Context: an optimization exercise on an open-source flow, tuned for a short achievable clock period and few clock cycles. The choices shown serve that exercise and are no tape-out recipe.
At most, simulation tests tie the RTL to the original design; equivalence was not proved.
Not every run is shown, and edits may drop behaviour that the tests do not exercise.
The RTL of runs 2, 3 and 6 to 9 was laid out without a check of its function.
Power and IR drop assume default switching activity.

==> flow/design.v <==
module adder32(in1, in2, out);
input [31:0] in1, in2;
output [31:0] out;
assign out = (in1 + in2);
endmodule
module mux2#(parameter WIDTH = 8)
            (d0, d1, s, y);
	input [WIDTH-1:0] d0, d1;
	input s;
	output [WIDTH-1:0] y;
	assign y = s ? d1 : d0; 
endmodule
module pc(rst, clk, newPc, pc);
input rst, clk;
input [31:0] newPc;
output reg [31:0] pc;
always @(negedge rst or posedge clk)
begin
if (!rst)
	pc <= 0;
else
	pc <= newPc;
end
endmodule
module pcAdd(pc, pcPlus4);
input [31:0] pc;
output [31:0] pcPlus4;
assign pcPlus4=pc+4;
endmodule
module shiftLeft2#(parameter IN_WIDTH = 8, parameter OUT_WIDTH = 8)
            (in, out);
	input [IN_WIDTH-1:0] in;
	output [OUT_WIDTH-1:0] out;
	assign out = in << 2;
endmodule
module signExtend(imm, signImm);
input [15:0] imm;
output [31:0] signImm;
assign signImm={{16{imm[15]}}, imm[15:0]};
endmodule
module alu(srcA, srcB, aluControl, shamt, aluResult, zero);
input [31:0] srcA, srcB;
input [3:0] aluControl;
input [4:0] shamt;
output reg [31:0] aluResult;
output zero;
always @(*)
begin
	case(aluControl)
		4'b0000 : aluResult=srcA&srcB;
		4'b0001 : aluResult=srcA|srcB;
		4'b0010 : aluResult=srcA+srcB;
		4'b0110 : aluResult=srcA-srcB;
		4'b0111 : aluResult=srcA<srcB?1:0;
		4'b1010 : aluResult=srcB<<shamt;
		4'b1100 : aluResult=~(srcA|srcB);
		default : aluResult=0;
	endcase
end
assign zero=aluResult==0?1:0;
endmodule
module controlUnit(opcode, funct, regDst, aluSrc, memToReg, regWrite, memRead, memWrite, branch, jump, aluControl);
input [5:0] opcode, funct;
output regDst, aluSrc, memToReg, regWrite, memRead, memWrite, branch, jump;
output [3:0] aluControl;
wire [1:0] aluOp;
mainDecoder md(opcode, regDst, aluSrc, memToReg, regWrite, memRead, memWrite, branch, jump, aluOp);
aluDecoder ad(funct, aluOp, aluControl);
endmodule
module mainDecoder(opcode, regDst, aluSrc, memToReg, regWrite, memRead, memWrite, branch, jump, aluOp);
input [5:0] opcode;
output regDst, aluSrc, memToReg, regWrite, memRead, memWrite, branch, jump;
output [1:0] aluOp;
reg [9:0] controls;
assign {regDst, aluSrc, memToReg, regWrite, memRead, memWrite, branch, jump, aluOp} = controls;
always @(*)
begin
	case(opcode)
		6'b000000: controls <= 10'b1001000010;  
		6'b100011: controls <= 10'b0111100000;  
		6'b101011: controls <= 10'b0100010000;  
		6'b000100: controls <= 10'b0000001001;  
		6'b001000, 
		6'b001001: controls <= 10'b0101000000;  
		6'b001101: controls <= 10'b0101000000;  
		6'b000010: controls <= 10'b0000000100;  
		default:   controls <= 10'bxxxxxxxxxx;  
    endcase
end
endmodule
module aluDecoder(funct, aluOp, aluControl);
input [5:0] funct;
input [1:0] aluOp;
output reg [3:0] aluControl;
always @(*)
begin
	case(aluOp)
		2'b00: aluControl <= 4'b0010;   
		2'b01: aluControl <= 4'b0110;   
		default:	case(funct)           
			6'b100000,
			6'b100001: aluControl <= 4'b0010;  
			6'b100010,
			6'b100011: aluControl <= 4'b0110;  
			6'b100100: aluControl <= 4'b0000;  
			6'b100101: aluControl <= 4'b0001;  
			6'b101010: aluControl <= 4'b0111;  
			6'b000000: aluControl <= 4'b1010;  
			default:   aluControl <= 4'bxxxx;  
        endcase
    endcase
end
endmodule
module registerFile(clk, regWrite, readReg1, readReg2, writeReg, writeData, readData1, readData2);
	input clk, regWrite;
	input [4:0] readReg1, readReg2, writeReg;
	input [31:0] writeData;
	output [31:0] readData1, readData2;
	reg [31:0] rf [31:0];
	always @(posedge clk) begin
    if (regWrite) rf[writeReg] <= writeData;
	end
	assign readData1 = (readReg1 != 0) ? rf[readReg1] : 0;
	assign readData2 = (readReg2 != 0) ? rf[readReg2] : 0;
endmodule
module mipsSystem(rst, clk, imem_addr, imem_rdata, dmem_we, dmem_addr, dmem_wdata, dmem_rdata, wb_en, wb_reg, wb_data);
input rst, clk;
output [31:0] imem_addr;
input [31:0] imem_rdata;
output dmem_we;
output [31:0] dmem_addr, dmem_wdata;
input [31:0] dmem_rdata;
output wb_en;
output [4:0] wb_reg;
output [31:0] wb_data;
wire [31:0] pcIn, pcOut, pcP4;
wire [31:0] instruction;
wire [27:0] addrShifted;
wire regDst, aluSrc, memToReg, regWrite, memRead, memWrite, branch, jump;
wire [3:0] aluControl;
wire [4:0] writeAddr;
wire [31:0] writeBack, readData1, readData2;
wire [31:0] extendedImm, branchImm, branchAddr, aluIn, aluResult;
wire notZero;
wire [31:0] notJumpAddr, dataRead;
pc pcreg(.rst(rst), .clk(clk), .newPc(pcIn), .pc(pcOut));
pcAdd pcAdder(.pc(pcOut), .pcPlus4(pcP4));
assign imem_addr = pcOut;
assign instruction = imem_rdata;
shiftLeft2 #(26, 28) jumpSL (.in(instruction[25:0]), .out(addrShifted));
controlUnit controller(
.opcode(instruction[31:26]),
.funct(instruction[5:0]),
.regDst(regDst),
.aluSrc(aluSrc),
.memToReg(memToReg),
.regWrite(regWrite),
.memRead(memRead),
.memWrite(memWrite),
.branch(branch),
.jump(jump),
.aluControl(aluControl)
);
mux2 #(5) dstMux (.d0(instruction[20:16]), .d1(instruction[15:11]), .s(regDst), .y(writeAddr));
registerFile regFile(
.clk(clk), .regWrite(regWrite), .readReg1(instruction[25:21]), .readReg2(instruction[20:16]),
.writeReg(writeAddr), .writeData(writeBack), .readData1(readData1), .readData2(readData2));
signExtend signExt(.imm(instruction[15:0]), .signImm(extendedImm));
shiftLeft2 #(32, 32) branchSL (.in(extendedImm), .out(branchImm));
adder32 add32(.in1(pcP4), .in2(branchImm), .out(branchAddr));
alu mainALU(.srcA(readData1), .srcB(aluIn), .aluControl(aluControl), .shamt(instruction[10:6]), .aluResult(aluResult), .zero(notZero));
mux2 #(32) aluMux (.d0(readData2), .d1(extendedImm), .s(aluSrc), .y(aluIn));
mux2 #(32) branchMux (.d0(pcP4), .d1(branchAddr), .s(branch&notZero), .y(notJumpAddr));
mux2 #(32) jumpMux (.d0(notJumpAddr), .d1({pcP4[31:28], addrShifted}), .s(jump), .y(pcIn));
assign dmem_we = memWrite;
assign dmem_addr = aluResult;
assign dmem_wdata = readData2;
assign dataRead = dmem_rdata;
mux2 #(32) readMux (.d0(aluResult), .d1(dataRead), .s(memToReg), .y(writeBack));
assign wb_en = regWrite;
assign wb_reg = writeAddr;
assign wb_data = writeBack;
endmodule
==> flow/run.sh <==
#!/bin/bash
# synth_recipe.tcl (not shown) runs the flow's synth.tcl, then flattens the netlist and writes it again
# the make line also repeats each setting of config.mk as NAME=value (left out here)
make -C /OpenROAD-flow-scripts/flow DESIGN_CONFIG=/design/flow/config.mk WORK_HOME=/design/flow/orfs CLKGATE_MAP_FILE= SYNTH_SCRIPT=/design/flow/synth_recipe.tcl finish
==> flow/config.mk <==
export PLATFORM = sky130hd
export DESIGN_NAME = mipsSystem
export DESIGN_NICKNAME = mipsSystem
export VERILOG_FILES = /design/flow/design.v
export SDC_FILE = /design/flow/constraint.sdc
export NUM_CORES = 8
export LEC_CHECK = 0
export CAP_MARGIN = 20
export CORE_MARGIN = 2
export CORE_UTILIZATION = 40
export PLACE_DENSITY = 0.6
export SLEW_MARGIN = 20
==> flow/constraint.sdc <==
create_clock -name core_clock -period 11.0 [get_ports {clk}]
set_input_delay 2.2000 -clock core_clock [delete_from_list [all_inputs] [get_ports {clk}]]
set_output_delay 2.2000 -clock core_clock [all_outputs]
set_load 0.01 [all_outputs]
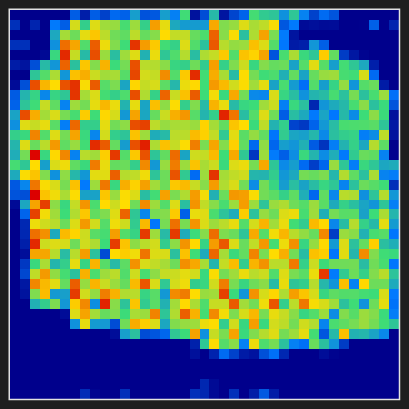
Figure 1: run 1, cell area per tile.
Scale: 1 px per um. The die is cut into 39 by 39 equal tiles; dark blue is low, red is high, 0 to 100% covered.
- emptiest ninth of the die: bottom left
- fullest tile: 100%
- mean over tiles: 45%
- nearly empty tiles: 19%
- tiles over 75% full: 15%
Initial Utilization: 40.2%
Core ar.: 0.147 mm^2

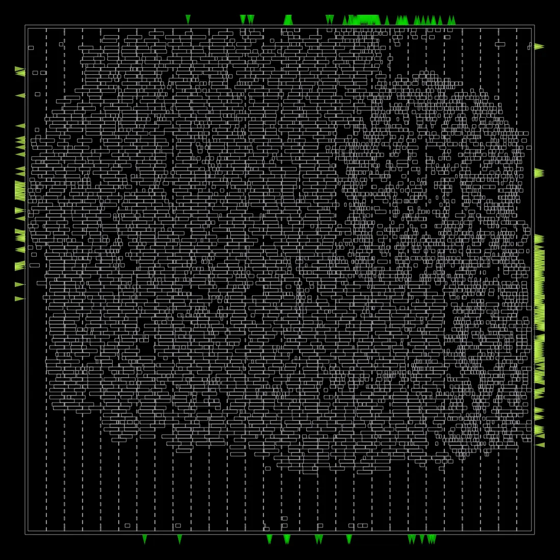
Figure 2: run 1, cell placement.
flip-flop and latch share of the layout cell area: 45.2%
Filler Cell Count: 12557

==> results_tabular.tex, run 1 <==
\begin{tabular}{lr}
\hline
Metric & Value \\
\hline
\multicolumn{2}{l}{\textbf{Global route}} \\
GRT met2 Usage & 45.1\% \\
Wire length of the first global-routing pass & 317 mm \\
Overflow after GRT & 0 \\
Met3 track demand over resource & $\sim$7.8\% \\
Met1 Track Usage GR & 39.9\% \\
Aggregate global-route resource usage & 29.6\% \\
Most used routing layer in global routing & met2 \\
Via count of the first global-routing pass & 41629 \\
Pin count of the biggest net entering global routing & 59 \\
Antenna violations before repair & 19 \\
\multicolumn{2}{l}{\textbf{Placement}} \\
Count of input and output buffers & approximately 200 \\
Placer's final routability congestion estimate & 1.02 \\
Post-place instance area & 0.0660 mm\^{}2 \\
Placed Cells incl. Taps & $\sim$6300 \\
Hpwl dp & about 160 mm \\
Post-Place Worst Slack & $\sim$0.070 ns \\
\multicolumn{2}{l}{\textbf{Clock tree}} \\
CTS Root Cell & sky130\_fd\_sc\_hd\_\_clkbuf\_16 \\
Post-CTS setup-driven buffer insertion count & 0 \\
Deepest level of the CTS H-tree & 3 \\
Sink count of the clock tree & about 1100 \\
Total of cells resized after clock tree synthesis & 0 \\
Clock Pin Slew Worst Setup and Hold Paths & $\sim$0.070 ns \\
Number of buffers inserted by hold repair at cts & 0 \\
Bufs on Longest Clock Path & 3 \\
Number of buffers added by the clock tree synthesis step & between 100 and 150 \\
TritonCTS clock tree & yes \\
Source-to-sink clock delay at the later pin of the worst-skew pair & roughly 0.74 ns \\
\multicolumn{2}{l}{\textbf{Worst setup path}} \\
Max FO, Critical Path & 40 \\
Longest individual stage delay on the worst path & between 0.5 and 0.6 ns \\
Cell with the largest stage delay on the worst path & sky130\_fd\_sc\_hd\_\_mux4\_2 \\
Path length in cells of the critical path & 22 \\
Crit path DAT & roughly 8.7 ns \\
Worst Path Buf+Inv & 7 \\
Crit path max-delay family & compound AO/OA/AOI/OAI gates \\
Critical path start-end classification & in2out \\
WP data required & 8.80 ns \\
Category of the worst setup path launch point & input pin \\
Critical path destination & wb\_data[0] \\
Crit. End Element & output pin \\
Worst reg2reg path endpoint & pcreg.pc[13] \\
R2r worst-path depth & 28 \\
Critical path's most frequent cell & sky130\_fd\_sc\_hd\_\_o21ai\_0 \\
Startpoint of the most critical register-to-register path & regFile.rf[1][0] \\
Critical path launch point & imem\_rdata[16] \\
Series of cell instances along the critical path & clkbuf\_8 > buf\_6 > buf\_16 > mux4\_2 > mux2\_2 > a22oi\_1 > nand3\_1 > o21ai\_0 > buf\_4 > ha\_1 > buf\_4 > nor2b\_1 > a211oi\_1 > o21bai\_1 > o21ai\_0 > a21oi\_1 > o21ai\_0 > nand4\_1 > o221a\_2 > a21oi\_2 > buf\_12 > clkdlybuf4s50\_1 \\
Minimum setup slack among reg-to-reg paths & between 3 and 4 ns \\
\multicolumn{2}{l}{\textbf{Logic synthesis}} \\
Flip-flop and latch count after synthesis & between 1000 and 1500 \\
Synth Area per Inst & approximately 15 um\^{}2 \\
Combinational family with the most area after synthesis & multiplexers \\
Area share of the leading cell type in the synthesized netlist & a little over 50\% \\
Simple logic cell fraction of the synthesized area & 6.82\% \\
Number of library cell types mapped by synthesis & 100 \\
Post-Synth XOR/XNOR Area & 0.843\% \\
Post-synth ARST share & 2.85\% \\
Library cell with the largest summed area after synthesis & sky130\_fd\_sc\_hd\_\_edfxtp\_1 \\
Largest cells by area after synthesis & sky130\_fd\_sc\_hd\_\_edfxtp\_1 (52\%), sky130\_fd\_sc\_hd\_\_mux4\_2 (20\%), sky130\_fd\_sc\_hd\_\_mux2i\_1 (3.1\%), sky130\_fd\_sc\_hd\_\_ha\_1 (2.7\%), sky130\_fd\_sc\_hd\_\_nor2\_1 (1.3\%) \\
Fraction of the mapped netlist area in compound gates & 9.27\% \\
Most used DFF post-synth & sky130\_fd\_sc\_hd\_\_edfxtp\_1 \\
Synthesized netlist cell count & 4003 \\
Portion of the post-synthesis area used by sequential elements & 53.2\% \\
Multiplexer area fraction after synthesis & 23.8\% \\
Post-synth top cells & sky130\_fd\_sc\_hd\_\_edfxtp\_1 (1024), sky130\_fd\_sc\_hd\_\_mux4\_2 (519), sky130\_fd\_sc\_hd\_\_nor2\_1 (203) \\
Count of flip-flops with a built-in enable after synthesis & slightly above 1000 \\
Library cell with the highest instance count after synthesis & sky130\_fd\_sc\_hd\_\_edfxtp\_1 \\
Synth warnings & 5 \\
Area of the mapped netlist & between 0.05 and 0.06 mm\^{}2 \\
Adder-cell share of the synthesized area & between 2 and 3\% \\
\multicolumn{2}{l}{\textbf{Finish}} \\
Number of ordinary and repair buffers in the finished layout & 602 \\
Non-clock buffering overhead in the final layout & 7.84\% \\
Number of multi-input combinational cells & between 2000 and 3000 \\
Commonest cells after routing, fill and taps aside & sky130\_fd\_sc\_hd\_\_edfxtp\_1 (1024), sky130\_fd\_sc\_hd\_\_mux4\_2 (519), sky130\_fd\_sc\_hd\_\_buf\_4 (372) \\
Largest register FFs & a little over 1000 \\
Non-clock inverter count & around 160 \\
Portion of the layout cell area used by clock cells & $\sim$5.0\% \\
Area grow syn2layout & 17.6\% \\
Final design area excluding fillers & slightly below 0.07 mm\^{}2 \\
Register area & about 0.032 mm\^{}2 \\
Num sequential & $\sim$1100 \\
Total inserted antenna cells & 4 \\
Largest Register & regFile.rf \\
Biggest registers after layout & regFile.rf: 1024 flops, pcreg.pc: 30 flops \\
Fraction of final layout cells sized beyond drive strength 1 & between 20\% and 30\% \\
Number of standard cells in the final layout excluding fillers & between 6000 and 7000 \\
Share of cell area taken by multi-input logic gates & between 30\% and 40\% \\
Clock buffer instance count of the final layout & $\sim$120 \\
Fraction of the core area covered by cells at the end of the flow & between 40\% and 50\% \\
Commonest non-fill, non-tap cell in the layout & sky130\_fd\_sc\_hd\_\_edfxtp\_1 \\
Layout Nets & around 4600 \\
Dominant kind of cell by area & sequential cells \\
Multi-input logic area & $\sim$0.026 mm\^{}2 \\
\multicolumn{2}{l}{\textbf{Power}} \\
Switch share & between 30\% and 40\% \\
Power of the combinational group & $\sim$3.8 mW \\
Power density relative to cell area & roughly 180 mW/mm\^{}2 \\
Power group with the largest share & sequential cells \\
Internal power of the cells & about 8.6 mW \\
Power Total & between 10 and 15 mW \\
Gate power share & around 30\% \\
Sequential power & slightly above 5 mW \\
Clock power frac & between 20\% and 30\% \\
Switching component of the power & just over 4 mW \\
Largest voltage drop on the vdd net & between 0.00015 and 0.0002 V \\
Total clock network power & 3.68 mW \\
Leak & 24.2 nW \\
Share of total power in sequential cells & 40.9\% \\
\multicolumn{2}{l}{\textbf{Worst hold path}} \\
End of the worst hold path & pcreg.pc[31] \\
Hold path startpoint & pcreg.pc[31] \\
Hold-critical path depth & 2 \\
Type of the most critical hold path & reg2reg \\
\multicolumn{2}{l}{\textbf{STA}} \\
Final setup violating endpoints & 0 \\
Highest clock rate & 92.1 MHz \\
Min cycle time layout & around 11 ns \\
Clock tree skew after final layout & approximately 0.065 ns \\
Max-Slew Margin vs Limit & between 10\% and 20\% \\
Final Max Tran Viols & 0 \\
Final-layout setup total negative slack & 0 ns \\
Number of endpoints with negative hold slack in the final report & 0 \\
Post-route worst setup slack & roughly 0.15 ns \\
Final worst-path cycle share & 98.7\% \\
Worst hold slack after final layout & just over 0.6 ns \\
Setup repair after global routing missed its margin & no \\
Slew at the pin closest to its max-slew limit & roughly 1.2 ns \\
\multicolumn{2}{l}{\textbf{Die}} \\
Die Ht & roughly 400 um \\
Tapcell Cnt & roughly 1900 \\
Placement Rows & between 100 and 150 \\
Die area & 0.151 mm\^{}2 \\
IO Count & between 200 and 250 \\
Die width & $\sim$390 um \\
\multicolumn{2}{l}{\textbf{Drt}} \\
Met1 Wirelength & $\sim$85 mm \\
Residual DRC & 0 \\
Starting DRC count in detailed routing & 6224 \\
Post-DR vias/cell & 6.63 \\
Vias post-DR & around 43000 \\
Top metal layer carrying routed signals & met5 \\
Wirelength, routed & about 230 mm \\
Met2 WL post-DR & $\sim$100 mm \\
Post-route antenna net violation count & 0 \\
DRT Pass-1 Iters & 6 \\
DR WL/cell & about 35 um \\
Met3 WL post-DR & roughly 28 mm \\
\multicolumn{2}{l}{\textbf{Outcome}} \\
Result of the run & finished clean \\
\multicolumn{2}{l}{\textbf{Run}} \\
Max Cap Violations & 0 \\
\hline
\end{tabular}
Testbench counts for the RTL of run 1, summed over its fixed seeds: cycles 133,414.
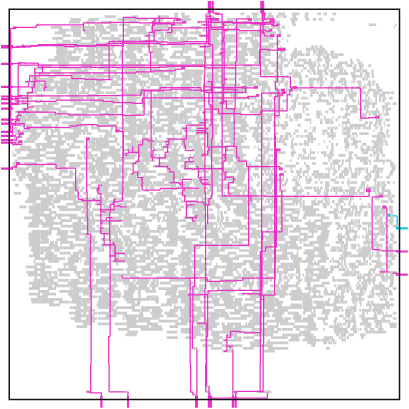
Figure 3: run 1, wires at chosen ports, followed through buffers.
Scale: 1 px per um.
- cyan: dmem_we (bits 1; direction output; end cells 1; buffers 1; wire 20.8 um)
- magenta: wb_data (bits 32; direction output; end cells 32; buffers 37; wire 9610 um)

## Run 2: files that changed since run 1, shown whole
==> flow/design.v <==
module adder32(in1, in2, out);
input [31:0] in1, in2;
output [31:0] out;
assign out = (in1 + in2);
endmodule
module mux2#(parameter WIDTH = 8)
            (d0, d1, s, y);
	input [WIDTH-1:0] d0, d1;
	input s;
	output [WIDTH-1:0] y;
	assign y = s ? d1 : d0; 
endmodule
module pc(rst, clk, newPc, pc);
input rst, clk;
input [31:0] newPc;
output reg [31:0] pc;
always @(negedge rst or posedge clk)
begin
if (!rst)
	pc <= 0;
else
	pc <= newPc;
end
endmodule
module pcAdd(pc, pcPlus4);
input [31:0] pc;
output [31:0] pcPlus4;
assign pcPlus4=pc+4;
endmodule
module shiftLeft2#(parameter IN_WIDTH = 8, parameter OUT_WIDTH = 8)
            (in, out);
	input [IN_WIDTH-1:0] in;
	output [OUT_WIDTH-1:0] out;
	assign out = in << 2;
endmodule
module signExtend(imm, signImm);
input [15:0] imm;
output [31:0] signImm;
assign signImm={{16{imm[15]}}, imm[15:0]};
endmodule
module alu(srcA, srcB, aluControl, shamt, aluResult, zero);
input [31:0] srcA, srcB;
input [3:0] aluControl;
input [4:0] shamt;
output reg [31:0] aluResult;
output zero;
always @(*)
begin
	case(aluControl)
		4'b0000 : aluResult=srcA&srcB;
		4'b0001 : aluResult=srcA|srcB;
		4'b0010 : aluResult=srcA+srcB;
		4'b0110 : aluResult=srcA-srcB;
		4'b0111 : aluResult=srcA<srcB?1:0;
		4'b1010 : aluResult=srcB<<shamt;
		4'b1100 : aluResult=~(srcA|srcB);
		default : aluResult=0;
	endcase
end
assign zero=aluResult==0?1:0;
endmodule
module controlUnit(opcode, funct, regDst, aluSrc, memToReg, regWrite, memRead, memWrite, branch, jump, aluControl);
input [5:0] opcode, funct;
output regDst, aluSrc, memToReg, regWrite, memRead, memWrite, branch, jump;
output [3:0] aluControl;
wire [1:0] aluOp;
mainDecoder md(opcode, regDst, aluSrc, memToReg, regWrite, memRead, memWrite, branch, jump, aluOp);
aluDecoder ad(funct, aluOp, aluControl);
endmodule
module mainDecoder(opcode, regDst, aluSrc, memToReg, regWrite, memRead, memWrite, branch, jump, aluOp);
input [5:0] opcode;
output regDst, aluSrc, memToReg, regWrite, memRead, memWrite, branch, jump;
output [1:0] aluOp;
reg [9:0] controls;
assign {regDst, aluSrc, memToReg, regWrite, memRead, memWrite, branch, jump, aluOp} = controls;
always @(*)
begin
	case(opcode)
		6'b000000: controls <= 10'b1001000010;  
		6'b100011: controls <= 10'b0111100000;  
		6'b101011: controls <= 10'b0100010000;  
		6'b000100: controls <= 10'b0000001001;  
		6'b001000, 
		6'b001001: controls <= 10'b0101000000;  
		6'b001101: controls <= 10'b0101000000;  
		6'b000010: controls <= 10'b0000000100;  
		default:   controls <= 10'bxxxxxxxxxx;  
    endcase
end
endmodule
module aluDecoder(funct, aluOp, aluControl);
input [5:0] funct;
input [1:0] aluOp;
output reg [3:0] aluControl;
always @(*)
begin
	case(aluOp)
		2'b00: aluControl <= 4'b0010;   
		2'b01: aluControl <= 4'b0110;   
		default:	case(funct)           
			6'b100000,
			6'b100001: aluControl <= 4'b0010;  
			6'b100010,
			6'b100011: aluControl <= 4'b0110;  
			6'b100100: aluControl <= 4'b0000;  
			6'b100101: aluControl <= 4'b0001;  
			6'b101010: aluControl <= 4'b0111;  
			6'b000000: aluControl <= 4'b1010;  
			default:   aluControl <= 4'bxxxx;  
        endcase
    endcase
end
endmodule
module registerFile(clk, regWrite, readReg1, readReg2, writeReg, writeData, readData1, readData2);
	input clk, regWrite;
	input [4:0] readReg1, readReg2, writeReg;
	input [31:0] writeData;
	output [31:0] readData1, readData2;
	reg [31:0] rf [31:0];
	always @(posedge clk) begin
    if (regWrite) rf[writeReg] <= writeData;
	end
	assign readData1 = (readReg1 != 0) ? rf[readReg1] : 0;
	assign readData2 = (readReg2 != 0) ? rf[readReg2] : 0;
endmodule
module mipsSystem(rst, clk, imem_addr, imem_rdata, dmem_we, dmem_addr, dmem_wdata, dmem_rdata, wb_en, wb_reg, wb_data);
input rst, clk;
output [31:0] imem_addr;
input [31:0] imem_rdata;
output dmem_we;
output [31:0] dmem_addr, dmem_wdata;
input [31:0] dmem_rdata;
output wb_en;
output [4:0] wb_reg;
output [31:0] wb_data;
reg [31:0] pc;
reg        d_valid;
reg [31:0] d_ir, d_pc;
reg        e_valid, e_wr, e_load, e_store, e_br;
reg [4:0]  e_dst;
reg [31:0] e_a, e_b, e_imm, e_target;
reg        e_useimm;
reg [4:0]  e_shamt;
reg        e_op_add, e_op_sub, e_op_and, e_op_or, e_op_slt, e_op_sll;
reg [1:0]  e_fa, e_fb;    
reg        m_valid, m_wr, m_load, m_we;
reg [4:0]  m_dst;
reg [31:0] m_res, m_wdata;
reg        w_en;
reg [4:0]  w_dst;
reg [31:0] w_data;
wire [31:0] rd1, rd2;
registerFile regFile(.clk(clk), .regWrite(w_en), .readReg1(d_ir[25:21]), .readReg2(d_ir[20:16]),
                     .writeReg(w_dst), .writeData(w_data), .readData1(rd1), .readData2(rd2));
assign wb_en   = w_en;
assign wb_reg  = w_dst;
assign wb_data = w_data;
assign dmem_we    = m_we;
assign dmem_addr  = m_res;
assign dmem_wdata = m_wdata;
wire [31:0] fa = (e_fa == 2'd1) ? m_res : (e_fa == 2'd2) ? w_data : e_a;
wire [31:0] fb = (e_fb == 2'd1) ? m_res : (e_fb == 2'd2) ? w_data : e_b;
wire [31:0] srcb = e_useimm ? e_imm : fb;
wire        subtract = e_op_sub | e_op_slt;
wire [32:0] sum = {1'b0, fa} + {1'b0, subtract ? ~srcb : srcb} + {32'd0, subtract};
wire [31:0] alu_res = ({32{e_op_add | e_op_sub}} & sum[31:0])
                    | ({32{e_op_and}} & (fa & srcb))
                    | ({32{e_op_or}}  & (fa | srcb))
                    | ({32{e_op_slt}} & {31'd0, ~sum[32]})
                    | ({32{e_op_sll}} & (srcb << e_shamt));
wire e_redirect = e_valid & e_br & (fa == fb);
wire [5:0] d_op = d_ir[31:26];
wire [4:0] d_rs = d_ir[25:21];
wire [4:0] d_rt = d_ir[20:16];
wire [4:0] d_rd = d_ir[15:11];
wire [5:0] d_fn = d_ir[5:0];
wire [31:0] d_sext = {{16{d_ir[15]}}, d_ir[15:0]};
wire d_rtype = (d_op == 6'b000000);
wire d_lw    = (d_op == 6'b100011);
wire d_sw    = (d_op == 6'b101011);
wire d_beq   = (d_op == 6'b000100);
wire d_addi  = (d_op == 6'b001000) | (d_op == 6'b001001) | (d_op == 6'b001101);
wire d_bsame = d_beq & (d_rs == d_rt);       
wire d_bcond = d_beq & (d_rs != d_rt);
wire d_wr    = d_rtype | d_lw | d_addi;
wire [4:0] d_dst = d_rtype ? d_rd : d_rt;
wire d_sll   = d_rtype & (d_fn == 6'b000000);
wire d_use_rs = (d_rtype & ~d_sll) | d_lw | d_sw | d_addi | d_bcond;
wire d_use_rt = d_rtype | d_sw | d_bcond;
wire [31:0] d_pc4 = d_pc + 32'd4;
wire [31:0] d_target = d_pc4 + {d_sext[29:0], 2'b00};
wire stall = d_valid & e_valid & e_load & (e_dst != 5'd0) &
             ((d_use_rs & (e_dst == d_rs)) | (d_use_rt & (e_dst == d_rt)));
wire d_redirect = d_valid & d_bsame;
wire [31:0] d_a = (d_rs == 5'd0) ? 32'd0 : (w_en & (w_dst == d_rs)) ? w_data : rd1;
wire [31:0] d_b = (d_rt == 5'd0) ? 32'd0 : (w_en & (w_dst == d_rt)) ? w_data : rd2;
wire [1:0] d_fa = (d_rs != 5'd0 && e_valid && e_wr && e_dst == d_rs) ? 2'd1 :
                  (d_rs != 5'd0 && m_valid && m_wr && m_dst == d_rs) ? 2'd2 : 2'd0;
wire [1:0] d_fb = (d_rt != 5'd0 && e_valid && e_wr && e_dst == d_rt) ? 2'd1 :
                  (d_rt != 5'd0 && m_valid && m_wr && m_dst == d_rt) ? 2'd2 : 2'd0;
wire f_jump = (imem_rdata[31:26] == 6'b000010);
wire [31:0] pc4 = pc + 32'd4;
wire [31:0] pc_next = e_redirect ? e_target :
                      stall      ? pc :
                      d_redirect ? d_target :
                      f_jump     ? {pc4[31:28], imem_rdata[25:0], 2'b00} : pc4;
assign imem_addr = pc;
always @(posedge clk or negedge rst) begin
	if (!rst) begin
		pc      <= 32'd0;
		d_valid <= 1'b0;
		e_valid <= 1'b0;
		m_valid <= 1'b0;
		m_we    <= 1'b0;
		w_en    <= 1'b0;
	end else begin
		pc <= pc_next;
		if (e_redirect | d_redirect) d_valid <= 1'b0;
		else if (!stall) d_valid <= 1'b1;
		e_valid <= d_valid & ~e_redirect & ~stall & ~d_bsame;
		m_valid <= e_valid;
		m_we    <= e_valid & e_store;
		w_en    <= m_valid & m_wr;
	end
end
always @(posedge clk) begin
	if (!(stall & ~e_redirect)) begin
		d_ir <= imem_rdata;
		d_pc <= pc;
	end
	e_wr     <= d_wr;
	e_load   <= d_lw;
	e_store  <= d_sw;
	e_br     <= d_bcond;
	e_dst    <= d_dst;
	e_a      <= d_a;
	e_b      <= d_b;
	e_imm    <= d_sext;
	e_target <= d_target;
	e_useimm <= ~d_rtype;
	e_shamt  <= d_ir[10:6];
	e_op_add <= ~d_rtype | (d_fn == 6'b100000) | (d_fn == 6'b100001);
	e_op_sub <= d_rtype & ((d_fn == 6'b100010) | (d_fn == 6'b100011));
	e_op_and <= d_rtype & (d_fn == 6'b100100);
	e_op_or  <= d_rtype & (d_fn == 6'b100101);
	e_op_slt <= d_rtype & (d_fn == 6'b101010);
	e_op_sll <= d_sll;
	e_fa     <= d_fa;
	e_fb     <= d_fb;
	m_wr    <= e_wr;
	m_load  <= e_load;
	m_dst   <= e_dst;
	m_res   <= alu_res;
	m_wdata <= fb;
	w_dst  <= m_dst;
	w_data <= m_load ? dmem_rdata : m_res;
end
endmodule
==> results_tabular.tex, run 2 <==
\begin{tabular}{lr}
\hline
Metric & Value \\
\hline
\multicolumn{2}{l}{\textbf{Outcome}} \\
Result of the run & finished clean \\
\multicolumn{2}{l}{\textbf{Placement}} \\
Post-Place Worst Slack & $\sim$5.9 ns \\
Placed Cells incl. Taps & about 6500 \\
Placer's final routability congestion estimate & between 0.9 and 1 \\
Post-place instance area & slightly above 0.07 mm\^{}2 \\
Hpwl dp & 133 mm \\
\multicolumn{2}{l}{\textbf{Logic synthesis}} \\
Largest cells by area after synthesis & sky130\_fd\_sc\_hd\_\_edfxtp\_1 (48\%), sky130\_fd\_sc\_hd\_\_mux4\_2 (21\%), sky130\_fd\_sc\_hd\_\_dfxtp\_1 (7.1\%), sky130\_fd\_sc\_hd\_\_mux2i\_1 (5.1\%), sky130\_fd\_sc\_hd\_\_a211oi\_1 (1.7\%) \\
Combinational family with the most area after synthesis & multiplexers \\
Portion of the post-synthesis area used by sequential elements & roughly 56\% \\
Synth Area per Inst & around 16 um\^{}2 \\
Fraction of the mapped netlist area in compound gates & a little over 6\% \\
Multiplexer area fraction after synthesis & a little over a quarter \\
Synth warnings & 2 \\
Flip-flop and latch count after synthesis & approximately 1400 \\
Simple logic cell fraction of the synthesized area & roughly 4.5\% \\
Adder-cell share of the synthesized area & 1.70\% \\
Area of the mapped netlist & $\sim$0.07 mm\^{}2 \\
Area share of the leading cell type in the synthesized netlist & approximately half \\
Count of flip-flops with a built-in enable after synthesis & 1088 \\
Library cell with the highest instance count after synthesis & sky130\_fd\_sc\_hd\_\_edfxtp\_1 \\
Number of library cell types mapped by synthesis & 90 \\
Synthesized netlist cell count & $\sim$4200 \\
Post-Synth XOR/XNOR Area & under 10\% \\
Post-synth ARST share & 2.71\% \\
Library cell with the largest summed area after synthesis & sky130\_fd\_sc\_hd\_\_edfxtp\_1 \\
Most used DFF post-synth & sky130\_fd\_sc\_hd\_\_edfxtp\_1 \\
Post-synth top cells & sky130\_fd\_sc\_hd\_\_edfxtp\_1 (1088), sky130\_fd\_sc\_hd\_\_mux4\_2 (627), sky130\_fd\_sc\_hd\_\_mux2i\_1 (348) \\
\multicolumn{2}{l}{\textbf{Finish}} \\
Flip-flop and latch share of the layout cell area & 49.4\% \\
Final design area excluding fillers & around 0.078 mm\^{}2 \\
Number of multi-input combinational cells & 2541 \\
Largest register FFs & 1024 \\
Share of cell area taken by multi-input logic gates & a little over a third \\
Largest Register & regFile.rf \\
Clock buffer instance count of the final layout & $\sim$190 \\
Portion of the layout cell area used by clock cells & approximately 6.4\% \\
Dominant kind of cell by area & sequential cells \\
Area grow syn2layout & 14.4\% \\
Layout Nets & about 4600 \\
Number of ordinary and repair buffers in the finished layout & $\sim$320 \\
Fraction of final layout cells sized beyond drive strength 1 & between 20\% and 30\% \\
Fraction of the core area covered by cells at the end of the flow & between 40\% and 50\% \\
Multi-input logic area & 0.0284 mm\^{}2 \\
Register area & 0.0384 mm\^{}2 \\
Filler Cell Count & between 10000 and 15000 \\
Num sequential & around 1400 \\
Non-clock inverter count & between 40 and 50 \\
Non-clock buffering overhead in the final layout & approximately 3.9\% \\
Commonest cells after routing, fill and taps aside & sky130\_fd\_sc\_hd\_\_edfxtp\_1 (1088), sky130\_fd\_sc\_hd\_\_mux4\_2 (627), sky130\_fd\_sc\_hd\_\_mux2i\_1 (348) \\
Total inserted antenna cells & 2 \\
Commonest non-fill, non-tap cell in the layout & sky130\_fd\_sc\_hd\_\_edfxtp\_1 \\
\multicolumn{2}{l}{\textbf{Drt}} \\
DRT Pass-1 Iters & 6 \\
Top metal layer carrying routed signals & met4 \\
Starting DRC count in detailed routing & between 4000 and 5000 \\
Vias post-DR & around 42000 \\
Post-route antenna net violation count & 0 \\
Post-DR vias/cell & about 6.2 \\
Wirelength, routed & 213 mm \\
Residual DRC & 0 \\
DR WL/cell & 31.6 um \\
Met2 WL post-DR & a little over 100 mm \\
Met1 Wirelength & 88.8 mm \\
Met3 WL post-DR & 15.1 mm \\
\multicolumn{2}{l}{\textbf{Global route}} \\
Aggregate global-route resource usage & 24.5\% \\
Pin count of the biggest net entering global routing & roughly 110 \\
Via count of the first global-routing pass & roughly 42000 \\
Met3 track demand over resource & around 3.9\% \\
GRT met2 Usage & about two fifths \\
Most used routing layer in global routing & met2 \\
Met1 Track Usage GR & 33.9\% \\
Antenna violations before repair & 2 \\
Overflow after GRT & 0 \\
Wire length of the first global-routing pass & just over 300 mm \\
\multicolumn{2}{l}{\textbf{Worst setup path}} \\
Cell with the largest stage delay on the worst path & sky130\_fd\_sc\_hd\_\_dfxtp\_4 \\
Series of cell instances along the critical path & mux2i\_1 > mux2i\_1 > xnor2\_1 > nand4\_1 > nor4\_2 > nand3\_1 > buf\_4 > nand2\_2 > buf\_4 \\
Max FO, Critical Path & 66 \\
Category of the worst setup path launch point & flip-flop \\
R2r worst-path depth & 9 \\
Longest individual stage delay on the worst path & about 1.0 ns \\
Path length in cells of the critical path & 9 \\
Crit. End Element & flip-flop \\
WP data required & between 10 and 15 ns \\
Crit path max-delay family & simple AND/OR/NAND/NOR gates \\
Worst Path Buf+Inv & 2 \\
Startpoint of the most critical register-to-register path & e\_fb[1] \\
Worst reg2reg path endpoint & d\_pc[6] \\
Crit path DAT & approximately 5.5 ns \\
Minimum setup slack among reg-to-reg paths & $\sim$6 ns \\
Critical path launch point & e\_fb[1] \\
Critical path start-end classification & reg2reg \\
Critical path destination & d\_pc[6] \\
\multicolumn{2}{l}{\textbf{Clock tree}} \\
CTS Root Cell & sky130\_fd\_sc\_hd\_\_clkbuf\_16 \\
Number of buffers inserted by hold repair at cts & 0 \\
Clock Pin Slew Worst Setup and Hold Paths & 0.06 ns \\
Number of buffers added by the clock tree synthesis step & 150 \\
TritonCTS clock tree & yes \\
Deepest level of the CTS H-tree & 4 \\
Post-CTS setup-driven buffer insertion count & 0 \\
Sink count of the clock tree & 1365 \\
Source-to-sink clock delay at the later pin of the worst-skew pair & roughly 0.80 ns \\
Total of cells resized after clock tree synthesis & 0 \\
Bufs on Longest Clock Path & 3 \\
\multicolumn{2}{l}{\textbf{Power}} \\
Leak & 25.4 nW \\
Power of the combinational group & 3.02 mW \\
Largest voltage drop on the vdd net & roughly 0.00014 V \\
Switching component of the power & 4.33 mW \\
Sequential power & about 6.6 mW \\
Switch share & 29.4\% \\
Total clock network power & roughly 5.1 mW \\
Internal power of the cells & approximately 10 mW \\
Gate power share & just over 20\% \\
Power Total & 14.7 mW \\
Power density relative to cell area & $\sim$190 mW/mm\^{}2 \\
Clock power frac & between 30\% and 40\% \\
Share of total power in sequential cells & between 40\% and 50\% \\
Power group with the largest share & sequential cells \\
\multicolumn{2}{l}{\textbf{Worst hold path}} \\
Type of the most critical hold path & reg2reg \\
Hold path startpoint & e\_wr \\
Hold-critical path depth & 0 \\
End of the worst hold path & m\_wr \\
\multicolumn{2}{l}{\textbf{Die}} \\
Die area & approximately 0.17 mm\^{}2 \\
Initial Utilization & 40.2\% \\
Placement Rows & 151 \\
Tapcell Cnt & between 2000 and 2500 \\
IO Count & approximately 200 \\
Core ar. & $\sim$0.17 mm\^{}2 \\
\multicolumn{2}{l}{\textbf{Run}} \\
Max Cap Violations & 0 \\
\multicolumn{2}{l}{\textbf{STA}} \\
Post-route worst setup slack & roughly 5.9 ns \\
Final Max Tran Viols & 0 \\
Final setup violating endpoints & 0 \\
Slew at the pin closest to its max-slew limit & 1.09 ns \\
Setup repair after global routing missed its margin & no \\
Min cycle time layout & $\sim$5.1 ns \\
Final worst-path cycle share & a little under half \\
Highest clock rate & $\sim$200 MHz \\
Max-Slew Margin vs Limit & between 20 and 30\% \\
Worst hold slack after final layout & between 0.3 and 0.4 ns \\
Clock tree skew after final layout & between 0.04 and 0.05 ns \\
Final-layout setup total negative slack & 0 ns \\
Number of endpoints with negative hold slack in the final report & 0 \\
\hline
\end{tabular}
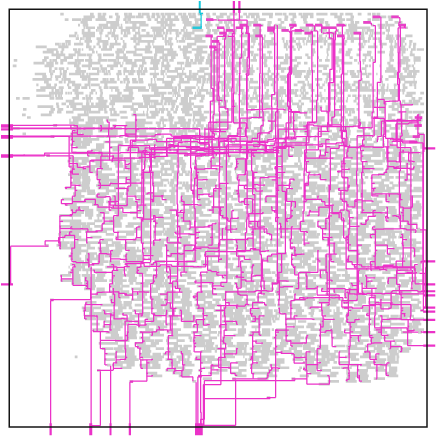
Figure 4: run 2, wires at chosen ports, followed through buffers.
Scale: 1 px per um.
- cyan: dmem_we (bits 1; direction output; end cells 1; buffers 1; wire 20.5 um)
- magenta: wb_data (bits 32; direction output; end cells 32; buffers 64; wire 21.2 mm)

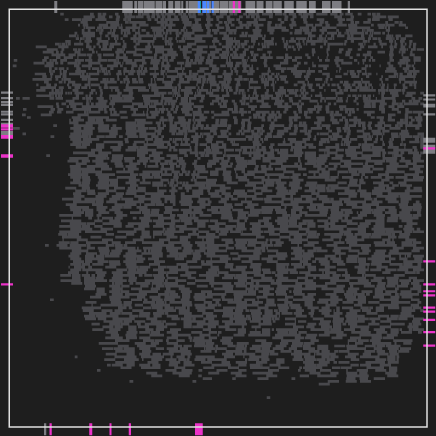
Figure 5: run 2, ports around the boundary.
Scale: 1 px per um. Pins as bars across the die edge, other pins in gray.
- magenta: wb_data (pins 32; direction output; edge 12 bottom, 10 right, 8 left, 2 top)
- blue: wb_reg (pins 5; direction output; edge top)
- cyan: dmem_we (pins 1; direction output; edge top)
- all pins by edge: 146 top, 23 right, 19 left, 13 bottom
count of input and output buffers: 200
die width: 416 um

==> inputs of run 3 (changes only) <==
--- a/flow/config.mk
+++ b/flow/config.mk
@@ -5,8 +5,10 @@
 export SDC_FILE = /design/flow/constraint.sdc
 export NUM_CORES = 8
 export LEC_CHECK = 0
+export ABC_CLOCK_PERIOD_IN_PS = 3000
 export CAP_MARGIN = 20
 export CORE_MARGIN = 2
 export CORE_UTILIZATION = 40
 export PLACE_DENSITY = 0.6
+export SETUP_SLACK_MARGIN = 5
 export SLEW_MARGIN = 20
==> results_tabular.tex, run 3 <==
\begin{tabular}{lr}
\hline
Metric & Value \\
\hline
\multicolumn{2}{l}{\textbf{Global route}} \\
Most used routing layer in global routing & met2 \\
Overflow after GRT & 0 \\
Antenna violations before repair & 2 \\
Pin count of the biggest net entering global routing & around 110 \\
\multicolumn{2}{l}{\textbf{Power}} \\
Switching component of the power & around 4.3 mW \\
Share of total power in sequential cells & a little under half \\
Power group with the largest share & sequential cells \\
Clock power frac & roughly a third \\
Largest voltage drop on the vdd net & around 0.00014 V \\
Switch share & a little under 30\% \\
\multicolumn{2}{l}{\textbf{Finish}} \\
Number of multi-input combinational cells & about 2500 \\
Clock buffer instance count of the final layout & 188 \\
Area grow syn2layout & 14.4\% \\
Total inserted antenna cells & 2 \\
Non-clock inverter count & 43 \\
Multi-input logic area & between 0.02 and 0.03 mm\^{}2 \\
Largest Register & regFile.rf \\
Register area & slightly below 0.04 mm\^{}2 \\
Share of cell area taken by multi-input logic gates & between 30 and 40\% \\
\multicolumn{2}{l}{\textbf{Outcome}} \\
Result of the run & finished clean \\
\multicolumn{2}{l}{\textbf{Clock tree}} \\
CTS Root Cell & sky130\_fd\_sc\_hd\_\_clkbuf\_16 \\
Sink count of the clock tree & $\sim$1400 \\
TritonCTS clock tree & yes \\
Source-to-sink clock delay at the later pin of the worst-skew pair & 0.80 ns \\
Number of buffers inserted by hold repair at cts & 0 \\
\multicolumn{2}{l}{\textbf{Worst setup path}} \\
Series of cell instances along the critical path & mux2i\_1 > mux2i\_1 > xnor2\_1 > nand4\_1 > nor4\_2 > nand3\_1 > buf\_4 > nand2\_2 > buf\_4 \\
Worst Path Buf+Inv & 2 \\
Cell with the largest stage delay on the worst path & sky130\_fd\_sc\_hd\_\_dfxtp\_4 \\
Critical path launch point & e\_fb[1] \\
Critical path start-end classification & reg2reg \\
Minimum setup slack among reg-to-reg paths & between 5 and 6 ns \\
Max FO, Critical Path & 66 \\
Crit path max-delay family & simple AND/OR/NAND/NOR gates \\
\multicolumn{2}{l}{\textbf{STA}} \\
Setup repair after global routing missed its margin & no \\
Post-route worst setup slack & a little under 6 ns \\
Number of endpoints with negative hold slack in the final report & 0 \\
Clock tree skew after final layout & approximately 0.040 ns \\
Highest clock rate & between 150 and 200 MHz \\
\multicolumn{2}{l}{\textbf{Drt}} \\
Met1 Wirelength & $\sim$90 mm \\
Post-route antenna net violation count & 0 \\
Wirelength, routed & 213 mm \\
DR WL/cell & roughly 32 um \\
\multicolumn{2}{l}{\textbf{Logic synthesis}} \\
Post-synth top cells & sky130\_fd\_sc\_hd\_\_edfxtp\_1 (1088), sky130\_fd\_sc\_hd\_\_mux4\_2 (627), sky130\_fd\_sc\_hd\_\_mux2i\_1 (348) \\
Combinational family with the most area after synthesis & multiplexers \\
Portion of the post-synthesis area used by sequential elements & 56.5\% \\
Adder-cell share of the synthesized area & $\sim$1.7\% \\
Post-Synth XOR/XNOR Area & under 10\% \\
Count of flip-flops with a built-in enable after synthesis & between 1000 and 1500 \\
Largest cells by area after synthesis & sky130\_fd\_sc\_hd\_\_edfxtp\_1 (48\%), sky130\_fd\_sc\_hd\_\_mux4\_2 (21\%), sky130\_fd\_sc\_hd\_\_dfxtp\_1 (7.1\%), sky130\_fd\_sc\_hd\_\_mux2i\_1 (5.1\%), sky130\_fd\_sc\_hd\_\_a211oi\_1 (1.7\%) \\
Simple logic cell fraction of the synthesized area & about 4.5\% \\
Post-synth ARST share & 2.71\% \\
Library cell with the largest summed area after synthesis & sky130\_fd\_sc\_hd\_\_edfxtp\_1 \\
Synth Area per Inst & $\sim$16 um\^{}2 \\
\multicolumn{2}{l}{\textbf{Die}} \\
Die area & between 0.15 and 0.2 mm\^{}2 \\
Placement Rows & between 150 and 200 \\
Core ar. & around 0.17 mm\^{}2 \\
Initial Utilization & between 40\% and 50\% \\
Die Ht & $\sim$420 um \\
\multicolumn{2}{l}{\textbf{Placement}} \\
Placer's final routability congestion estimate & approximately 0.95 \\
Hpwl dp & about 130 mm \\
\multicolumn{2}{l}{\textbf{Worst hold path}} \\
End of the worst hold path & m\_wr \\
Hold path startpoint & e\_wr \\
\hline
\end{tabular}
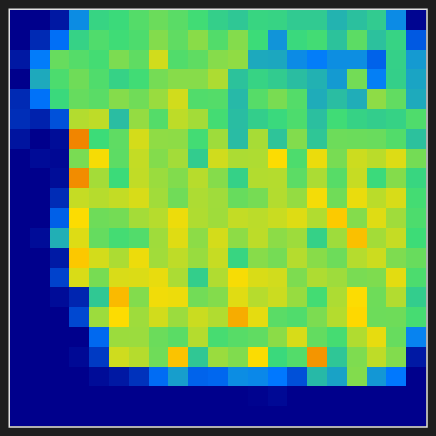
Figure 6: run 3, cell area per tile.
Scale: 1 px per um. The die is cut into 21 by 21 equal tiles; dark blue is low, red is high, 0 to 100% covered.
- tiles over 75% full: 2.3%
- mean over tiles: 43%
- emptiest ninth of the die: bottom left

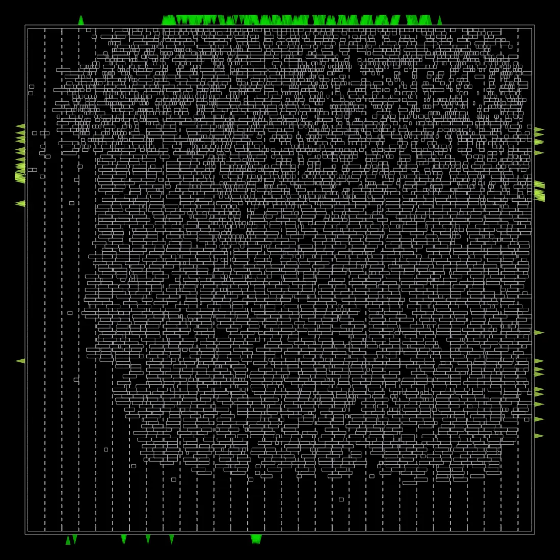
Figure 7: run 3, cell placement.
number of standard cells in the final layout excluding fillers: 6763
Filler Cell Count: 14501
fraction of the core area covered by cells at the end of the flow: 46.0%

==> run 4: a larger rewrite; changed files in full <==
removed: flow/run.sh
==> flow/design.v <==
module adder32(in1, in2, out);
input [31:0] in1, in2;
output [31:0] out;
assign out = (in1 + in2);
endmodule
module mux2#(parameter WIDTH = 8)
            (d0, d1, s, y);
	input [WIDTH-1:0] d0, d1;
	input s;
	output [WIDTH-1:0] y;
	assign y = s ? d1 : d0; 
endmodule
module pc(rst, clk, newPc, pc);
input rst, clk;
input [31:0] newPc;
output reg [31:0] pc;
always @(negedge rst or posedge clk)
begin
if (!rst)
	pc <= 0;
else
	pc <= newPc;
end
endmodule
module pcAdd(pc, pcPlus4);
input [31:0] pc;
output [31:0] pcPlus4;
assign pcPlus4=pc+4;
endmodule
module shiftLeft2#(parameter IN_WIDTH = 8, parameter OUT_WIDTH = 8)
            (in, out);
	input [IN_WIDTH-1:0] in;
	output [OUT_WIDTH-1:0] out;
	assign out = in << 2;
endmodule
module signExtend(imm, signImm);
input [15:0] imm;
output [31:0] signImm;
assign signImm={{16{imm[15]}}, imm[15:0]};
endmodule
module alu(srcA, srcB, aluControl, shamt, aluResult, zero);
input [31:0] srcA, srcB;
input [3:0] aluControl;
input [4:0] shamt;
output reg [31:0] aluResult;
output zero;
always @(*)
begin
	case(aluControl)
		4'b0000 : aluResult=srcA&srcB;
		4'b0001 : aluResult=srcA|srcB;
		4'b0010 : aluResult=srcA+srcB;
		4'b0110 : aluResult=srcA-srcB;
		4'b0111 : aluResult=srcA<srcB?1:0;
		4'b1010 : aluResult=srcB<<shamt;
		4'b1100 : aluResult=~(srcA|srcB);
		default : aluResult=0;
	endcase
end
assign zero=aluResult==0?1:0;
endmodule
module controlUnit(opcode, funct, regDst, aluSrc, memToReg, regWrite, memRead, memWrite, branch, jump, aluControl);
input [5:0] opcode, funct;
output regDst, aluSrc, memToReg, regWrite, memRead, memWrite, branch, jump;
output [3:0] aluControl;
wire [1:0] aluOp;
mainDecoder md(opcode, regDst, aluSrc, memToReg, regWrite, memRead, memWrite, branch, jump, aluOp);
aluDecoder ad(funct, aluOp, aluControl);
endmodule
module mainDecoder(opcode, regDst, aluSrc, memToReg, regWrite, memRead, memWrite, branch, jump, aluOp);
input [5:0] opcode;
output regDst, aluSrc, memToReg, regWrite, memRead, memWrite, branch, jump;
output [1:0] aluOp;
reg [9:0] controls;
assign {regDst, aluSrc, memToReg, regWrite, memRead, memWrite, branch, jump, aluOp} = controls;
always @(*)
begin
	case(opcode)
		6'b000000: controls <= 10'b1001000010;  
		6'b100011: controls <= 10'b0111100000;  
		6'b101011: controls <= 10'b0100010000;  
		6'b000100: controls <= 10'b0000001001;  
		6'b001000, 
		6'b001001: controls <= 10'b0101000000;  
		6'b001101: controls <= 10'b0101000000;  
		6'b000010: controls <= 10'b0000000100;  
		default:   controls <= 10'bxxxxxxxxxx;  
    endcase
end
endmodule
module aluDecoder(funct, aluOp, aluControl);
input [5:0] funct;
input [1:0] aluOp;
output reg [3:0] aluControl;
always @(*)
begin
	case(aluOp)
		2'b00: aluControl <= 4'b0010;   
		2'b01: aluControl <= 4'b0110;   
		default:	case(funct)           
			6'b100000,
			6'b100001: aluControl <= 4'b0010;  
			6'b100010,
			6'b100011: aluControl <= 4'b0110;  
			6'b100100: aluControl <= 4'b0000;  
			6'b100101: aluControl <= 4'b0001;  
			6'b101010: aluControl <= 4'b0111;  
			6'b000000: aluControl <= 4'b1010;  
			default:   aluControl <= 4'bxxxx;  
        endcase
    endcase
end
endmodule
module registerFile(clk, regWrite, readReg1, readReg2, writeReg, writeData, readData1, readData2);
	input clk, regWrite;
	input [4:0] readReg1, readReg2, writeReg;
	input [31:0] writeData;
	output [31:0] readData1, readData2;
	reg [31:0] rf [31:0];
	always @(posedge clk) begin
    if (regWrite) rf[writeReg] <= writeData;
	end
	assign readData1 = (readReg1 != 0) ? rf[readReg1] : 0;
	assign readData2 = (readReg2 != 0) ? rf[readReg2] : 0;
endmodule
module mipsSystem(rst, clk, imem_addr, imem_rdata, dmem_we, dmem_addr, dmem_wdata, dmem_rdata, wb_en, wb_reg, wb_data);
input rst, clk;
output [31:0] imem_addr;
input [31:0] imem_rdata;
output dmem_we;
output [31:0] dmem_addr, dmem_wdata;
input [31:0] dmem_rdata;
output wb_en;
output [4:0] wb_reg;
output [31:0] wb_data;
reg [31:0] pc;
reg        e_valid, e_wr, e_load, e_store, e_br;
reg [4:0]  e_dst;
reg [31:0] e_a, e_b, e_imm, e_target;
reg        e_useimm;
reg [4:0]  e_shamt;
reg        e_op_add, e_op_sub, e_op_and, e_op_or, e_op_slt, e_op_sll;
reg [1:0]  e_fa, e_fb;    
reg        m_valid, m_wr, m_load, m_we;
reg [4:0]  m_dst;
reg [31:0] m_res, m_wdata;
reg        w_en;
reg [4:0]  w_dst;
reg [31:0] w_data;
wire [31:0] ir = imem_rdata;
wire [5:0] f_op = ir[31:26];
wire [4:0] f_rs = ir[25:21];
wire [4:0] f_rt = ir[20:16];
wire [4:0] f_rd = ir[15:11];
wire [5:0] f_fn = ir[5:0];
wire [31:0] f_sext = {{16{ir[15]}}, ir[15:0]};
wire f_rtype = (f_op == 6'b000000);
wire f_lw    = (f_op == 6'b100011);
wire f_sw    = (f_op == 6'b101011);
wire f_beq   = (f_op == 6'b000100);
wire f_j     = (f_op == 6'b000010);
wire f_addi  = (f_op == 6'b001000) | (f_op == 6'b001001) | (f_op == 6'b001101);
wire f_bsame = f_beq & (f_rs == f_rt);       
wire f_bcond = f_beq & (f_rs != f_rt);
wire f_wr    = f_rtype | f_lw | f_addi;
wire [4:0] f_dst = f_rtype ? f_rd : f_rt;
wire f_sll   = f_rtype & (f_fn == 6'b000000);
wire f_use_rs = (f_rtype & ~f_sll) | f_lw | f_sw | f_addi | f_bcond;
wire f_use_rt = f_rtype | f_sw | f_bcond;
wire [31:0] pc4 = pc + 32'd4;
wire [31:0] f_btarget = pc4 + {f_sext[29:0], 2'b00};
wire [31:0] f_jtarget = {pc4[31:28], ir[25:0], 2'b00};
wire [31:0] rd1, rd2;
registerFile regFile(.clk(clk), .regWrite(w_en), .readReg1(f_rs), .readReg2(f_rt),
                     .writeReg(w_dst), .writeData(w_data), .readData1(rd1), .readData2(rd2));
wire [31:0] f_a = (f_rs == 5'd0) ? 32'd0 : (w_en & (w_dst == f_rs)) ? w_data : rd1;
wire [31:0] f_b = (f_rt == 5'd0) ? 32'd0 : (w_en & (w_dst == f_rt)) ? w_data : rd2;
wire [1:0] f_fa = (f_rs != 5'd0 && e_valid && e_wr && e_dst == f_rs) ? 2'd1 :
                  (f_rs != 5'd0 && m_valid && m_wr && m_dst == f_rs) ? 2'd2 : 2'd0;
wire [1:0] f_fb = (f_rt != 5'd0 && e_valid && e_wr && e_dst == f_rt) ? 2'd1 :
                  (f_rt != 5'd0 && m_valid && m_wr && m_dst == f_rt) ? 2'd2 : 2'd0;
wire [31:0] fa = (e_fa == 2'd1) ? m_res : (e_fa == 2'd2) ? w_data : e_a;
wire [31:0] fb = (e_fb == 2'd1) ? m_res : (e_fb == 2'd2) ? w_data : e_b;
wire [31:0] srcb = e_useimm ? e_imm : fb;
wire        subtract = e_op_sub | e_op_slt;
wire [32:0] sum = {1'b0, fa} + {1'b0, subtract ? ~srcb : srcb} + {32'd0, subtract};
wire [31:0] alu_res = ({32{e_op_add | e_op_sub}} & sum[31:0])
                    | ({32{e_op_and}} & (fa & srcb))
                    | ({32{e_op_or}}  & (fa | srcb))
                    | ({32{e_op_slt}} & {31'd0, ~sum[32]})
                    | ({32{e_op_sll}} & (srcb << e_shamt));
wire e_redirect = e_valid & e_br & (fa == fb);
wire stall = e_valid & e_load & (e_dst != 5'd0) &
             ((f_use_rs & (e_dst == f_rs)) | (f_use_rt & (e_dst == f_rt)));
wire [31:0] pc_next = e_redirect ? e_target :
                      stall      ? pc :
                      f_j        ? f_jtarget :
                      f_bsame    ? f_btarget : pc4;
assign imem_addr = pc;
assign dmem_we    = m_we;
assign dmem_addr  = m_res;
assign dmem_wdata = m_wdata;
assign wb_en   = w_en;
assign wb_reg  = w_dst;
assign wb_data = w_data;
always @(posedge clk or negedge rst) begin
	if (!rst) begin
		pc      <= 32'd0;
		e_valid <= 1'b0;
		m_valid <= 1'b0;
		m_we    <= 1'b0;
		w_en    <= 1'b0;
	end else begin
		pc      <= pc_next;
		e_valid <= ~e_redirect & ~stall & (f_wr | f_sw | f_bcond);
		m_valid <= e_valid;
		m_we    <= e_valid & e_store;
		w_en    <= m_valid & m_wr;
	end
end
always @(posedge clk) begin
	e_wr     <= f_wr;
	e_load   <= f_lw;
	e_store  <= f_sw;
	e_br     <= f_bcond;
	e_dst    <= f_dst;
	e_a      <= f_a;
	e_b      <= f_b;
	e_imm    <= f_sext;
	e_target <= f_btarget;
	e_useimm <= ~f_rtype;
	e_shamt  <= ir[10:6];
	e_op_add <= ~f_rtype | (f_fn == 6'b100000) | (f_fn == 6'b100001);
	e_op_sub <= f_rtype & ((f_fn == 6'b100010) | (f_fn == 6'b100011));
	e_op_and <= f_rtype & (f_fn == 6'b100100);
	e_op_or  <= f_rtype & (f_fn == 6'b100101);
	e_op_slt <= f_rtype & (f_fn == 6'b101010);
	e_op_sll <= f_sll;
	e_fa     <= f_fa;
	e_fb     <= f_fb;
	m_wr    <= e_wr;
	m_load  <= e_load;
	m_dst   <= e_dst;
	m_res   <= alu_res;
	m_wdata <= fb;
	w_dst  <= m_dst;
	w_data <= m_load ? dmem_rdata : m_res;
end
endmodule
==> flow/flow/run.sh <==
#!/bin/bash
# Standard ORFS layout, with timing repair aimed at a setup margin well above
# the design's period (the SDC is unchanged), so that repair keeps improving
# paths that already meet the 11 ns clock.
set -euo pipefail
MARGIN=${MARGIN:-8.0}
bash standard.sh SETUP_SLACK_MARGIN=$MARGIN ABC_CLOCK_PERIOD_IN_PS=3000 finish > flow_make.log 2>&1
==> flow/standard.sh <==
#!/bin/bash
# synth_recipe.tcl (not shown) runs the flow's synth.tcl, then flattens the netlist and writes it again
# the make line also repeats each setting of config.mk as NAME=value (left out here)
make -C /OpenROAD-flow-scripts/flow DESIGN_CONFIG=/design/flow/config.mk WORK_HOME=/design/flow/orfs CLKGATE_MAP_FILE= SYNTH_SCRIPT=/design/flow/synth_recipe.tcl "${@:-finish}"
==> flow/config.mk <==
export PLATFORM = sky130hd
export DESIGN_NAME = mipsSystem
export DESIGN_NICKNAME = mipsSystem
export VERILOG_FILES = /design/flow/design.v
export SDC_FILE = /design/flow/constraint.sdc
export NUM_CORES = 8
export LEC_CHECK = 0
export CAP_MARGIN = 20
export CORE_MARGIN = 2
export CORE_UTILIZATION = 40
export PLACE_DENSITY = 0.6
export SLEW_MARGIN = 20
==> results_tabular.tex, run 4 <==
\begin{tabular}{lr}
\hline
Metric & Value \\
\hline
\multicolumn{2}{l}{\textbf{Outcome}} \\
Result of the run & finished clean \\
\multicolumn{2}{l}{\textbf{Worst setup path}} \\
Critical path start-end classification & in2reg \\
Critical path destination & pc[30] \\
Max FO, Critical Path & 2 \\
Crit path DAT & just under 5 ns \\
Cell with the largest stage delay on the worst path & sky130\_fd\_sc\_hd\_\_o41a\_1 \\
Category of the worst setup path launch point & input pin \\
Worst reg2reg path endpoint & m\_res[29] \\
Minimum setup slack among reg-to-reg paths & just under 7 ns \\
Series of cell instances along the critical path & buf\_12 > ha\_4 > fa\_2 > a211oi\_2 > o21bai\_2 > a221o\_1 > and2\_4 > o31a\_1 > o21a\_1 > a41oi\_2 > xnor2\_1 > o41a\_1 \\
Crit. End Element & flip-flop \\
\multicolumn{2}{l}{\textbf{Die}} \\
Die Ht & approximately 400 um \\
Placement Rows & about 150 \\
Core ar. & about 0.16 mm\^{}2 \\
Die area & $\sim$0.17 mm\^{}2 \\
Initial Utilization & between 40\% and 50\% \\
Tapcell Cnt & between 2000 and 2500 \\
\multicolumn{2}{l}{\textbf{Finish}} \\
Largest register FFs & around 1000 \\
Total inserted antenna cells & 5 \\
Number of standard cells in the final layout excluding fillers & 7271 \\
Clock buffer instance count of the final layout & 178 \\
Register area & around 0.037 mm\^{}2 \\
Number of ordinary and repair buffers in the finished layout & 969 \\
Fraction of the core area covered by cells at the end of the flow & 54.2\% \\
Layout Nets & slightly above 5000 \\
Number of multi-input combinational cells & between 2000 and 3000 \\
Filler Cell Count & $\sim$13000 \\
Num sequential & 1300 \\
Fraction of final layout cells sized beyond drive strength 1 & about 48\% \\
Final design area excluding fillers & just under 0.09 mm\^{}2 \\
Commonest non-fill, non-tap cell in the layout & sky130\_fd\_sc\_hd\_\_edfxtp\_1 \\
Area grow syn2layout & 35.2\% \\
Non-clock buffering overhead in the final layout & 14.6\% \\
Largest Register & regFile.rf \\
\multicolumn{2}{l}{\textbf{Drt}} \\
Met2 WL post-DR & $\sim$120 mm \\
Post-route antenna net violation count & 0 \\
Post-DR vias/cell & roughly 6.6 \\
Top metal layer carrying routed signals & met5 \\
Starting DRC count in detailed routing & roughly 7000 \\
Met3 WL post-DR & between 30 and 40 mm \\
Residual DRC & 0 \\
Vias post-DR & 47967 \\
DR WL/cell & 37.4 um \\
\multicolumn{2}{l}{\textbf{Clock tree}} \\
Total of cells resized after clock tree synthesis & between 1500 and 2000 \\
Post-CTS setup-driven buffer insertion count & about 420 \\
Number of buffers added by the clock tree synthesis step & 141 \\
Sink count of the clock tree & 1300 \\
Clock Pin Slew Worst Setup and Hold Paths & $\sim$0.060 ns \\
Source-to-sink clock delay at the later pin of the worst-skew pair & between 0.8 and 0.9 ns \\
Bufs on Longest Clock Path & 3 \\
Number of buffers inserted by hold repair at cts & 0 \\
Deepest level of the CTS H-tree & 4 \\
\multicolumn{2}{l}{\textbf{Logic synthesis}} \\
Post-synth ARST share & roughly 2.8\% \\
Number of library cell types mapped by synthesis & between 80 and 90 \\
Count of flip-flops with a built-in enable after synthesis & between 1000 and 1500 \\
Area of the mapped netlist & $\sim$0.065 mm\^{}2 \\
Post-Synth XOR/XNOR Area & 2.34\% \\
Combinational family with the most area after synthesis & multiplexers \\
Synth warnings & 2 \\
Portion of the post-synthesis area used by sequential elements & 56.0\% \\
Synthesized netlist cell count & 4165 \\
Largest cells by area after synthesis & sky130\_fd\_sc\_hd\_\_edfxtp\_1 (47\%), sky130\_fd\_sc\_hd\_\_mux4\_2 (21\%), sky130\_fd\_sc\_hd\_\_dfxtp\_1 (7.4\%), sky130\_fd\_sc\_hd\_\_mux2i\_1 (4.1\%), sky130\_fd\_sc\_hd\_\_a211oi\_1 (1.8\%) \\
Area share of the leading cell type in the synthesized netlist & between 40\% and 50\% \\
\multicolumn{2}{l}{\textbf{Placement}} \\
Placer's final routability congestion estimate & just over 0.9 \\
Count of input and output buffers & 200 \\
Post-Place Worst Slack & 4.92 ns \\
Placed Cells incl. Taps & approximately 6300 \\
\multicolumn{2}{l}{\textbf{Power}} \\
Switching component of the power & between 4 and 5 mW \\
Gate power share & a little under a third \\
Share of total power in sequential cells & around two fifths \\
Power group with the largest share & sequential cells \\
Power Total & between 15 and 20 mW \\
Largest voltage drop on the vdd net & roughly 0.00017 V \\
Power density relative to cell area & approximately 180 mW/mm\^{}2 \\
Leak & a little over 30 nW \\
Power of the combinational group & roughly 4.9 mW \\
Switch share & a little under a third \\
\multicolumn{2}{l}{\textbf{STA}} \\
Max-Slew Margin vs Limit & a little over a quarter \\
Clock tree skew after final layout & approximately 0.033 ns \\
Final-layout setup total negative slack & 0 ns \\
Final setup violating endpoints & 0 \\
Number of endpoints with negative hold slack in the final report & 0 \\
Highest clock rate & $\sim$240 MHz \\
\multicolumn{2}{l}{\textbf{Global route}} \\
Met3 track demand over resource & 8.25\% \\
GRT met2 Usage & around 50\% \\
Via count of the first global-routing pass & around 46000 \\
Antenna violations before repair & 12 \\
Wire length of the first global-routing pass & approximately 370 mm \\
Met1 Track Usage GR & around 41\% \\
Aggregate global-route resource usage & roughly a third \\
\multicolumn{2}{l}{\textbf{Worst hold path}} \\
End of the worst hold path & m\_load \\
Hold-critical path depth & 0 \\
\multicolumn{2}{l}{\textbf{Run}} \\
Max Cap Violations & 0 \\
\hline
\end{tabular}
Testbench counts for the RTL of run 4, summed over its fixed seeds: cycles 139,507.
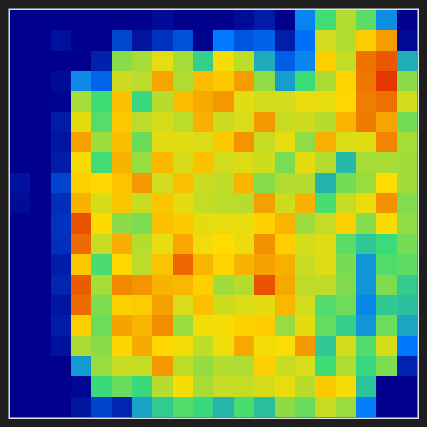
Figure 8: run 4, cell area per tile.
Scale: 1 px per um. The die is cut into 20 by 20 equal tiles; dark blue is low, red is high, 0 to 100% covered.
- tiles over 75% full: 24%
- mean over tiles: 51%
- fullest tile: 94%
- emptiest ninth of the die: top left
- nearly empty tiles: 16%

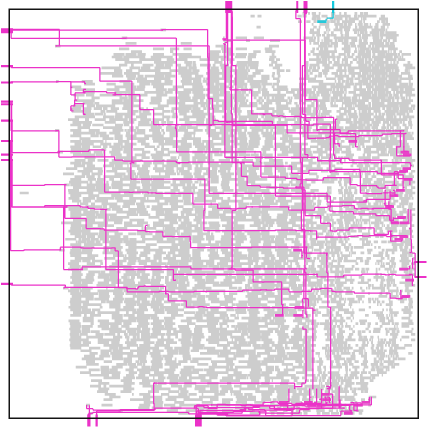
Figure 9: run 4, wires at chosen ports, followed through buffers.
Scale: 1 px per um.
- cyan: dmem_we (bits 1; direction output; end cells 1; buffers 1; wire 15.7 um)
- magenta: wb_data (bits 32; direction output; end cells 32; buffers 59; wire 11800 um)

==> inputs of run 5 (changes only) <==
==> flow/flow/run.sh (replaced) <==
#!/bin/bash
# Standard ORFS layout, with timing repair aimed at a setup margin well above
# the design's period (the SDC is unchanged), so that repair keeps improving
# paths that already meet the 11 ns clock.
set -euo pipefail
MARGIN=${MARGIN:-7.5}
bash standard.sh SETUP_SLACK_MARGIN=$MARGIN ABC_CLOCK_PERIOD_IN_PS=3000 finish > flow_make.log 2>&1
==> results_tabular.tex, run 5 <==
\begin{tabular}{lr}
\hline
Metric & Value \\
\hline
\multicolumn{2}{l}{\textbf{Global route}} \\
Pin count of the biggest net entering global routing & 78 \\
Met3 track demand over resource & 7.70\% \\
Antenna violations before repair & 20 \\
Most used routing layer in global routing & met2 \\
Via count of the first global-routing pass & between 40000 and 50000 \\
Wire length of the first global-routing pass & 343 mm \\
Aggregate global-route resource usage & between 20\% and 30\% \\
Met1 Track Usage GR & between 30\% and 40\% \\
GRT met2 Usage & between 40\% and 50\% \\
Overflow after GRT & 0 \\
\multicolumn{2}{l}{\textbf{Finish}} \\
Num sequential & 1300 \\
Clock buffer instance count of the final layout & $\sim$180 \\
Commonest cells after routing, fill and taps aside & sky130\_fd\_sc\_hd\_\_edfxtp\_1 (1024), sky130\_fd\_sc\_hd\_\_mux4\_2 (614), sky130\_fd\_sc\_hd\_\_buf\_4 (373) \\
Number of multi-input combinational cells & 2518 \\
Final design area excluding fillers & between 0.08 and 0.09 mm\^{}2 \\
Filler Cell Count & 13020 \\
Largest register FFs & between 1000 and 1500 \\
Dominant kind of cell by area & sequential cells \\
Multi-input logic area & 0.0300 mm\^{}2 \\
Fraction of the core area covered by cells at the end of the flow & between 50\% and 60\% \\
Register area & around 0.037 mm\^{}2 \\
Share of cell area taken by multi-input logic gates & roughly 36\% \\
Layout Nets & $\sim$4900 \\
Flip-flop and latch share of the layout cell area & 43.8\% \\
Total inserted antenna cells & 5 \\
Area grow syn2layout & 29.0\% \\
Fraction of final layout cells sized beyond drive strength 1 & $\sim$43\% \\
Portion of the layout cell area used by clock cells & under 10\% \\
Commonest non-fill, non-tap cell in the layout & sky130\_fd\_sc\_hd\_\_edfxtp\_1 \\
Number of standard cells in the final layout excluding fillers & $\sim$7000 \\
Largest Register & regFile.rf \\
Number of ordinary and repair buffers in the finished layout & a little under 800 \\
Non-clock buffering overhead in the final layout & between 10\% and 20\% \\
Non-clock inverter count & 46 \\
\multicolumn{2}{l}{\textbf{Drt}} \\
Residual DRC & 0 \\
DR WL/cell & 36.3 um \\
Post-DR vias/cell & 6.51 \\
Vias post-DR & 46081 \\
DRT Pass-1 Iters & 5 \\
Post-route antenna net violation count & 0 \\
Wirelength, routed & 257 mm \\
Met2 WL post-DR & between 100 and 150 mm \\
Met1 Wirelength & 93.4 mm \\
Met3 WL post-DR & about 30 mm \\
Starting DRC count in detailed routing & around 6700 \\
Top metal layer carrying routed signals & met5 \\
\multicolumn{2}{l}{\textbf{Clock tree}} \\
Number of buffers inserted by hold repair at cts & 0 \\
CTS Root Cell & sky130\_fd\_sc\_hd\_\_clkbuf\_16 \\
Deepest level of the CTS H-tree & 4 \\
Post-CTS setup-driven buffer insertion count & between 200 and 300 \\
Sink count of the clock tree & 1300 \\
Source-to-sink clock delay at the later pin of the worst-skew pair & 0.81 ns \\
Bufs on Longest Clock Path & 3 \\
Total of cells resized after clock tree synthesis & 1364 \\
TritonCTS clock tree & yes \\
Clock Pin Slew Worst Setup and Hold Paths & approximately 0.070 ns \\
Number of buffers added by the clock tree synthesis step & roughly 140 \\
\multicolumn{2}{l}{\textbf{Power}} \\
Power group with the largest share & sequential cells \\
Power Total & 15.7 mW \\
Clock power frac & 30.7\% \\
Sequential power & about 6.3 mW \\
Switching component of the power & 4.77 mW \\
Switch share & between 30\% and 40\% \\
Power of the combinational group & $\sim$4.6 mW \\
Share of total power in sequential cells & roughly two fifths \\
Leak & about 29 nW \\
Total clock network power & roughly 4.8 mW \\
Gate power share & 29.3\% \\
Largest voltage drop on the vdd net & roughly 0.00018 V \\
Power density relative to cell area & $\sim$190 mW/mm\^{}2 \\
Internal power of the cells & 11.0 mW \\
\multicolumn{2}{l}{\textbf{Placement}} \\
Placer's final routability congestion estimate & approximately 0.94 \\
Count of input and output buffers & 200 \\
Placed Cells incl. Taps & $\sim$6300 \\
Post-Place Worst Slack & 5.05 ns \\
Hpwl dp & 129 mm \\
Post-place instance area & $\sim$0.07 mm\^{}2 \\
\multicolumn{2}{l}{\textbf{Logic synthesis}} \\
Adder-cell share of the synthesized area & $\sim$1.2\% \\
Fraction of the mapped netlist area in compound gates & under 10\% \\
Library cell with the largest summed area after synthesis & sky130\_fd\_sc\_hd\_\_edfxtp\_1 \\
Post-synth ARST share & under 10\% \\
Multiplexer area fraction after synthesis & a little over a quarter \\
Simple logic cell fraction of the synthesized area & $\sim$5.0\% \\
Flip-flop and latch count after synthesis & 1300 \\
Synth Area per Inst & between 15 and 20 um\^{}2 \\
Library cell with the highest instance count after synthesis & sky130\_fd\_sc\_hd\_\_edfxtp\_1 \\
Post-Synth XOR/XNOR Area & 2.34\% \\
Area of the mapped netlist & roughly 0.065 mm\^{}2 \\
Synthesized netlist cell count & between 4000 and 5000 \\
Number of library cell types mapped by synthesis & 87 \\
Most used DFF post-synth & sky130\_fd\_sc\_hd\_\_edfxtp\_1 \\
Synth warnings & 2 \\
Post-synth top cells & sky130\_fd\_sc\_hd\_\_edfxtp\_1 (1024), sky130\_fd\_sc\_hd\_\_mux4\_2 (614), sky130\_fd\_sc\_hd\_\_mux2i\_1 (268) \\
Largest cells by area after synthesis & sky130\_fd\_sc\_hd\_\_edfxtp\_1 (47\%), sky130\_fd\_sc\_hd\_\_mux4\_2 (21\%), sky130\_fd\_sc\_hd\_\_dfxtp\_1 (7.4\%), sky130\_fd\_sc\_hd\_\_mux2i\_1 (4.1\%), sky130\_fd\_sc\_hd\_\_a211oi\_1 (1.8\%) \\
Count of flip-flops with a built-in enable after synthesis & just over 1000 \\
Area share of the leading cell type in the synthesized netlist & 47.2\% \\
Portion of the post-synthesis area used by sequential elements & $\sim$56\% \\
Combinational family with the most area after synthesis & multiplexers \\
\multicolumn{2}{l}{\textbf{Worst hold path}} \\
Hold path startpoint & e\_load \\
Hold-critical path depth & 0 \\
End of the worst hold path & m\_load \\
Type of the most critical hold path & reg2reg \\
\multicolumn{2}{l}{\textbf{Worst setup path}} \\
Max FO, Critical Path & 2 \\
Critical path start-end classification & in2reg \\
Longest individual stage delay on the worst path & 0.37 ns \\
Worst reg2reg path endpoint & m\_res[29] \\
Critical path launch point & imem\_rdata[0] \\
Path length in cells of the critical path & 13 \\
Crit. End Element & flip-flop \\
Minimum setup slack among reg-to-reg paths & 6.85 ns \\
Category of the worst setup path launch point & input pin \\
R2r worst-path depth & 16 \\
Crit path max-delay family & compound AO/OA/AOI/OAI gates \\
Startpoint of the most critical register-to-register path & e\_fb[1] \\
Crit path DAT & roughly 4.8 ns \\
Critical path destination & pc[22] \\
Series of cell instances along the critical path & buf\_12 > ha\_4 > fa\_2 > a211oi\_2 > o21bai\_2 > a221o\_1 > and2\_4 > o31a\_1 > o21a\_1 > buf\_6 > or3\_1 > nand4\_1 > a31oi\_1 \\
Cell with the largest stage delay on the worst path & sky130\_fd\_sc\_hd\_\_fa\_2 \\
WP data required & 11.66 ns \\
Worst Path Buf+Inv & 2 \\
\multicolumn{2}{l}{\textbf{STA}} \\
Slew at the pin closest to its max-slew limit & around 1.0 ns \\
Max-Slew Margin vs Limit & between 30\% and 40\% \\
Number of endpoints with negative hold slack in the final report & 0 \\
Post-route worst setup slack & 6.85 ns \\
Setup repair after global routing missed its margin & yes \\
Min cycle time layout & between 4 and 5 ns \\
Worst hold slack after final layout & 0.375 ns \\
Final setup violating endpoints & 0 \\
Final Max Tran Viols & 0 \\
Clock tree skew after final layout & approximately 0.030 ns \\
Final-layout setup total negative slack & 0 ns \\
Final worst-path cycle share & between 30 and 40\% \\
Highest clock rate & approximately 240 MHz \\
\multicolumn{2}{l}{\textbf{Die}} \\
Die area & between 0.15 and 0.2 mm\^{}2 \\
Placement Rows & between 100 and 150 \\
Initial Utilization & between 40\% and 50\% \\
Tapcell Cnt & about 2200 \\
Core ar. & 0.162 mm\^{}2 \\
IO Count & $\sim$200 \\
\multicolumn{2}{l}{\textbf{Outcome}} \\
Result of the run & finished clean \\
\multicolumn{2}{l}{\textbf{Run}} \\
Max Cap Violations & 0 \\
\hline
\end{tabular}
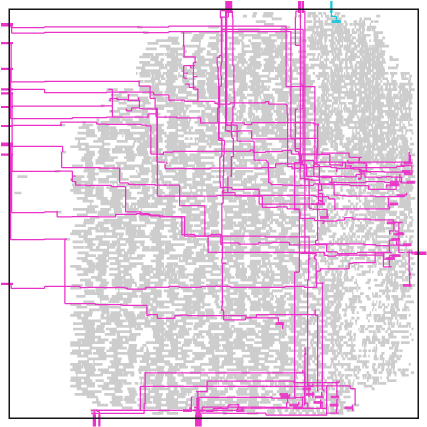
Figure 10: run 5, wires at chosen ports, followed through buffers.
Scale: 1 px per um.
- cyan: dmem_we (bits 1; direction output; end cells 1; buffers 1; wire 19.5 um)
- magenta: wb_data (bits 32; direction output; end cells 32; buffers 59; wire 12000 um)

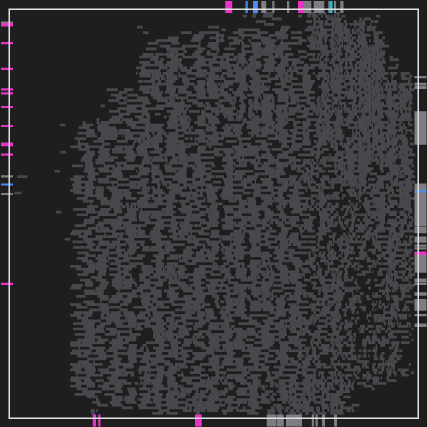
Figure 11: run 5, ports around the boundary.
Scale: 1 px per um. Pins as bars across the die edge, other pins in gray.
- blue: wb_reg (pins 5; direction output; edge 3 top, 1 left, 1 right)
- cyan: dmem_we (pins 1; direction output; edge top)
- magenta: wb_data (pins 32; direction output; edge 12 left, 9 top, 9 bottom, 2 right)
- all pins by edge: 100 right, 43 bottom, 42 top, 16 left
die width: 407 um
Die Ht: 407 um

==> inputs of run 6 (changes only) <==
--- a/flow/design.v
+++ b/flow/design.v
@@ -144,6 +144,10 @@
 reg        m_valid, m_wr, m_load, m_we;
 reg [4:0]  m_dst;
 reg [31:0] m_res, m_wdata;
+reg        m_rep;     
+reg        r_en;
+reg [4:0]  r_dst;
+reg [31:0] r_data;
 reg        w_en;
 reg [4:0]  w_dst;
 reg [31:0] w_data;
@@ -190,19 +194,29 @@
                     | ({32{e_op_slt}} & {31'd0, ~sum[32]})
                     | ({32{e_op_sll}} & (srcb << e_shamt));
 wire e_redirect = e_valid & e_br & (fa == fb);
+wire [31:0] zx = fa;
+wire [31:0] zy = subtract ? ~srcb : srcb;
+wire        zsum = &(~(zx ^ zy ^ {zx[30:0] | zy[30:0], subtract}));
+wire        e_zero = (e_op_add | e_op_sub) ? zsum :
+                     e_op_and ? ~|(fa & srcb) : ~|(fa | srcb);
+wire        e_zok = e_valid & e_wr & ~e_load & (e_op_add | e_op_sub | e_op_and | e_op_or);
+wire f_fast = f_bcond & (f_rt == 5'd0) & (f_rs == e_dst) & e_zok;
+wire f_ftaken = f_fast & e_zero;
 wire stall = e_valid & e_load & (e_dst != 5'd0) &
              ((f_use_rs & (e_dst == f_rs)) | (f_use_rt & (e_dst == f_rt)));
 wire [31:0] pc_next = e_redirect ? e_target :
                       stall      ? pc :
                       f_j        ? f_jtarget :
-                      f_bsame    ? f_btarget : pc4;
+                      (f_bsame | f_ftaken) ? f_btarget : pc4;
 assign imem_addr = pc;
 assign dmem_we    = m_we;
 assign dmem_addr  = m_res;
 assign dmem_wdata = m_wdata;
-assign wb_en   = w_en;
-assign wb_reg  = w_dst;
-assign wb_data = w_data;
+wire m_rep_now = m_valid & m_wr & ~m_rep;
+wire e_rep_now = ~m_rep_now & e_valid & e_wr & ~e_load;
+assign wb_en   = r_en;
+assign wb_reg  = r_dst;
+assign wb_data = r_data;
 always @(posedge clk or negedge rst) begin
 	if (!rst) begin
 		pc      <= 32'd0;
@@ -210,9 +224,11 @@
 		m_valid <= 1'b0;
 		m_we    <= 1'b0;
 		w_en    <= 1'b0;
+		r_en    <= 1'b0;
 	end else begin
+		r_en    <= m_rep_now | e_rep_now;
 		pc      <= pc_next;
-		e_valid <= ~e_redirect & ~stall & (f_wr | f_sw | f_bcond);
+		e_valid <= ~e_redirect & ~stall & (f_wr | f_sw | (f_bcond & ~f_fast));
 		m_valid <= e_valid;
 		m_we    <= e_valid & e_store;
 		w_en    <= m_valid & m_wr;
@@ -238,6 +254,9 @@
 	e_op_sll <= f_sll;
 	e_fa     <= f_fa;
 	e_fb     <= f_fb;
+	m_rep   <= e_rep_now;
+	r_dst   <= m_rep_now ? m_dst : e_dst;
+	r_data  <= m_rep_now ? (m_load ? dmem_rdata : m_res) : alu_res;
 	m_wr    <= e_wr;
 	m_load  <= e_load;
 	m_dst   <= e_dst;
==> flow/flow/run.sh (replaced) <==
#!/bin/bash
# Standard ORFS layout with two changes to how it is made (the SDC is unchanged):
#  - no extraction of full/half adder cells in synthesis (ADDER_MAP_FILE empty),
#    so that ABC maps the adders for speed;
#  - timing repair aimed at a setup margin well above the 11 ns clock, so that
#    repair keeps improving paths that already meet it.
set -euo pipefail
MARGIN=${MARGIN:-7.5}
bash standard.sh ADDER_MAP_FILE= SETUP_SLACK_MARGIN=$MARGIN ABC_CLOCK_PERIOD_IN_PS=3000 finish > flow_make.log 2>&1
==> results_tabular.tex, run 6 <==
\begin{tabular}{lr}
\hline
Metric & Value \\
\hline
\multicolumn{2}{l}{\textbf{STA}} \\
Final worst-path cycle share & 41.5\% \\
Slew at the pin closest to its max-slew limit & roughly 1.4 ns \\
Post-route worst setup slack & between 6 and 7 ns \\
Setup repair after global routing missed its margin & yes \\
Worst hold slack after final layout & between 0.3 and 0.4 ns \\
Max-Slew Margin vs Limit & between 7 and 8\% \\
Highest clock rate & 219 MHz \\
Number of endpoints with negative hold slack in the final report & 0 \\
Final-layout setup total negative slack & 0 ns \\
\multicolumn{2}{l}{\textbf{Logic synthesis}} \\
Multiplexer area fraction after synthesis & about a quarter \\
Count of flip-flops with a built-in enable after synthesis & 1024 \\
Most used DFF post-synth & sky130\_fd\_sc\_hd\_\_edfxtp\_1 \\
Simple logic cell fraction of the synthesized area & $\sim$7.3\% \\
Largest cells by area after synthesis & sky130\_fd\_sc\_hd\_\_edfxtp\_1 (43\%), sky130\_fd\_sc\_hd\_\_mux4\_2 (19\%), sky130\_fd\_sc\_hd\_\_dfxtp\_1 (7.8\%), sky130\_fd\_sc\_hd\_\_mux2i\_1 (4.5\%), sky130\_fd\_sc\_hd\_\_xnor2\_1 (2.4\%) \\
Fraction of the mapped netlist area in compound gates & between 8 and 9\% \\
Flip-flop and latch count after synthesis & about 1300 \\
Number of library cell types mapped by synthesis & 119 \\
Post-Synth XOR/XNOR Area & under 10\% \\
Post-synth ARST share & 2.76\% \\
Portion of the post-synthesis area used by sequential elements & 52.2\% \\
\multicolumn{2}{l}{\textbf{Drt}} \\
Residual DRC & 0 \\
Post-route antenna net violation count & 0 \\
Met3 WL post-DR & 30.3 mm \\
Top metal layer carrying routed signals & met5 \\
Starting DRC count in detailed routing & approximately 7900 \\
Wirelength, routed & 291 mm \\
Met2 WL post-DR & between 100 and 150 mm \\
\multicolumn{2}{l}{\textbf{Placement}} \\
Hpwl dp & $\sim$160 mm \\
Post-place instance area & approximately 0.076 mm\^{}2 \\
Post-Place Worst Slack & around 4.5 ns \\
Placed Cells incl. Taps & approximately 7300 \\
Count of input and output buffers & 200 \\
\multicolumn{2}{l}{\textbf{Power}} \\
Largest voltage drop on the vdd net & roughly 0.00012 V \\
Switch share & about a third \\
Internal power of the cells & 11.0 mW \\
Clock power frac & a little under a third \\
Power group with the largest share & sequential cells \\
Power of the combinational group & $\sim$4.4 mW \\
\multicolumn{2}{l}{\textbf{Global route}} \\
GRT met2 Usage & about 49\% \\
Via count of the first global-routing pass & about 52000 \\
Wire length of the first global-routing pass & roughly 400 mm \\
Met1 Track Usage GR & 38.6\% \\
Overflow after GRT & 0 \\
\multicolumn{2}{l}{\textbf{Worst setup path}} \\
Cell with the largest stage delay on the worst path & sky130\_fd\_sc\_hd\_\_o21ai\_0 \\
Longest individual stage delay on the worst path & 0.56 ns \\
Critical path's most frequent cell & sky130\_fd\_sc\_hd\_\_buf\_12 \\
Worst Path Buf+Inv & 2 \\
WP data required & 11.69 ns \\
Series of cell instances along the critical path & o21ai\_0 > mux2i\_4 > or3\_4 > and4\_1 > a311o\_1 > a2111oi\_4 > nand4\_1 > or4\_4 > a21oi\_4 > o21bai\_4 > buf\_12 > buf\_12 > or3\_1 > a311oi\_2 \\
\multicolumn{2}{l}{\textbf{Die}} \\
Initial Utilization & around two fifths \\
IO Count & $\sim$200 \\
Core ar. & 0.177 mm\^{}2 \\
\multicolumn{2}{l}{\textbf{Outcome}} \\
Result of the run & finished clean \\
\multicolumn{2}{l}{\textbf{Worst hold path}} \\
Hold-critical path depth & 0 \\
Hold path startpoint & e\_wr \\
Type of the most critical hold path & reg2reg \\
\multicolumn{2}{l}{\textbf{Clock tree}} \\
TritonCTS clock tree & yes \\
Number of buffers inserted by hold repair at cts & 0 \\
Source-to-sink clock delay at the later pin of the worst-skew pair & roughly 0.83 ns \\
Bufs on Longest Clock Path & 3 \\
Number of buffers added by the clock tree synthesis step & $\sim$150 \\
Post-CTS setup-driven buffer insertion count & approximately 290 \\
\multicolumn{2}{l}{\textbf{Finish}} \\
Largest Register & regFile.rf \\
Area grow syn2layout & 32.2\% \\
Non-clock inverter count & 37 \\
Non-clock buffering overhead in the final layout & between 10 and 15\% \\
Portion of the layout cell area used by clock cells & between 5 and 6\% \\
Number of standard cells in the final layout excluding fillers & around 8000 \\
Layout Nets & roughly 6000 \\
Commonest non-fill, non-tap cell in the layout & sky130\_fd\_sc\_hd\_\_edfxtp\_1 \\
Share of cell area taken by multi-input logic gates & between 30 and 40\% \\
\multicolumn{2}{l}{\textbf{Run}} \\
Max Cap Violations & 0 \\
\hline
\end{tabular}
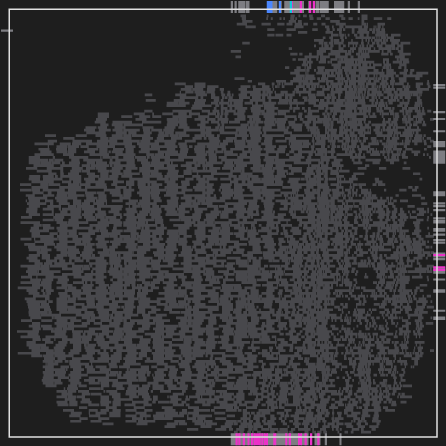
Figure 12: run 6, ports around the boundary.
Scale: 1 px per um. Pins as bars across the die edge, other pins in gray.
- magenta: wb_data (pins 32; direction output; edge 25 bottom, 4 top, 3 right)
- blue: wb_reg (pins 5; direction output; edge top)
- cyan: dmem_we (pins 1; direction output; edge top)
- all pins by edge: 91 bottom, 62 top, 47 right, 1 left
die width: 426 um
Die Ht: 426 um

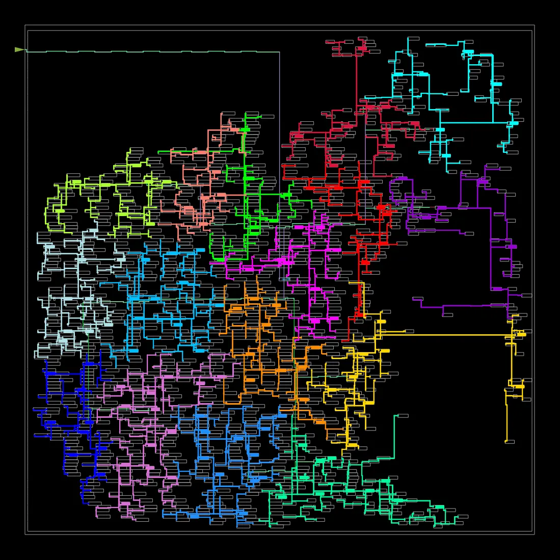
Figure 13: run 6, the clock tree on the layout.
deepest level of the CTS H-tree: 4
sink count of the clock tree: 1339
CTS Root Cell: sky130_fd_sc_hd__clkbuf_16

==> inputs of run 7 (changes only) <==
--- a/flow/flow/run.sh
+++ b/flow/flow/run.sh
@@ -6,4 +6,4 @@
 #    repair keeps improving paths that already meet it.
 set -euo pipefail
 MARGIN=${MARGIN:-7.5}
-bash standard.sh ADDER_MAP_FILE= SETUP_SLACK_MARGIN=$MARGIN ABC_CLOCK_PERIOD_IN_PS=3000 finish > flow_make.log 2>&1
+bash standard.sh SETUP_SLACK_MARGIN=$MARGIN ABC_CLOCK_PERIOD_IN_PS=3000 finish > flow_make.log 2>&1
==> results_tabular.tex, run 7 <==
\begin{tabular}{lr}
\hline
Metric & Value \\
\hline
\multicolumn{2}{l}{\textbf{Outcome}} \\
Result of the run & finished clean \\
\multicolumn{2}{l}{\textbf{Drt}} \\
Residual DRC & 0 \\
Met3 WL post-DR & roughly 24 mm \\
Top metal layer carrying routed signals & met5 \\
Vias post-DR & between 40000 and 50000 \\
DRT Pass-1 Iters & 6 \\
Post-DR vias/cell & 6.38 \\
Met2 WL post-DR & 118 mm \\
Starting DRC count in detailed routing & about 6000 \\
Post-route antenna net violation count & 0 \\
DR WL/cell & approximately 34 um \\
\multicolumn{2}{l}{\textbf{Logic synthesis}} \\
Area share of the leading cell type in the synthesized netlist & approximately 46\% \\
Combinational family with the most area after synthesis & multiplexers \\
Multiplexer area fraction after synthesis & 27.4\% \\
Synth warnings & 2 \\
Largest cells by area after synthesis & sky130\_fd\_sc\_hd\_\_edfxtp\_1 (46\%), sky130\_fd\_sc\_hd\_\_mux4\_2 (21\%), sky130\_fd\_sc\_hd\_\_dfxtp\_1 (8.2\%), sky130\_fd\_sc\_hd\_\_mux2i\_1 (4.9\%), sky130\_fd\_sc\_hd\_\_ha\_1 (1.9\%) \\
Flip-flop and latch count after synthesis & 1339 \\
Number of library cell types mapped by synthesis & 85 \\
Count of flip-flops with a built-in enable after synthesis & just over 1000 \\
Adder-cell share of the synthesized area & under 10\% \\
Synthesized netlist cell count & 4373 \\
Post-synth ARST share & $\sim$2.8\% \\
Simple logic cell fraction of the synthesized area & 4.76\% \\
Synth Area per Inst & $\sim$15 um\^{}2 \\
Library cell with the highest instance count after synthesis & sky130\_fd\_sc\_hd\_\_edfxtp\_1 \\
Post-Synth XOR/XNOR Area & under 10\% \\
Post-synth top cells & sky130\_fd\_sc\_hd\_\_edfxtp\_1 (1024), sky130\_fd\_sc\_hd\_\_mux4\_2 (622), sky130\_fd\_sc\_hd\_\_mux2i\_1 (330) \\
Library cell with the largest summed area after synthesis & sky130\_fd\_sc\_hd\_\_edfxtp\_1 \\
Fraction of the mapped netlist area in compound gates & 5.40\% \\
Portion of the post-synthesis area used by sequential elements & between 50 and 60\% \\
Area of the mapped netlist & 0.0675 mm\^{}2 \\
\multicolumn{2}{l}{\textbf{STA}} \\
Setup repair after global routing missed its margin & yes \\
Final-layout setup total negative slack & 0 ns \\
Min cycle time layout & 4.46 ns \\
Clock tree skew after final layout & approximately 0.044 ns \\
Max-Slew Margin vs Limit & 24.5\% \\
Final Max Tran Viols & 0 \\
Slew at the pin closest to its max-slew limit & approximately 1.1 ns \\
Highest clock rate & 224 MHz \\
Number of endpoints with negative hold slack in the final report & 0 \\
Final worst-path cycle share & a little over 40\% \\
Post-route worst setup slack & between 6 and 7 ns \\
Final setup violating endpoints & 0 \\
\multicolumn{2}{l}{\textbf{Finish}} \\
Final design area excluding fillers & $\sim$0.087 mm\^{}2 \\
Number of standard cells in the final layout excluding fillers & 7310 \\
Number of ordinary and repair buffers in the finished layout & 772 \\
Non-clock buffering overhead in the final layout & 10.6\% \\
Fraction of the core area covered by cells at the end of the flow & 51.9\% \\
Register area & about 0.037 mm\^{}2 \\
Commonest cells after routing, fill and taps aside & sky130\_fd\_sc\_hd\_\_edfxtp\_1 (1024), sky130\_fd\_sc\_hd\_\_mux4\_2 (622), sky130\_fd\_sc\_hd\_\_buf\_4 (329) \\
Portion of the layout cell area used by clock cells & under 10\% \\
Share of cell area taken by multi-input logic gates & between 30\% and 40\% \\
Commonest non-fill, non-tap cell in the layout & sky130\_fd\_sc\_hd\_\_edfxtp\_1 \\
Largest Register & regFile.rf \\
Clock buffer instance count of the final layout & about 200 \\
Fraction of final layout cells sized beyond drive strength 1 & 43.7\% \\
Non-clock inverter count & 120 \\
Filler Cell Count & 13416 \\
Flip-flop and latch share of the layout cell area & a little over two fifths \\
Largest register FFs & slightly above 1000 \\
Dominant kind of cell by area & sequential cells \\
Number of multi-input combinational cells & roughly 2600 \\
Layout Nets & roughly 5200 \\
Total inserted antenna cells & 2 \\
Area grow syn2layout & 28.6\% \\
\multicolumn{2}{l}{\textbf{Worst setup path}} \\
Longest individual stage delay on the worst path & just over 0.5 ns \\
R2r worst-path depth & 18 \\
Worst reg2reg path endpoint & r\_data[21] \\
Series of cell instances along the critical path & buf\_12 > buf\_12 > buf\_16 > mux2i\_4 > mux2i\_4 > mux2i\_4 > xor2\_4 > ha\_4 > a2111oi\_4 > nand2\_1 > o21ai\_2 > a211oi\_4 > or4b\_4 > a21oi\_4 > o21ai\_4 > xor2\_2 > a221o\_2 > mux2\_4 \\
Startpoint of the most critical register-to-register path & e\_fb[1] \\
Critical path destination & r\_data[21] \\
Crit path DAT & $\sim$5 ns \\
Path length in cells of the critical path & 18 \\
Cell with the largest stage delay on the worst path & sky130\_fd\_sc\_hd\_\_or4b\_4 \\
Critical path launch point & e\_fb[1] \\
Category of the worst setup path launch point & flip-flop \\
Critical path start-end classification & reg2reg \\
Crit. End Element & flip-flop \\
Minimum setup slack among reg-to-reg paths & approximately 6.5 ns \\
Crit path max-delay family & compound AO/OA/AOI/OAI gates \\
\multicolumn{2}{l}{\textbf{Power}} \\
Total clock network power & between 4 and 5 mW \\
Gate power share & 24.8\% \\
Sequential power & around 6.6 mW \\
Power Total & about 15 mW \\
Power of the combinational group & about 3.8 mW \\
Share of total power in sequential cells & 43.3\% \\
Largest voltage drop on the vdd net & around 0.00016 V \\
Clock power frac & 31.9\% \\
Switching component of the power & between 4 and 5 mW \\
Internal power of the cells & $\sim$11 mW \\
Leak & 30.1 nW \\
\multicolumn{2}{l}{\textbf{Die}} \\
IO Count & between 200 and 250 \\
Die area & 0.172 mm\^{}2 \\
Tapcell Cnt & 2204 \\
Placement Rows & 150 \\
Die width & a little over 400 um \\
Core ar. & around 0.17 mm\^{}2 \\
Initial Utilization & 40.3\% \\
Die Ht & just over 400 um \\
\multicolumn{2}{l}{\textbf{Clock tree}} \\
Sink count of the clock tree & between 1000 and 1500 \\
Bufs on Longest Clock Path & 3 \\
Deepest level of the CTS H-tree & 4 \\
Post-CTS setup-driven buffer insertion count & 244 \\
CTS Root Cell & sky130\_fd\_sc\_hd\_\_clkbuf\_16 \\
Total of cells resized after clock tree synthesis & between 1000 and 1500 \\
Number of buffers inserted by hold repair at cts & 0 \\
Clock Pin Slew Worst Setup and Hold Paths & 0.06 ns \\
Source-to-sink clock delay at the later pin of the worst-skew pair & 0.80 ns \\
TritonCTS clock tree & yes \\
\multicolumn{2}{l}{\textbf{Global route}} \\
Overflow after GRT & 0 \\
Antenna violations before repair & 9 \\
Wire length of the first global-routing pass & about 340 mm \\
Most used routing layer in global routing & met2 \\
Aggregate global-route resource usage & about 28\% \\
Via count of the first global-routing pass & approximately 45000 \\
GRT met2 Usage & around 45\% \\
Pin count of the biggest net entering global routing & 85 \\
Met3 track demand over resource & approximately 5.5\% \\
\multicolumn{2}{l}{\textbf{Placement}} \\
Placed Cells incl. Taps & around 6600 \\
Placer's final routability congestion estimate & $\sim$0.95 \\
Post-place instance area & about 0.073 mm\^{}2 \\
Hpwl dp & 137 mm \\
Post-Place Worst Slack & around 4.7 ns \\
\multicolumn{2}{l}{\textbf{Worst hold path}} \\
End of the worst hold path & m\_wr \\
Type of the most critical hold path & reg2reg \\
Hold-critical path depth & 0 \\
Hold path startpoint & e\_wr \\
\multicolumn{2}{l}{\textbf{Run}} \\
Max Cap Violations & 0 \\
\hline
\end{tabular}
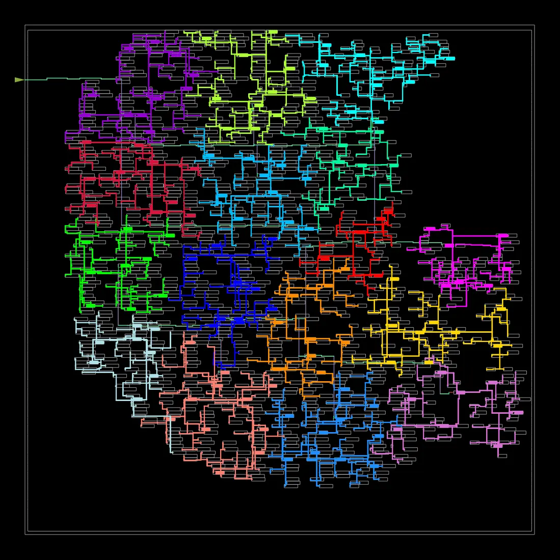
Figure 14: run 7, the clock tree on the layout.
number of buffers added by the clock tree synthesis step: 146
num sequential: 1339

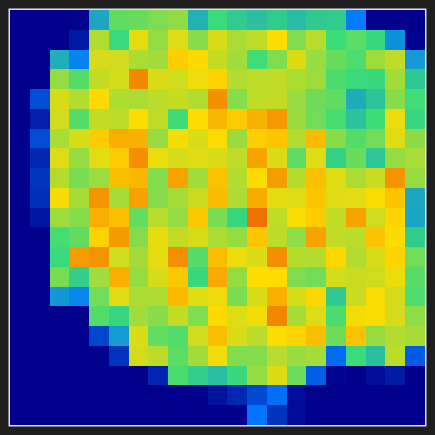
Figure 15: run 7, cell area per tile.
Scale: 1 px per um. The die is cut into 21 by 21 equal tiles; dark blue is low, red is high, 0 to 100% covered.
- fullest tile: 87%
- nearly empty tiles: 20%
- emptiest ninth of the die: bottom left
- tiles over 75% full: 14%

==> run 8: a larger rewrite; changed files in full <==
==> flow/design.v <==
module adder32(in1, in2, out);
input [31:0] in1, in2;
output [31:0] out;
assign out = (in1 + in2);
endmodule
module mux2#(parameter WIDTH = 8)
            (d0, d1, s, y);
	input [WIDTH-1:0] d0, d1;
	input s;
	output [WIDTH-1:0] y;
	assign y = s ? d1 : d0; 
endmodule
module pc(rst, clk, newPc, pc);
input rst, clk;
input [31:0] newPc;
output reg [31:0] pc;
always @(negedge rst or posedge clk)
begin
if (!rst)
	pc <= 0;
else
	pc <= newPc;
end
endmodule
module pcAdd(pc, pcPlus4);
input [31:0] pc;
output [31:0] pcPlus4;
assign pcPlus4=pc+4;
endmodule
module shiftLeft2#(parameter IN_WIDTH = 8, parameter OUT_WIDTH = 8)
            (in, out);
	input [IN_WIDTH-1:0] in;
	output [OUT_WIDTH-1:0] out;
	assign out = in << 2;
endmodule
module signExtend(imm, signImm);
input [15:0] imm;
output [31:0] signImm;
assign signImm={{16{imm[15]}}, imm[15:0]};
endmodule
module alu(srcA, srcB, aluControl, shamt, aluResult, zero);
input [31:0] srcA, srcB;
input [3:0] aluControl;
input [4:0] shamt;
output reg [31:0] aluResult;
output zero;
always @(*)
begin
	case(aluControl)
		4'b0000 : aluResult=srcA&srcB;
		4'b0001 : aluResult=srcA|srcB;
		4'b0010 : aluResult=srcA+srcB;
		4'b0110 : aluResult=srcA-srcB;
		4'b0111 : aluResult=srcA<srcB?1:0;
		4'b1010 : aluResult=srcB<<shamt;
		4'b1100 : aluResult=~(srcA|srcB);
		default : aluResult=0;
	endcase
end
assign zero=aluResult==0?1:0;
endmodule
module controlUnit(opcode, funct, regDst, aluSrc, memToReg, regWrite, memRead, memWrite, branch, jump, aluControl);
input [5:0] opcode, funct;
output regDst, aluSrc, memToReg, regWrite, memRead, memWrite, branch, jump;
output [3:0] aluControl;
wire [1:0] aluOp;
mainDecoder md(opcode, regDst, aluSrc, memToReg, regWrite, memRead, memWrite, branch, jump, aluOp);
aluDecoder ad(funct, aluOp, aluControl);
endmodule
module mainDecoder(opcode, regDst, aluSrc, memToReg, regWrite, memRead, memWrite, branch, jump, aluOp);
input [5:0] opcode;
output regDst, aluSrc, memToReg, regWrite, memRead, memWrite, branch, jump;
output [1:0] aluOp;
reg [9:0] controls;
assign {regDst, aluSrc, memToReg, regWrite, memRead, memWrite, branch, jump, aluOp} = controls;
always @(*)
begin
	case(opcode)
		6'b000000: controls <= 10'b1001000010;  
		6'b100011: controls <= 10'b0111100000;  
		6'b101011: controls <= 10'b0100010000;  
		6'b000100: controls <= 10'b0000001001;  
		6'b001000, 
		6'b001001: controls <= 10'b0101000000;  
		6'b001101: controls <= 10'b0101000000;  
		6'b000010: controls <= 10'b0000000100;  
		default:   controls <= 10'bxxxxxxxxxx;  
    endcase
end
endmodule
module aluDecoder(funct, aluOp, aluControl);
input [5:0] funct;
input [1:0] aluOp;
output reg [3:0] aluControl;
always @(*)
begin
	case(aluOp)
		2'b00: aluControl <= 4'b0010;   
		2'b01: aluControl <= 4'b0110;   
		default:	case(funct)           
			6'b100000,
			6'b100001: aluControl <= 4'b0010;  
			6'b100010,
			6'b100011: aluControl <= 4'b0110;  
			6'b100100: aluControl <= 4'b0000;  
			6'b100101: aluControl <= 4'b0001;  
			6'b101010: aluControl <= 4'b0111;  
			6'b000000: aluControl <= 4'b1010;  
			default:   aluControl <= 4'bxxxx;  
        endcase
    endcase
end
endmodule
module registerFile(clk, regWrite, readReg1, readReg2, writeReg, writeData, readData1, readData2);
	input clk, regWrite;
	input [4:0] readReg1, readReg2, writeReg;
	input [31:0] writeData;
	output [31:0] readData1, readData2;
	reg [31:0] rf [31:0];
	always @(posedge clk) begin
    if (regWrite) rf[writeReg] <= writeData;
	end
	assign readData1 = (readReg1 != 0) ? rf[readReg1] : 0;
	assign readData2 = (readReg2 != 0) ? rf[readReg2] : 0;
endmodule
module mipsSystem(rst, clk, imem_addr, imem_rdata, dmem_we, dmem_addr, dmem_wdata, dmem_rdata, wb_en, wb_reg, wb_data);
input rst, clk;
output [31:0] imem_addr;
input [31:0] imem_rdata;
output dmem_we;
output [31:0] dmem_addr, dmem_wdata;
input [31:0] dmem_rdata;
output wb_en;
output [4:0] wb_reg;
output [31:0] wb_data;
reg [31:0] pc;
reg        e_valid, e_wr, e_load, e_store, e_br;
reg [4:0]  e_dst;
reg [31:0] e_a;           
reg [31:0] e_bx;          
reg [31:0] e_sd;          
reg [31:0] e_target;
reg [4:0]  e_shamt;
reg        e_sub;         
reg        e_sel_sum, e_op_and, e_op_or, e_op_slt, e_op_sll;
reg        e_fa, e_fb, e_fs;    
reg        m_valid, m_wr, m_load, m_rep;
reg [4:0]  m_dst;
reg [31:0] m_res;
reg        o_we;
reg [31:0] o_addr, o_wdata;
reg        r_en;
reg [4:0]  r_dst;
reg [31:0] r_data;
reg        w_en;
reg [4:0]  w_dst;
reg [31:0] w_data;
wire [31:0] ir = imem_rdata;
wire [5:0] f_op = ir[31:26];
wire [4:0] f_rs = ir[25:21];
wire [4:0] f_rt = ir[20:16];
wire [4:0] f_rd = ir[15:11];
wire [5:0] f_fn = ir[5:0];
wire [31:0] f_sext = {{16{ir[15]}}, ir[15:0]};
wire f_rtype = (f_op == 6'b000000);
wire f_lw    = (f_op == 6'b100011);
wire f_sw    = (f_op == 6'b101011);
wire f_beq   = (f_op == 6'b000100);
wire f_j     = (f_op == 6'b000010);
wire f_addi  = (f_op == 6'b001000) | (f_op == 6'b001001) | (f_op == 6'b001101);
wire f_bsame = f_beq & (f_rs == f_rt);       
wire f_bcond = f_beq & (f_rs != f_rt);
wire f_wr    = f_rtype | f_lw | f_addi;
wire [4:0] f_dst = f_rtype ? f_rd : f_rt;
wire f_sll   = f_rtype & (f_fn == 6'b000000);
wire f_sub   = f_rtype & ((f_fn == 6'b100010) | (f_fn == 6'b100011) | (f_fn == 6'b101010));
wire f_use_rs = (f_rtype & ~f_sll) | f_lw | f_sw | f_addi | f_bcond;
wire f_use_rt = f_rtype | f_sw | f_bcond;
wire [31:0] pc4 = pc + 32'd4;
wire [16:0] bt_lo = {1'b0, pc4[17:2]} + {1'b0, ir[15:0]};
wire [13:0] pc4_hi = pc4[31:18];
wire [13:0] pc4_hi_p1 = pc4_hi + 14'd1;
wire [13:0] pc4_hi_m1 = pc4_hi - 14'd1;
wire [13:0] bt_hi = (bt_lo[16] == ir[15]) ? pc4_hi : bt_lo[16] ? pc4_hi_p1 : pc4_hi_m1;
wire [31:0] f_btarget = {bt_hi, bt_lo[15:0], 2'b00};
wire [31:0] f_jtarget = {pc4[31:28], ir[25:0], 2'b00};
wire [31:0] rd1, rd2;
registerFile regFile(.clk(clk), .regWrite(w_en), .readReg1(f_rs), .readReg2(f_rt),
                     .writeReg(w_dst), .writeData(w_data), .readData1(rd1), .readData2(rd2));
wire [31:0] m_val = m_load ? dmem_rdata : m_res;
wire f_a_e = e_valid & e_wr & (e_dst == f_rs);
wire f_b_e = e_valid & e_wr & (e_dst == f_rt);
wire f_a_m = m_valid & m_wr & (m_dst == f_rs);
wire f_b_m = m_valid & m_wr & (m_dst == f_rt);
wire f_a_w = w_en & (w_dst == f_rs);
wire f_b_w = w_en & (w_dst == f_rt);
wire [31:0] f_a = (f_rs == 5'd0) ? 32'd0 : f_a_m ? m_val : f_a_w ? w_data : rd1;
wire [31:0] f_b = (f_rt == 5'd0) ? 32'd0 : f_b_m ? m_val : f_b_w ? w_data : rd2;
wire [31:0] ea = e_fa ? m_res : e_a;
wire [31:0] eb = e_fb ? (m_res ^ {32{e_sub}}) : e_bx;
wire [32:0] sum1 = {ea, 1'b1} + {eb, e_sub};
wire [31:0] sum = sum1[32:1];
wire        carry = (ea[31] & eb[31]) | ((ea[31] | eb[31]) & ~sum[31]);    
wire [31:0] other = ({32{e_op_and}} & (ea & eb))
                  | ({32{e_op_or}}  & (ea | eb))
                  | ({32{e_op_sll}} & (eb << e_shamt));
wire [31:0] alu_res = e_sel_sum ? sum : {other[31:1], other[0] | (e_op_slt & ~carry)};
wire        zsum = &(~(ea ^ eb ^ {ea[30:0] | eb[30:0], e_sub}));
wire        e_redirect = e_valid & e_br & zsum;
wire        e_zero = e_sel_sum ? zsum : e_op_and ? ~|(ea & eb) : ~|(ea | eb);
wire        e_zok = e_valid & e_wr & ~e_load & (e_sel_sum | e_op_and | e_op_or);
wire [31:0] e_sdata = e_fs ? m_res : e_sd;
wire f_fast = f_bcond & (f_rt == 5'd0) & (f_rs == e_dst) & e_zok;
wire f_ftaken = f_fast & e_zero;
wire stall = e_valid & e_load & (e_dst != 5'd0) &
             ((f_use_rs & (e_dst == f_rs)) | (f_use_rt & (e_dst == f_rt)));
wire [31:0] pc_next = e_redirect ? e_target :
                      stall      ? pc :
                      f_j        ? f_jtarget :
                      (f_bsame | f_ftaken) ? f_btarget : pc4;
assign imem_addr = pc;
assign dmem_we    = o_we;
assign dmem_addr  = o_addr;
assign dmem_wdata = o_wdata;
wire m_rep_now = m_valid & m_wr & ~m_rep;
wire e_rep_now = ~m_rep_now & e_valid & e_wr & ~e_load;
assign wb_en   = r_en;
assign wb_reg  = r_dst;
assign wb_data = r_data;
always @(posedge clk or negedge rst) begin
	if (!rst) begin
		pc      <= 32'd0;
		e_valid <= 1'b0;
		m_valid <= 1'b0;
		o_we    <= 1'b0;
		w_en    <= 1'b0;
		r_en    <= 1'b0;
	end else begin
		pc      <= pc_next;
		e_valid <= ~e_redirect & ~stall & (f_wr | f_sw | (f_bcond & ~f_fast));
		m_valid <= e_valid;
		o_we    <= e_valid & e_store;
		w_en    <= m_valid & m_wr;
		r_en    <= m_rep_now | e_rep_now;
	end
end
always @(posedge clk) begin
	e_wr      <= f_wr;
	e_load    <= f_lw;
	e_store   <= f_sw;
	e_br      <= f_bcond;
	e_dst     <= f_dst;
	e_a       <= f_a;
	e_bx      <= (f_rtype | f_beq) ? (f_b ^ {32{f_sub | f_beq}}) : f_sext;
	e_sd      <= f_b;
	e_target  <= f_btarget;
	e_shamt   <= ir[10:6];
	e_sub     <= f_sub | f_beq;
	e_sel_sum <= ~f_rtype | (f_fn == 6'b100000) | (f_fn == 6'b100001) |
	             (f_fn == 6'b100010) | (f_fn == 6'b100011);
	e_op_and  <= f_rtype & (f_fn == 6'b100100);
	e_op_or   <= f_rtype & (f_fn == 6'b100101);
	e_op_slt  <= f_rtype & (f_fn == 6'b101010);
	e_op_sll  <= f_sll;
	e_fa      <= (f_rs != 5'd0) & f_a_e;
	e_fb      <= (f_rt != 5'd0) & f_b_e & (f_rtype | f_beq);
	e_fs      <= (f_rt != 5'd0) & f_b_e;
	m_wr    <= e_wr;
	m_load  <= e_load;
	m_dst   <= e_dst;
	m_res   <= alu_res;
	m_rep   <= e_rep_now;
	if (e_valid & (e_load | e_store)) o_addr <= alu_res;
	if (e_valid & e_store) o_wdata <= e_sdata;
	r_dst   <= m_rep_now ? m_dst : e_dst;
	r_data  <= m_rep_now ? m_val : alu_res;
	w_dst  <= m_dst;
	w_data <= m_val;
end
endmodule
==> results_tabular.tex, run 8 <==
\begin{tabular}{lr}
\hline
Metric & Value \\
\hline
\multicolumn{2}{l}{\textbf{Power}} \\
Power Total & around 15 mW \\
Internal power of the cells & between 10 and 15 mW \\
Total clock network power & 4.83 mW \\
Power group with the largest share & sequential cells \\
Leak & 30.3 nW \\
Sequential power & 7.13 mW \\
Clock power frac & about 31\% \\
Power density relative to cell area & about 180 mW/mm\^{}2 \\
Gate power share & 22.8\% \\
\multicolumn{2}{l}{\textbf{Finish}} \\
Fraction of final layout cells sized beyond drive strength 1 & roughly 44\% \\
Non-clock inverter count & 130 \\
Largest Register & regFile.rf \\
Num sequential & 1386 \\
Final design area excluding fillers & about 0.088 mm\^{}2 \\
Number of multi-input combinational cells & approximately 2600 \\
Clock buffer instance count of the final layout & between 150 and 200 \\
Dominant kind of cell by area & sequential cells \\
Multi-input logic area & 0.0316 mm\^{}2 \\
Portion of the layout cell area used by clock cells & a little over 5\% \\
Total inserted antenna cells & 3 \\
Register area & 0.0389 mm\^{}2 \\
Commonest non-fill, non-tap cell in the layout & sky130\_fd\_sc\_hd\_\_edfxtp\_1 \\
Layout Nets & between 5000 and 6000 \\
Non-clock buffering overhead in the final layout & a little over a tenth \\
\multicolumn{2}{l}{\textbf{Logic synthesis}} \\
Area share of the leading cell type in the synthesized netlist & between 40\% and 50\% \\
Most used DFF post-synth & sky130\_fd\_sc\_hd\_\_edfxtp\_1 \\
Synth warnings & 2 \\
Fraction of the mapped netlist area in compound gates & 5.05\% \\
Multiplexer area fraction after synthesis & between 20\% and 30\% \\
Synth Area per Inst & 15.5 um\^{}2 \\
Library cell with the largest summed area after synthesis & sky130\_fd\_sc\_hd\_\_edfxtp\_1 \\
Post-synth ARST share & $\sim$2.5\% \\
Combinational family with the most area after synthesis & multiplexers \\
Simple logic cell fraction of the synthesized area & approximately 4.7\% \\
Adder-cell share of the synthesized area & roughly 1.7\% \\
Library cell with the highest instance count after synthesis & sky130\_fd\_sc\_hd\_\_edfxtp\_1 \\
Synthesized netlist cell count & $\sim$4400 \\
Post-synth top cells & sky130\_fd\_sc\_hd\_\_edfxtp\_1 (1088), sky130\_fd\_sc\_hd\_\_mux4\_2 (657), sky130\_fd\_sc\_hd\_\_nor2\_1 (296) \\
\multicolumn{2}{l}{\textbf{Global route}} \\
Antenna violations before repair & 9 \\
Pin count of the biggest net entering global routing & 66 \\
Via count of the first global-routing pass & between 40000 and 50000 \\
Aggregate global-route resource usage & between 20\% and 30\% \\
Most used routing layer in global routing & met2 \\
GRT met2 Usage & roughly 48\% \\
Overflow after GRT & 0 \\
\multicolumn{2}{l}{\textbf{Drt}} \\
Met2 WL post-DR & 125 mm \\
Vias post-DR & 46591 \\
DRT Pass-1 Iters & 6 \\
Post-route antenna net violation count & 0 \\
Starting DRC count in detailed routing & 6313 \\
Met1 Wirelength & about 97 mm \\
Wirelength, routed & between 200 and 300 mm \\
Residual DRC & 0 \\
Top metal layer carrying routed signals & met5 \\
\multicolumn{2}{l}{\textbf{Worst hold path}} \\
End of the worst hold path & m\_wr \\
Hold-critical path depth & 0 \\
Hold path startpoint & e\_wr \\
Type of the most critical hold path & reg2reg \\
\multicolumn{2}{l}{\textbf{Worst setup path}} \\
Crit. End Element & flip-flop \\
Critical path launch point & imem\_rdata[12] \\
R2r worst-path depth & 21 \\
Category of the worst setup path launch point & input pin \\
Minimum setup slack among reg-to-reg paths & a little over 6 ns \\
Longest individual stage delay on the worst path & $\sim$0.34 ns \\
Crit path max-delay family & compound AO/OA/AOI/OAI gates \\
Worst reg2reg path endpoint & pc[29] \\
Critical path destination & pc[29] \\
Max FO, Critical Path & 6 \\
Path length in cells of the critical path & 17 \\
Series of cell instances along the critical path & clkdlybuf4s15\_2 > ha\_4 > nand4\_1 > a211oi\_2 > o21ai\_2 > o21a\_1 > buf\_12 > buf\_4 > ha\_4 > a21boi\_4 > a2bb2o\_4 > a21oi\_4 > a211oi\_4 > o21ai\_2 > mux2i\_2 > mux2\_4 > nor2\_1 \\
Critical path start-end classification & in2reg \\
WP data required & $\sim$12 ns \\
Crit path DAT & approximately 5.8 ns \\
\multicolumn{2}{l}{\textbf{Die}} \\
Tapcell Cnt & $\sim$2200 \\
Die Ht & 417 um \\
Die area & 0.174 mm\^{}2 \\
Placement Rows & $\sim$150 \\
Die width & around 420 um \\
\multicolumn{2}{l}{\textbf{Run}} \\
Max Cap Violations & 0 \\
\multicolumn{2}{l}{\textbf{STA}} \\
Post-route worst setup slack & roughly 6.0 ns \\
Setup repair after global routing missed its margin & yes \\
Worst hold slack after final layout & 0.361 ns \\
Number of endpoints with negative hold slack in the final report & 0 \\
Max-Slew Margin vs Limit & between 10\% and 20\% \\
Final-layout setup total negative slack & 0 ns \\
Final worst-path cycle share & between 40\% and 50\% \\
Final setup violating endpoints & 0 \\
Slew at the pin closest to its max-slew limit & roughly 1.2 ns \\
\multicolumn{2}{l}{\textbf{Clock tree}} \\
Source-to-sink clock delay at the later pin of the worst-skew pair & approximately 0.8 ns \\
Sink count of the clock tree & between 1000 and 1500 \\
Bufs on Longest Clock Path & 3 \\
CTS Root Cell & sky130\_fd\_sc\_hd\_\_clkbuf\_16 \\
Deepest level of the CTS H-tree & 4 \\
Number of buffers added by the clock tree synthesis step & between 100 and 150 \\
Clock Pin Slew Worst Setup and Hold Paths & about 0.070 ns \\
Number of buffers inserted by hold repair at cts & 0 \\
\multicolumn{2}{l}{\textbf{Placement}} \\
Count of input and output buffers & about 200 \\
Hpwl dp & 140 mm \\
Placer's final routability congestion estimate & 0.990 \\
Post-Place Worst Slack & around 3.9 ns \\
\multicolumn{2}{l}{\textbf{Outcome}} \\
Result of the run & finished clean \\
\hline
\end{tabular}
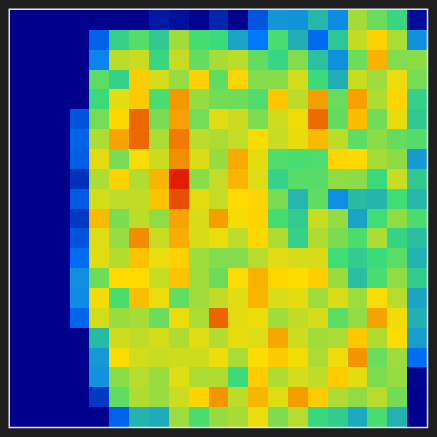
Figure 16: run 8, cell area per tile.
Scale: 1 px per um. The die is cut into 21 by 21 equal tiles; dark blue is low, red is high, 0 to 100% covered.
- mean over tiles: 49%
- fullest tile: 97%
- tiles over 75% full: 14%
- nearly empty tiles: 19%
Core ar.: 0.169 mm^2
Initial Utilization: 40.2%

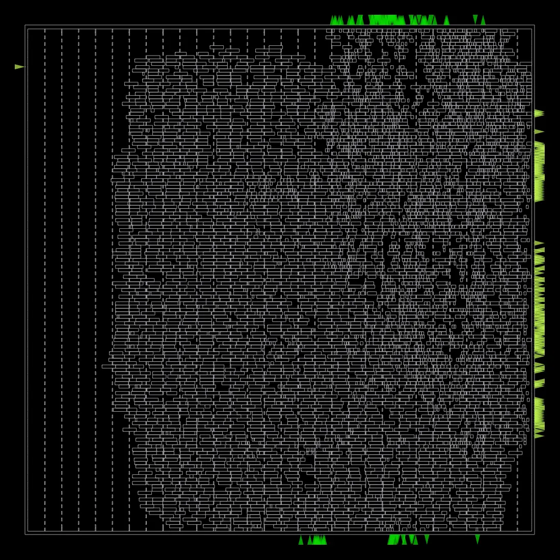
Figure 17: run 8, cell placement.
Filler Cell Count: 13521
flip-flop and latch share of the layout cell area: 44.2%

==> inputs of run 9 (changes only) <==
--- a/flow/flow/run.sh
+++ b/flow/flow/run.sh
@@ -6,4 +6,4 @@
 #    repair keeps improving paths that already meet it.
 set -euo pipefail
 MARGIN=${MARGIN:-7.5}
-bash standard.sh SETUP_SLACK_MARGIN=$MARGIN ABC_CLOCK_PERIOD_IN_PS=3000 finish > flow_make.log 2>&1
+bash standard.sh ADDER_MAP_FILE= SETUP_SLACK_MARGIN=$MARGIN ABC_CLOCK_PERIOD_IN_PS=3000 finish > flow_make.log 2>&1
==> results_tabular.tex, run 9 <==
\begin{tabular}{lr}
\hline
Metric & Value \\
\hline
\multicolumn{2}{l}{\textbf{Finish}} \\
Number of ordinary and repair buffers in the finished layout & 858 \\
Multi-input logic area & 0.0332 mm\^{}2 \\
Largest Register & regFile.rf \\
Commonest cells after routing, fill and taps aside & sky130\_fd\_sc\_hd\_\_edfxtp\_1 (1088), sky130\_fd\_sc\_hd\_\_mux4\_2 (649), sky130\_fd\_sc\_hd\_\_buf\_4 (291) \\
Non-clock inverter count & 75 \\
Portion of the layout cell area used by clock cells & 5.36\% \\
Register area & around 0.039 mm\^{}2 \\
Clock buffer instance count of the final layout & around 190 \\
Total inserted antenna cells & 4 \\
Number of standard cells in the final layout excluding fillers & between 7000 and 8000 \\
\multicolumn{2}{l}{\textbf{Worst setup path}} \\
Category of the worst setup path launch point & input pin \\
Max FO, Critical Path & 9 \\
Critical path start-end classification & in2reg \\
Cell with the largest stage delay on the worst path & sky130\_fd\_sc\_hd\_\_dlygate4sd2\_1 \\
R2r worst-path depth & 13 \\
WP data required & 11.72 ns \\
Crit. End Element & flip-flop \\
Critical path's most frequent cell & sky130\_fd\_sc\_hd\_\_buf\_12 \\
Crit path max-delay family & compound AO/OA/AOI/OAI gates \\
\multicolumn{2}{l}{\textbf{Power}} \\
Power Total & 15.2 mW \\
Switching component of the power & approximately 4.5 mW \\
Clock power frac & between 30 and 40\% \\
Gate power share & 20.2\% \\
Internal power of the cells & $\sim$11 mW \\
Leak & 31.2 nW \\
\multicolumn{2}{l}{\textbf{Global route}} \\
Wire length of the first global-routing pass & $\sim$370 mm \\
GRT met2 Usage & 46.9\% \\
Antenna violations before repair & 7 \\
Met3 track demand over resource & roughly 6.3\% \\
\multicolumn{2}{l}{\textbf{STA}} \\
Setup repair after global routing missed its margin & yes \\
Min cycle time layout & around 4.5 ns \\
Max-Slew Margin vs Limit & roughly a quarter \\
Final worst-path cycle share & approximately two fifths \\
Final-layout setup total negative slack & 0 ns \\
Final setup violating endpoints & 0 \\
Post-route worst setup slack & about 6.5 ns \\
Clock tree skew after final layout & 0.0399 ns \\
Slew at the pin closest to its max-slew limit & $\sim$1.1 ns \\
\multicolumn{2}{l}{\textbf{Drt}} \\
Residual DRC & 0 \\
Met2 WL post-DR & about 130 mm \\
Met1 Wirelength & between 90 and 100 mm \\
Post-route antenna net violation count & 0 \\
\multicolumn{2}{l}{\textbf{Logic synthesis}} \\
Synth warnings & 2 \\
Combinational family with the most area after synthesis & multiplexers \\
Fraction of the mapped netlist area in compound gates & roughly 6.3\% \\
Synth Area per Inst & between 10 and 15 um\^{}2 \\
Post-synth ARST share & under 10\% \\
Portion of the post-synthesis area used by sequential elements & between 50\% and 60\% \\
Post-Synth XOR/XNOR Area & between 3 and 4\% \\
Area share of the leading cell type in the synthesized netlist & around 47\% \\
Area of the mapped netlist & just under 0.07 mm\^{}2 \\
Count of flip-flops with a built-in enable after synthesis & roughly 1100 \\
\multicolumn{2}{l}{\textbf{Die}} \\
Die width & around 420 um \\
Die area & 0.177 mm\^{}2 \\
IO Count & $\sim$200 \\
\multicolumn{2}{l}{\textbf{Outcome}} \\
Result of the run & finished clean \\
\multicolumn{2}{l}{\textbf{Clock tree}} \\
Source-to-sink clock delay at the later pin of the worst-skew pair & slightly above 0.8 ns \\
Total of cells resized after clock tree synthesis & $\sim$1500 \\
CTS Root Cell & sky130\_fd\_sc\_hd\_\_clkbuf\_16 \\
Post-CTS setup-driven buffer insertion count & 314 \\
Number of buffers inserted by hold repair at cts & 0 \\
TritonCTS clock tree & yes \\
\multicolumn{2}{l}{\textbf{Worst hold path}} \\
Hold path startpoint & e\_wr \\
Type of the most critical hold path & reg2reg \\
\hline
\end{tabular}
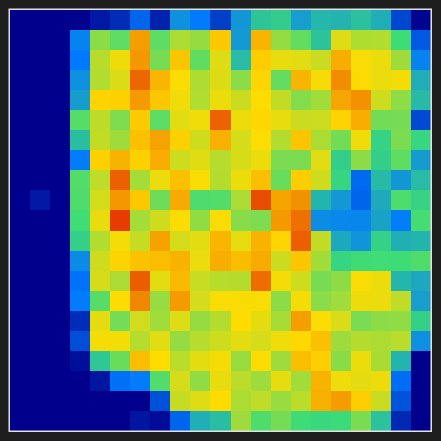
Figure 18: run 9, cell area per tile.
Scale: 1 px per um. The die is cut into 21 by 21 equal tiles; dark blue is low, red is high, 0 to 100% covered.
- mean over tiles: 50%
- emptiest ninth of the die: bottom left
- fullest tile: 93%
- densest ninth of the die: middle
Initial Utilization: 40.4%
fraction of the core area covered by cells at the end of the flow: 53.1%

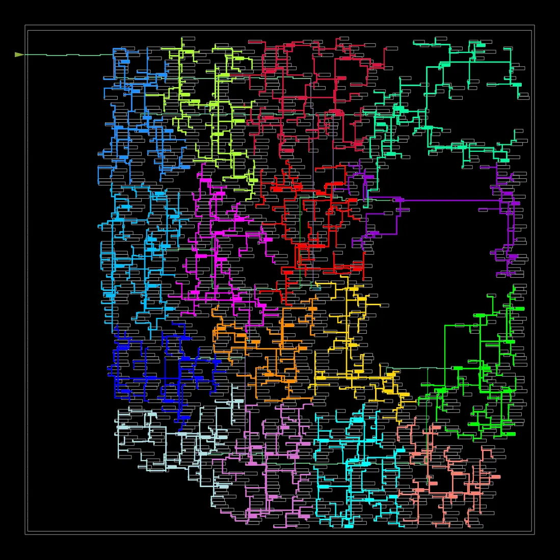
Figure 19: run 9, the clock tree on the layout.
sink count of the clock tree: 1386
num sequential: 1386
number of buffers added by the clock tree synthesis step: 147


==> notes/layouts.md <==
Pictures saved along the way, in no particular order.

The clock tree on the layout.
shot_01.png
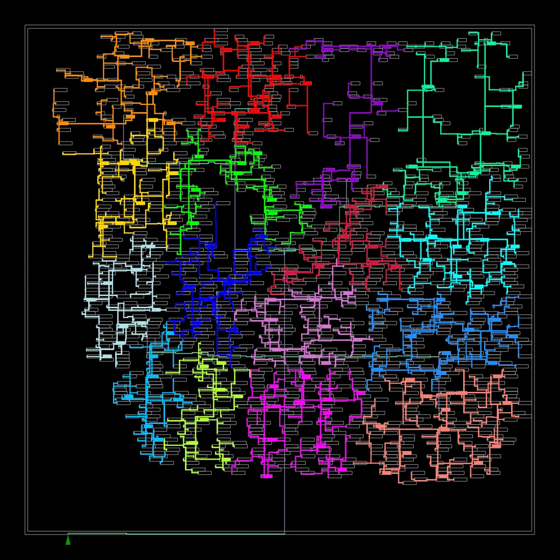
shot_02.png
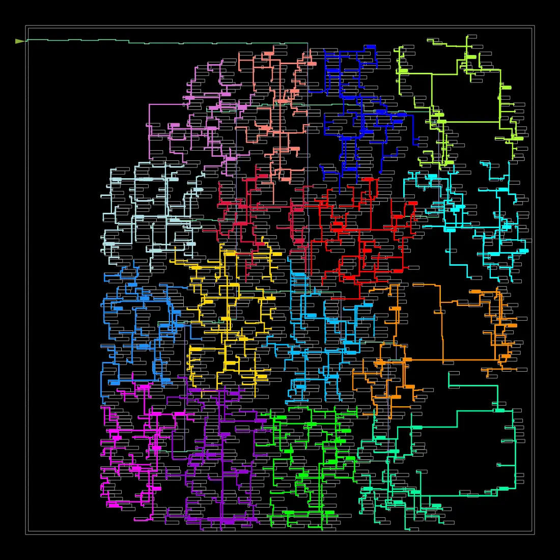
shot_03.png
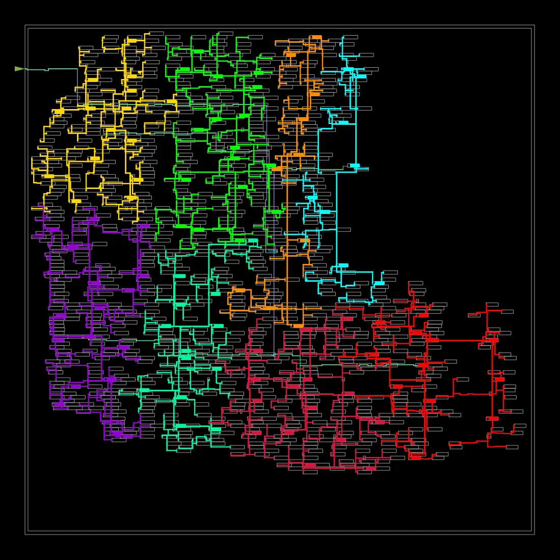
shot_04.png
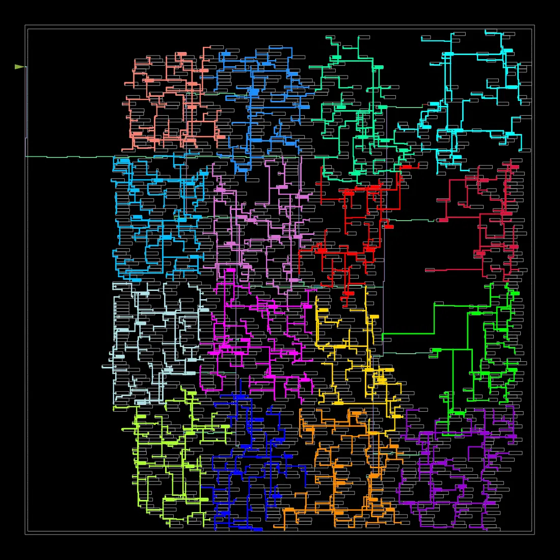
shot_05.png
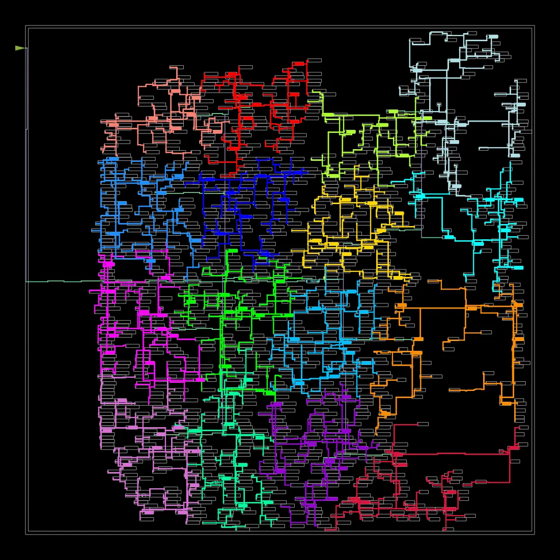
For run 1, see shot_03.png.
For run 8, see shot_04.png.
For run 5, see shot_02.png.
For run 2, see shot_01.png.
For run 4, see shot_05.png.


## Gallery

Ports around the boundary.
Scale: 1 px per um. Pins as bars across the die edge, other pins in gray.
picture 1
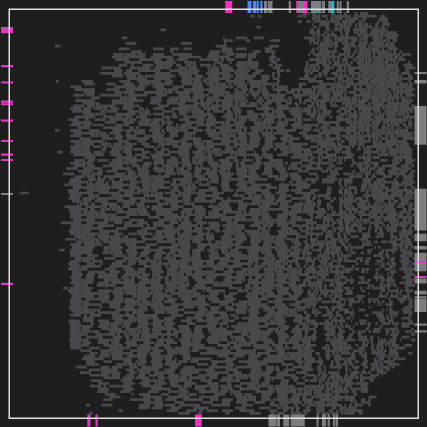
picture 2
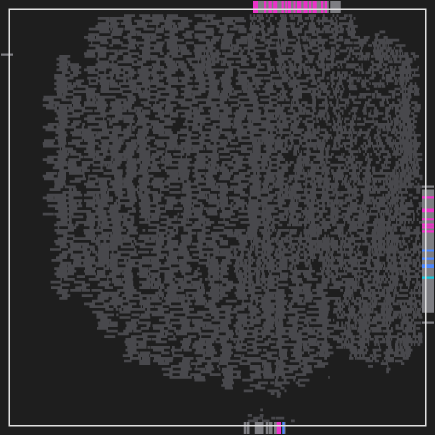
picture 3
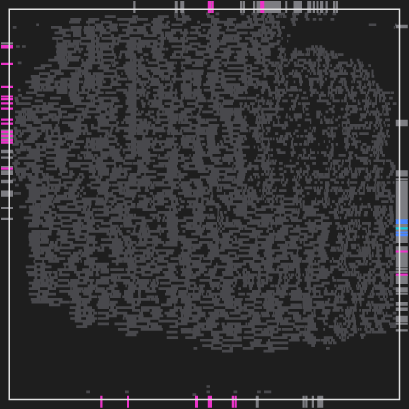
picture 4
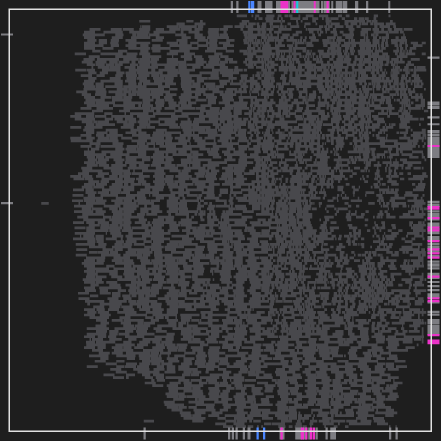
run 4 -> picture 1
run 9 -> picture 4
run 1 -> picture 3
run 7 -> picture 2

==> afterwards: timing with drivers on the ports <==
In the flow no input, the clock included, has a driving cell. The finished layouts below were timed again as built, in two steps.
Step 1 assumes that a clkbuf_16 drives the clock port and a buf_2 every other input.
Step 2 also shifts input and output timing later by t, the mid clock arrival at the registers, as if the neighbouring blocks saw the same clock.
a / b / c = ideal ports / drivers / drivers and shift; a / b = the first two.
| run | shift t [ns] | setup slack, ns | worst setup path at the end | latest minus earliest clock arrival (ns) | worst slew at a driven data input, ns |
|---|---|---|---|---|---|
| run 1 | 0.787 | 0.147 / 0.106 / 0.106 | input to output | 0.065 / 0.065 | 0.07 |
| run 2 | 0.861 | 5.937 / 5.937 / 5.909 | input to register | 0.053 / 0.053 | 0.07 |
| run 3 | 0.861 | 5.937 / 5.937 / 5.909 | input to register | 0.053 / 0.053 | 0.07 |
| run 4 | 0.879 | 6.843 / 6.858 / 5.998 | input to register | 0.037 / 0.038 | 0.37 |
| run 5 | 0.877 | 6.846 / 6.850 / 6.004 | input to register | 0.035 / 0.035 | 0.39 |
| run 6 | 0.877 | 6.435 / 6.435 / 5.593 | input to register | 0.067 / 0.067 | 0.40 |
| run 7 | 0.860 | 6.545 / 6.545 / 5.931 | input to register | 0.046 / 0.046 | 0.30 |
| run 8 | 0.876 | 5.957 / 5.895 / 5.019 | input to register | 0.025 / 0.026 | 0.41 |
| run 9 | 0.899 | 6.463 / 6.441 / 5.542 | input to register | 0.041 / 0.042 | 0.42 |
After both steps setup and hold are still met in every run listed. For run 8, which loses most, drivers alone change the setup slack by -0.062 ns; drivers and shift together by -0.938 ns.
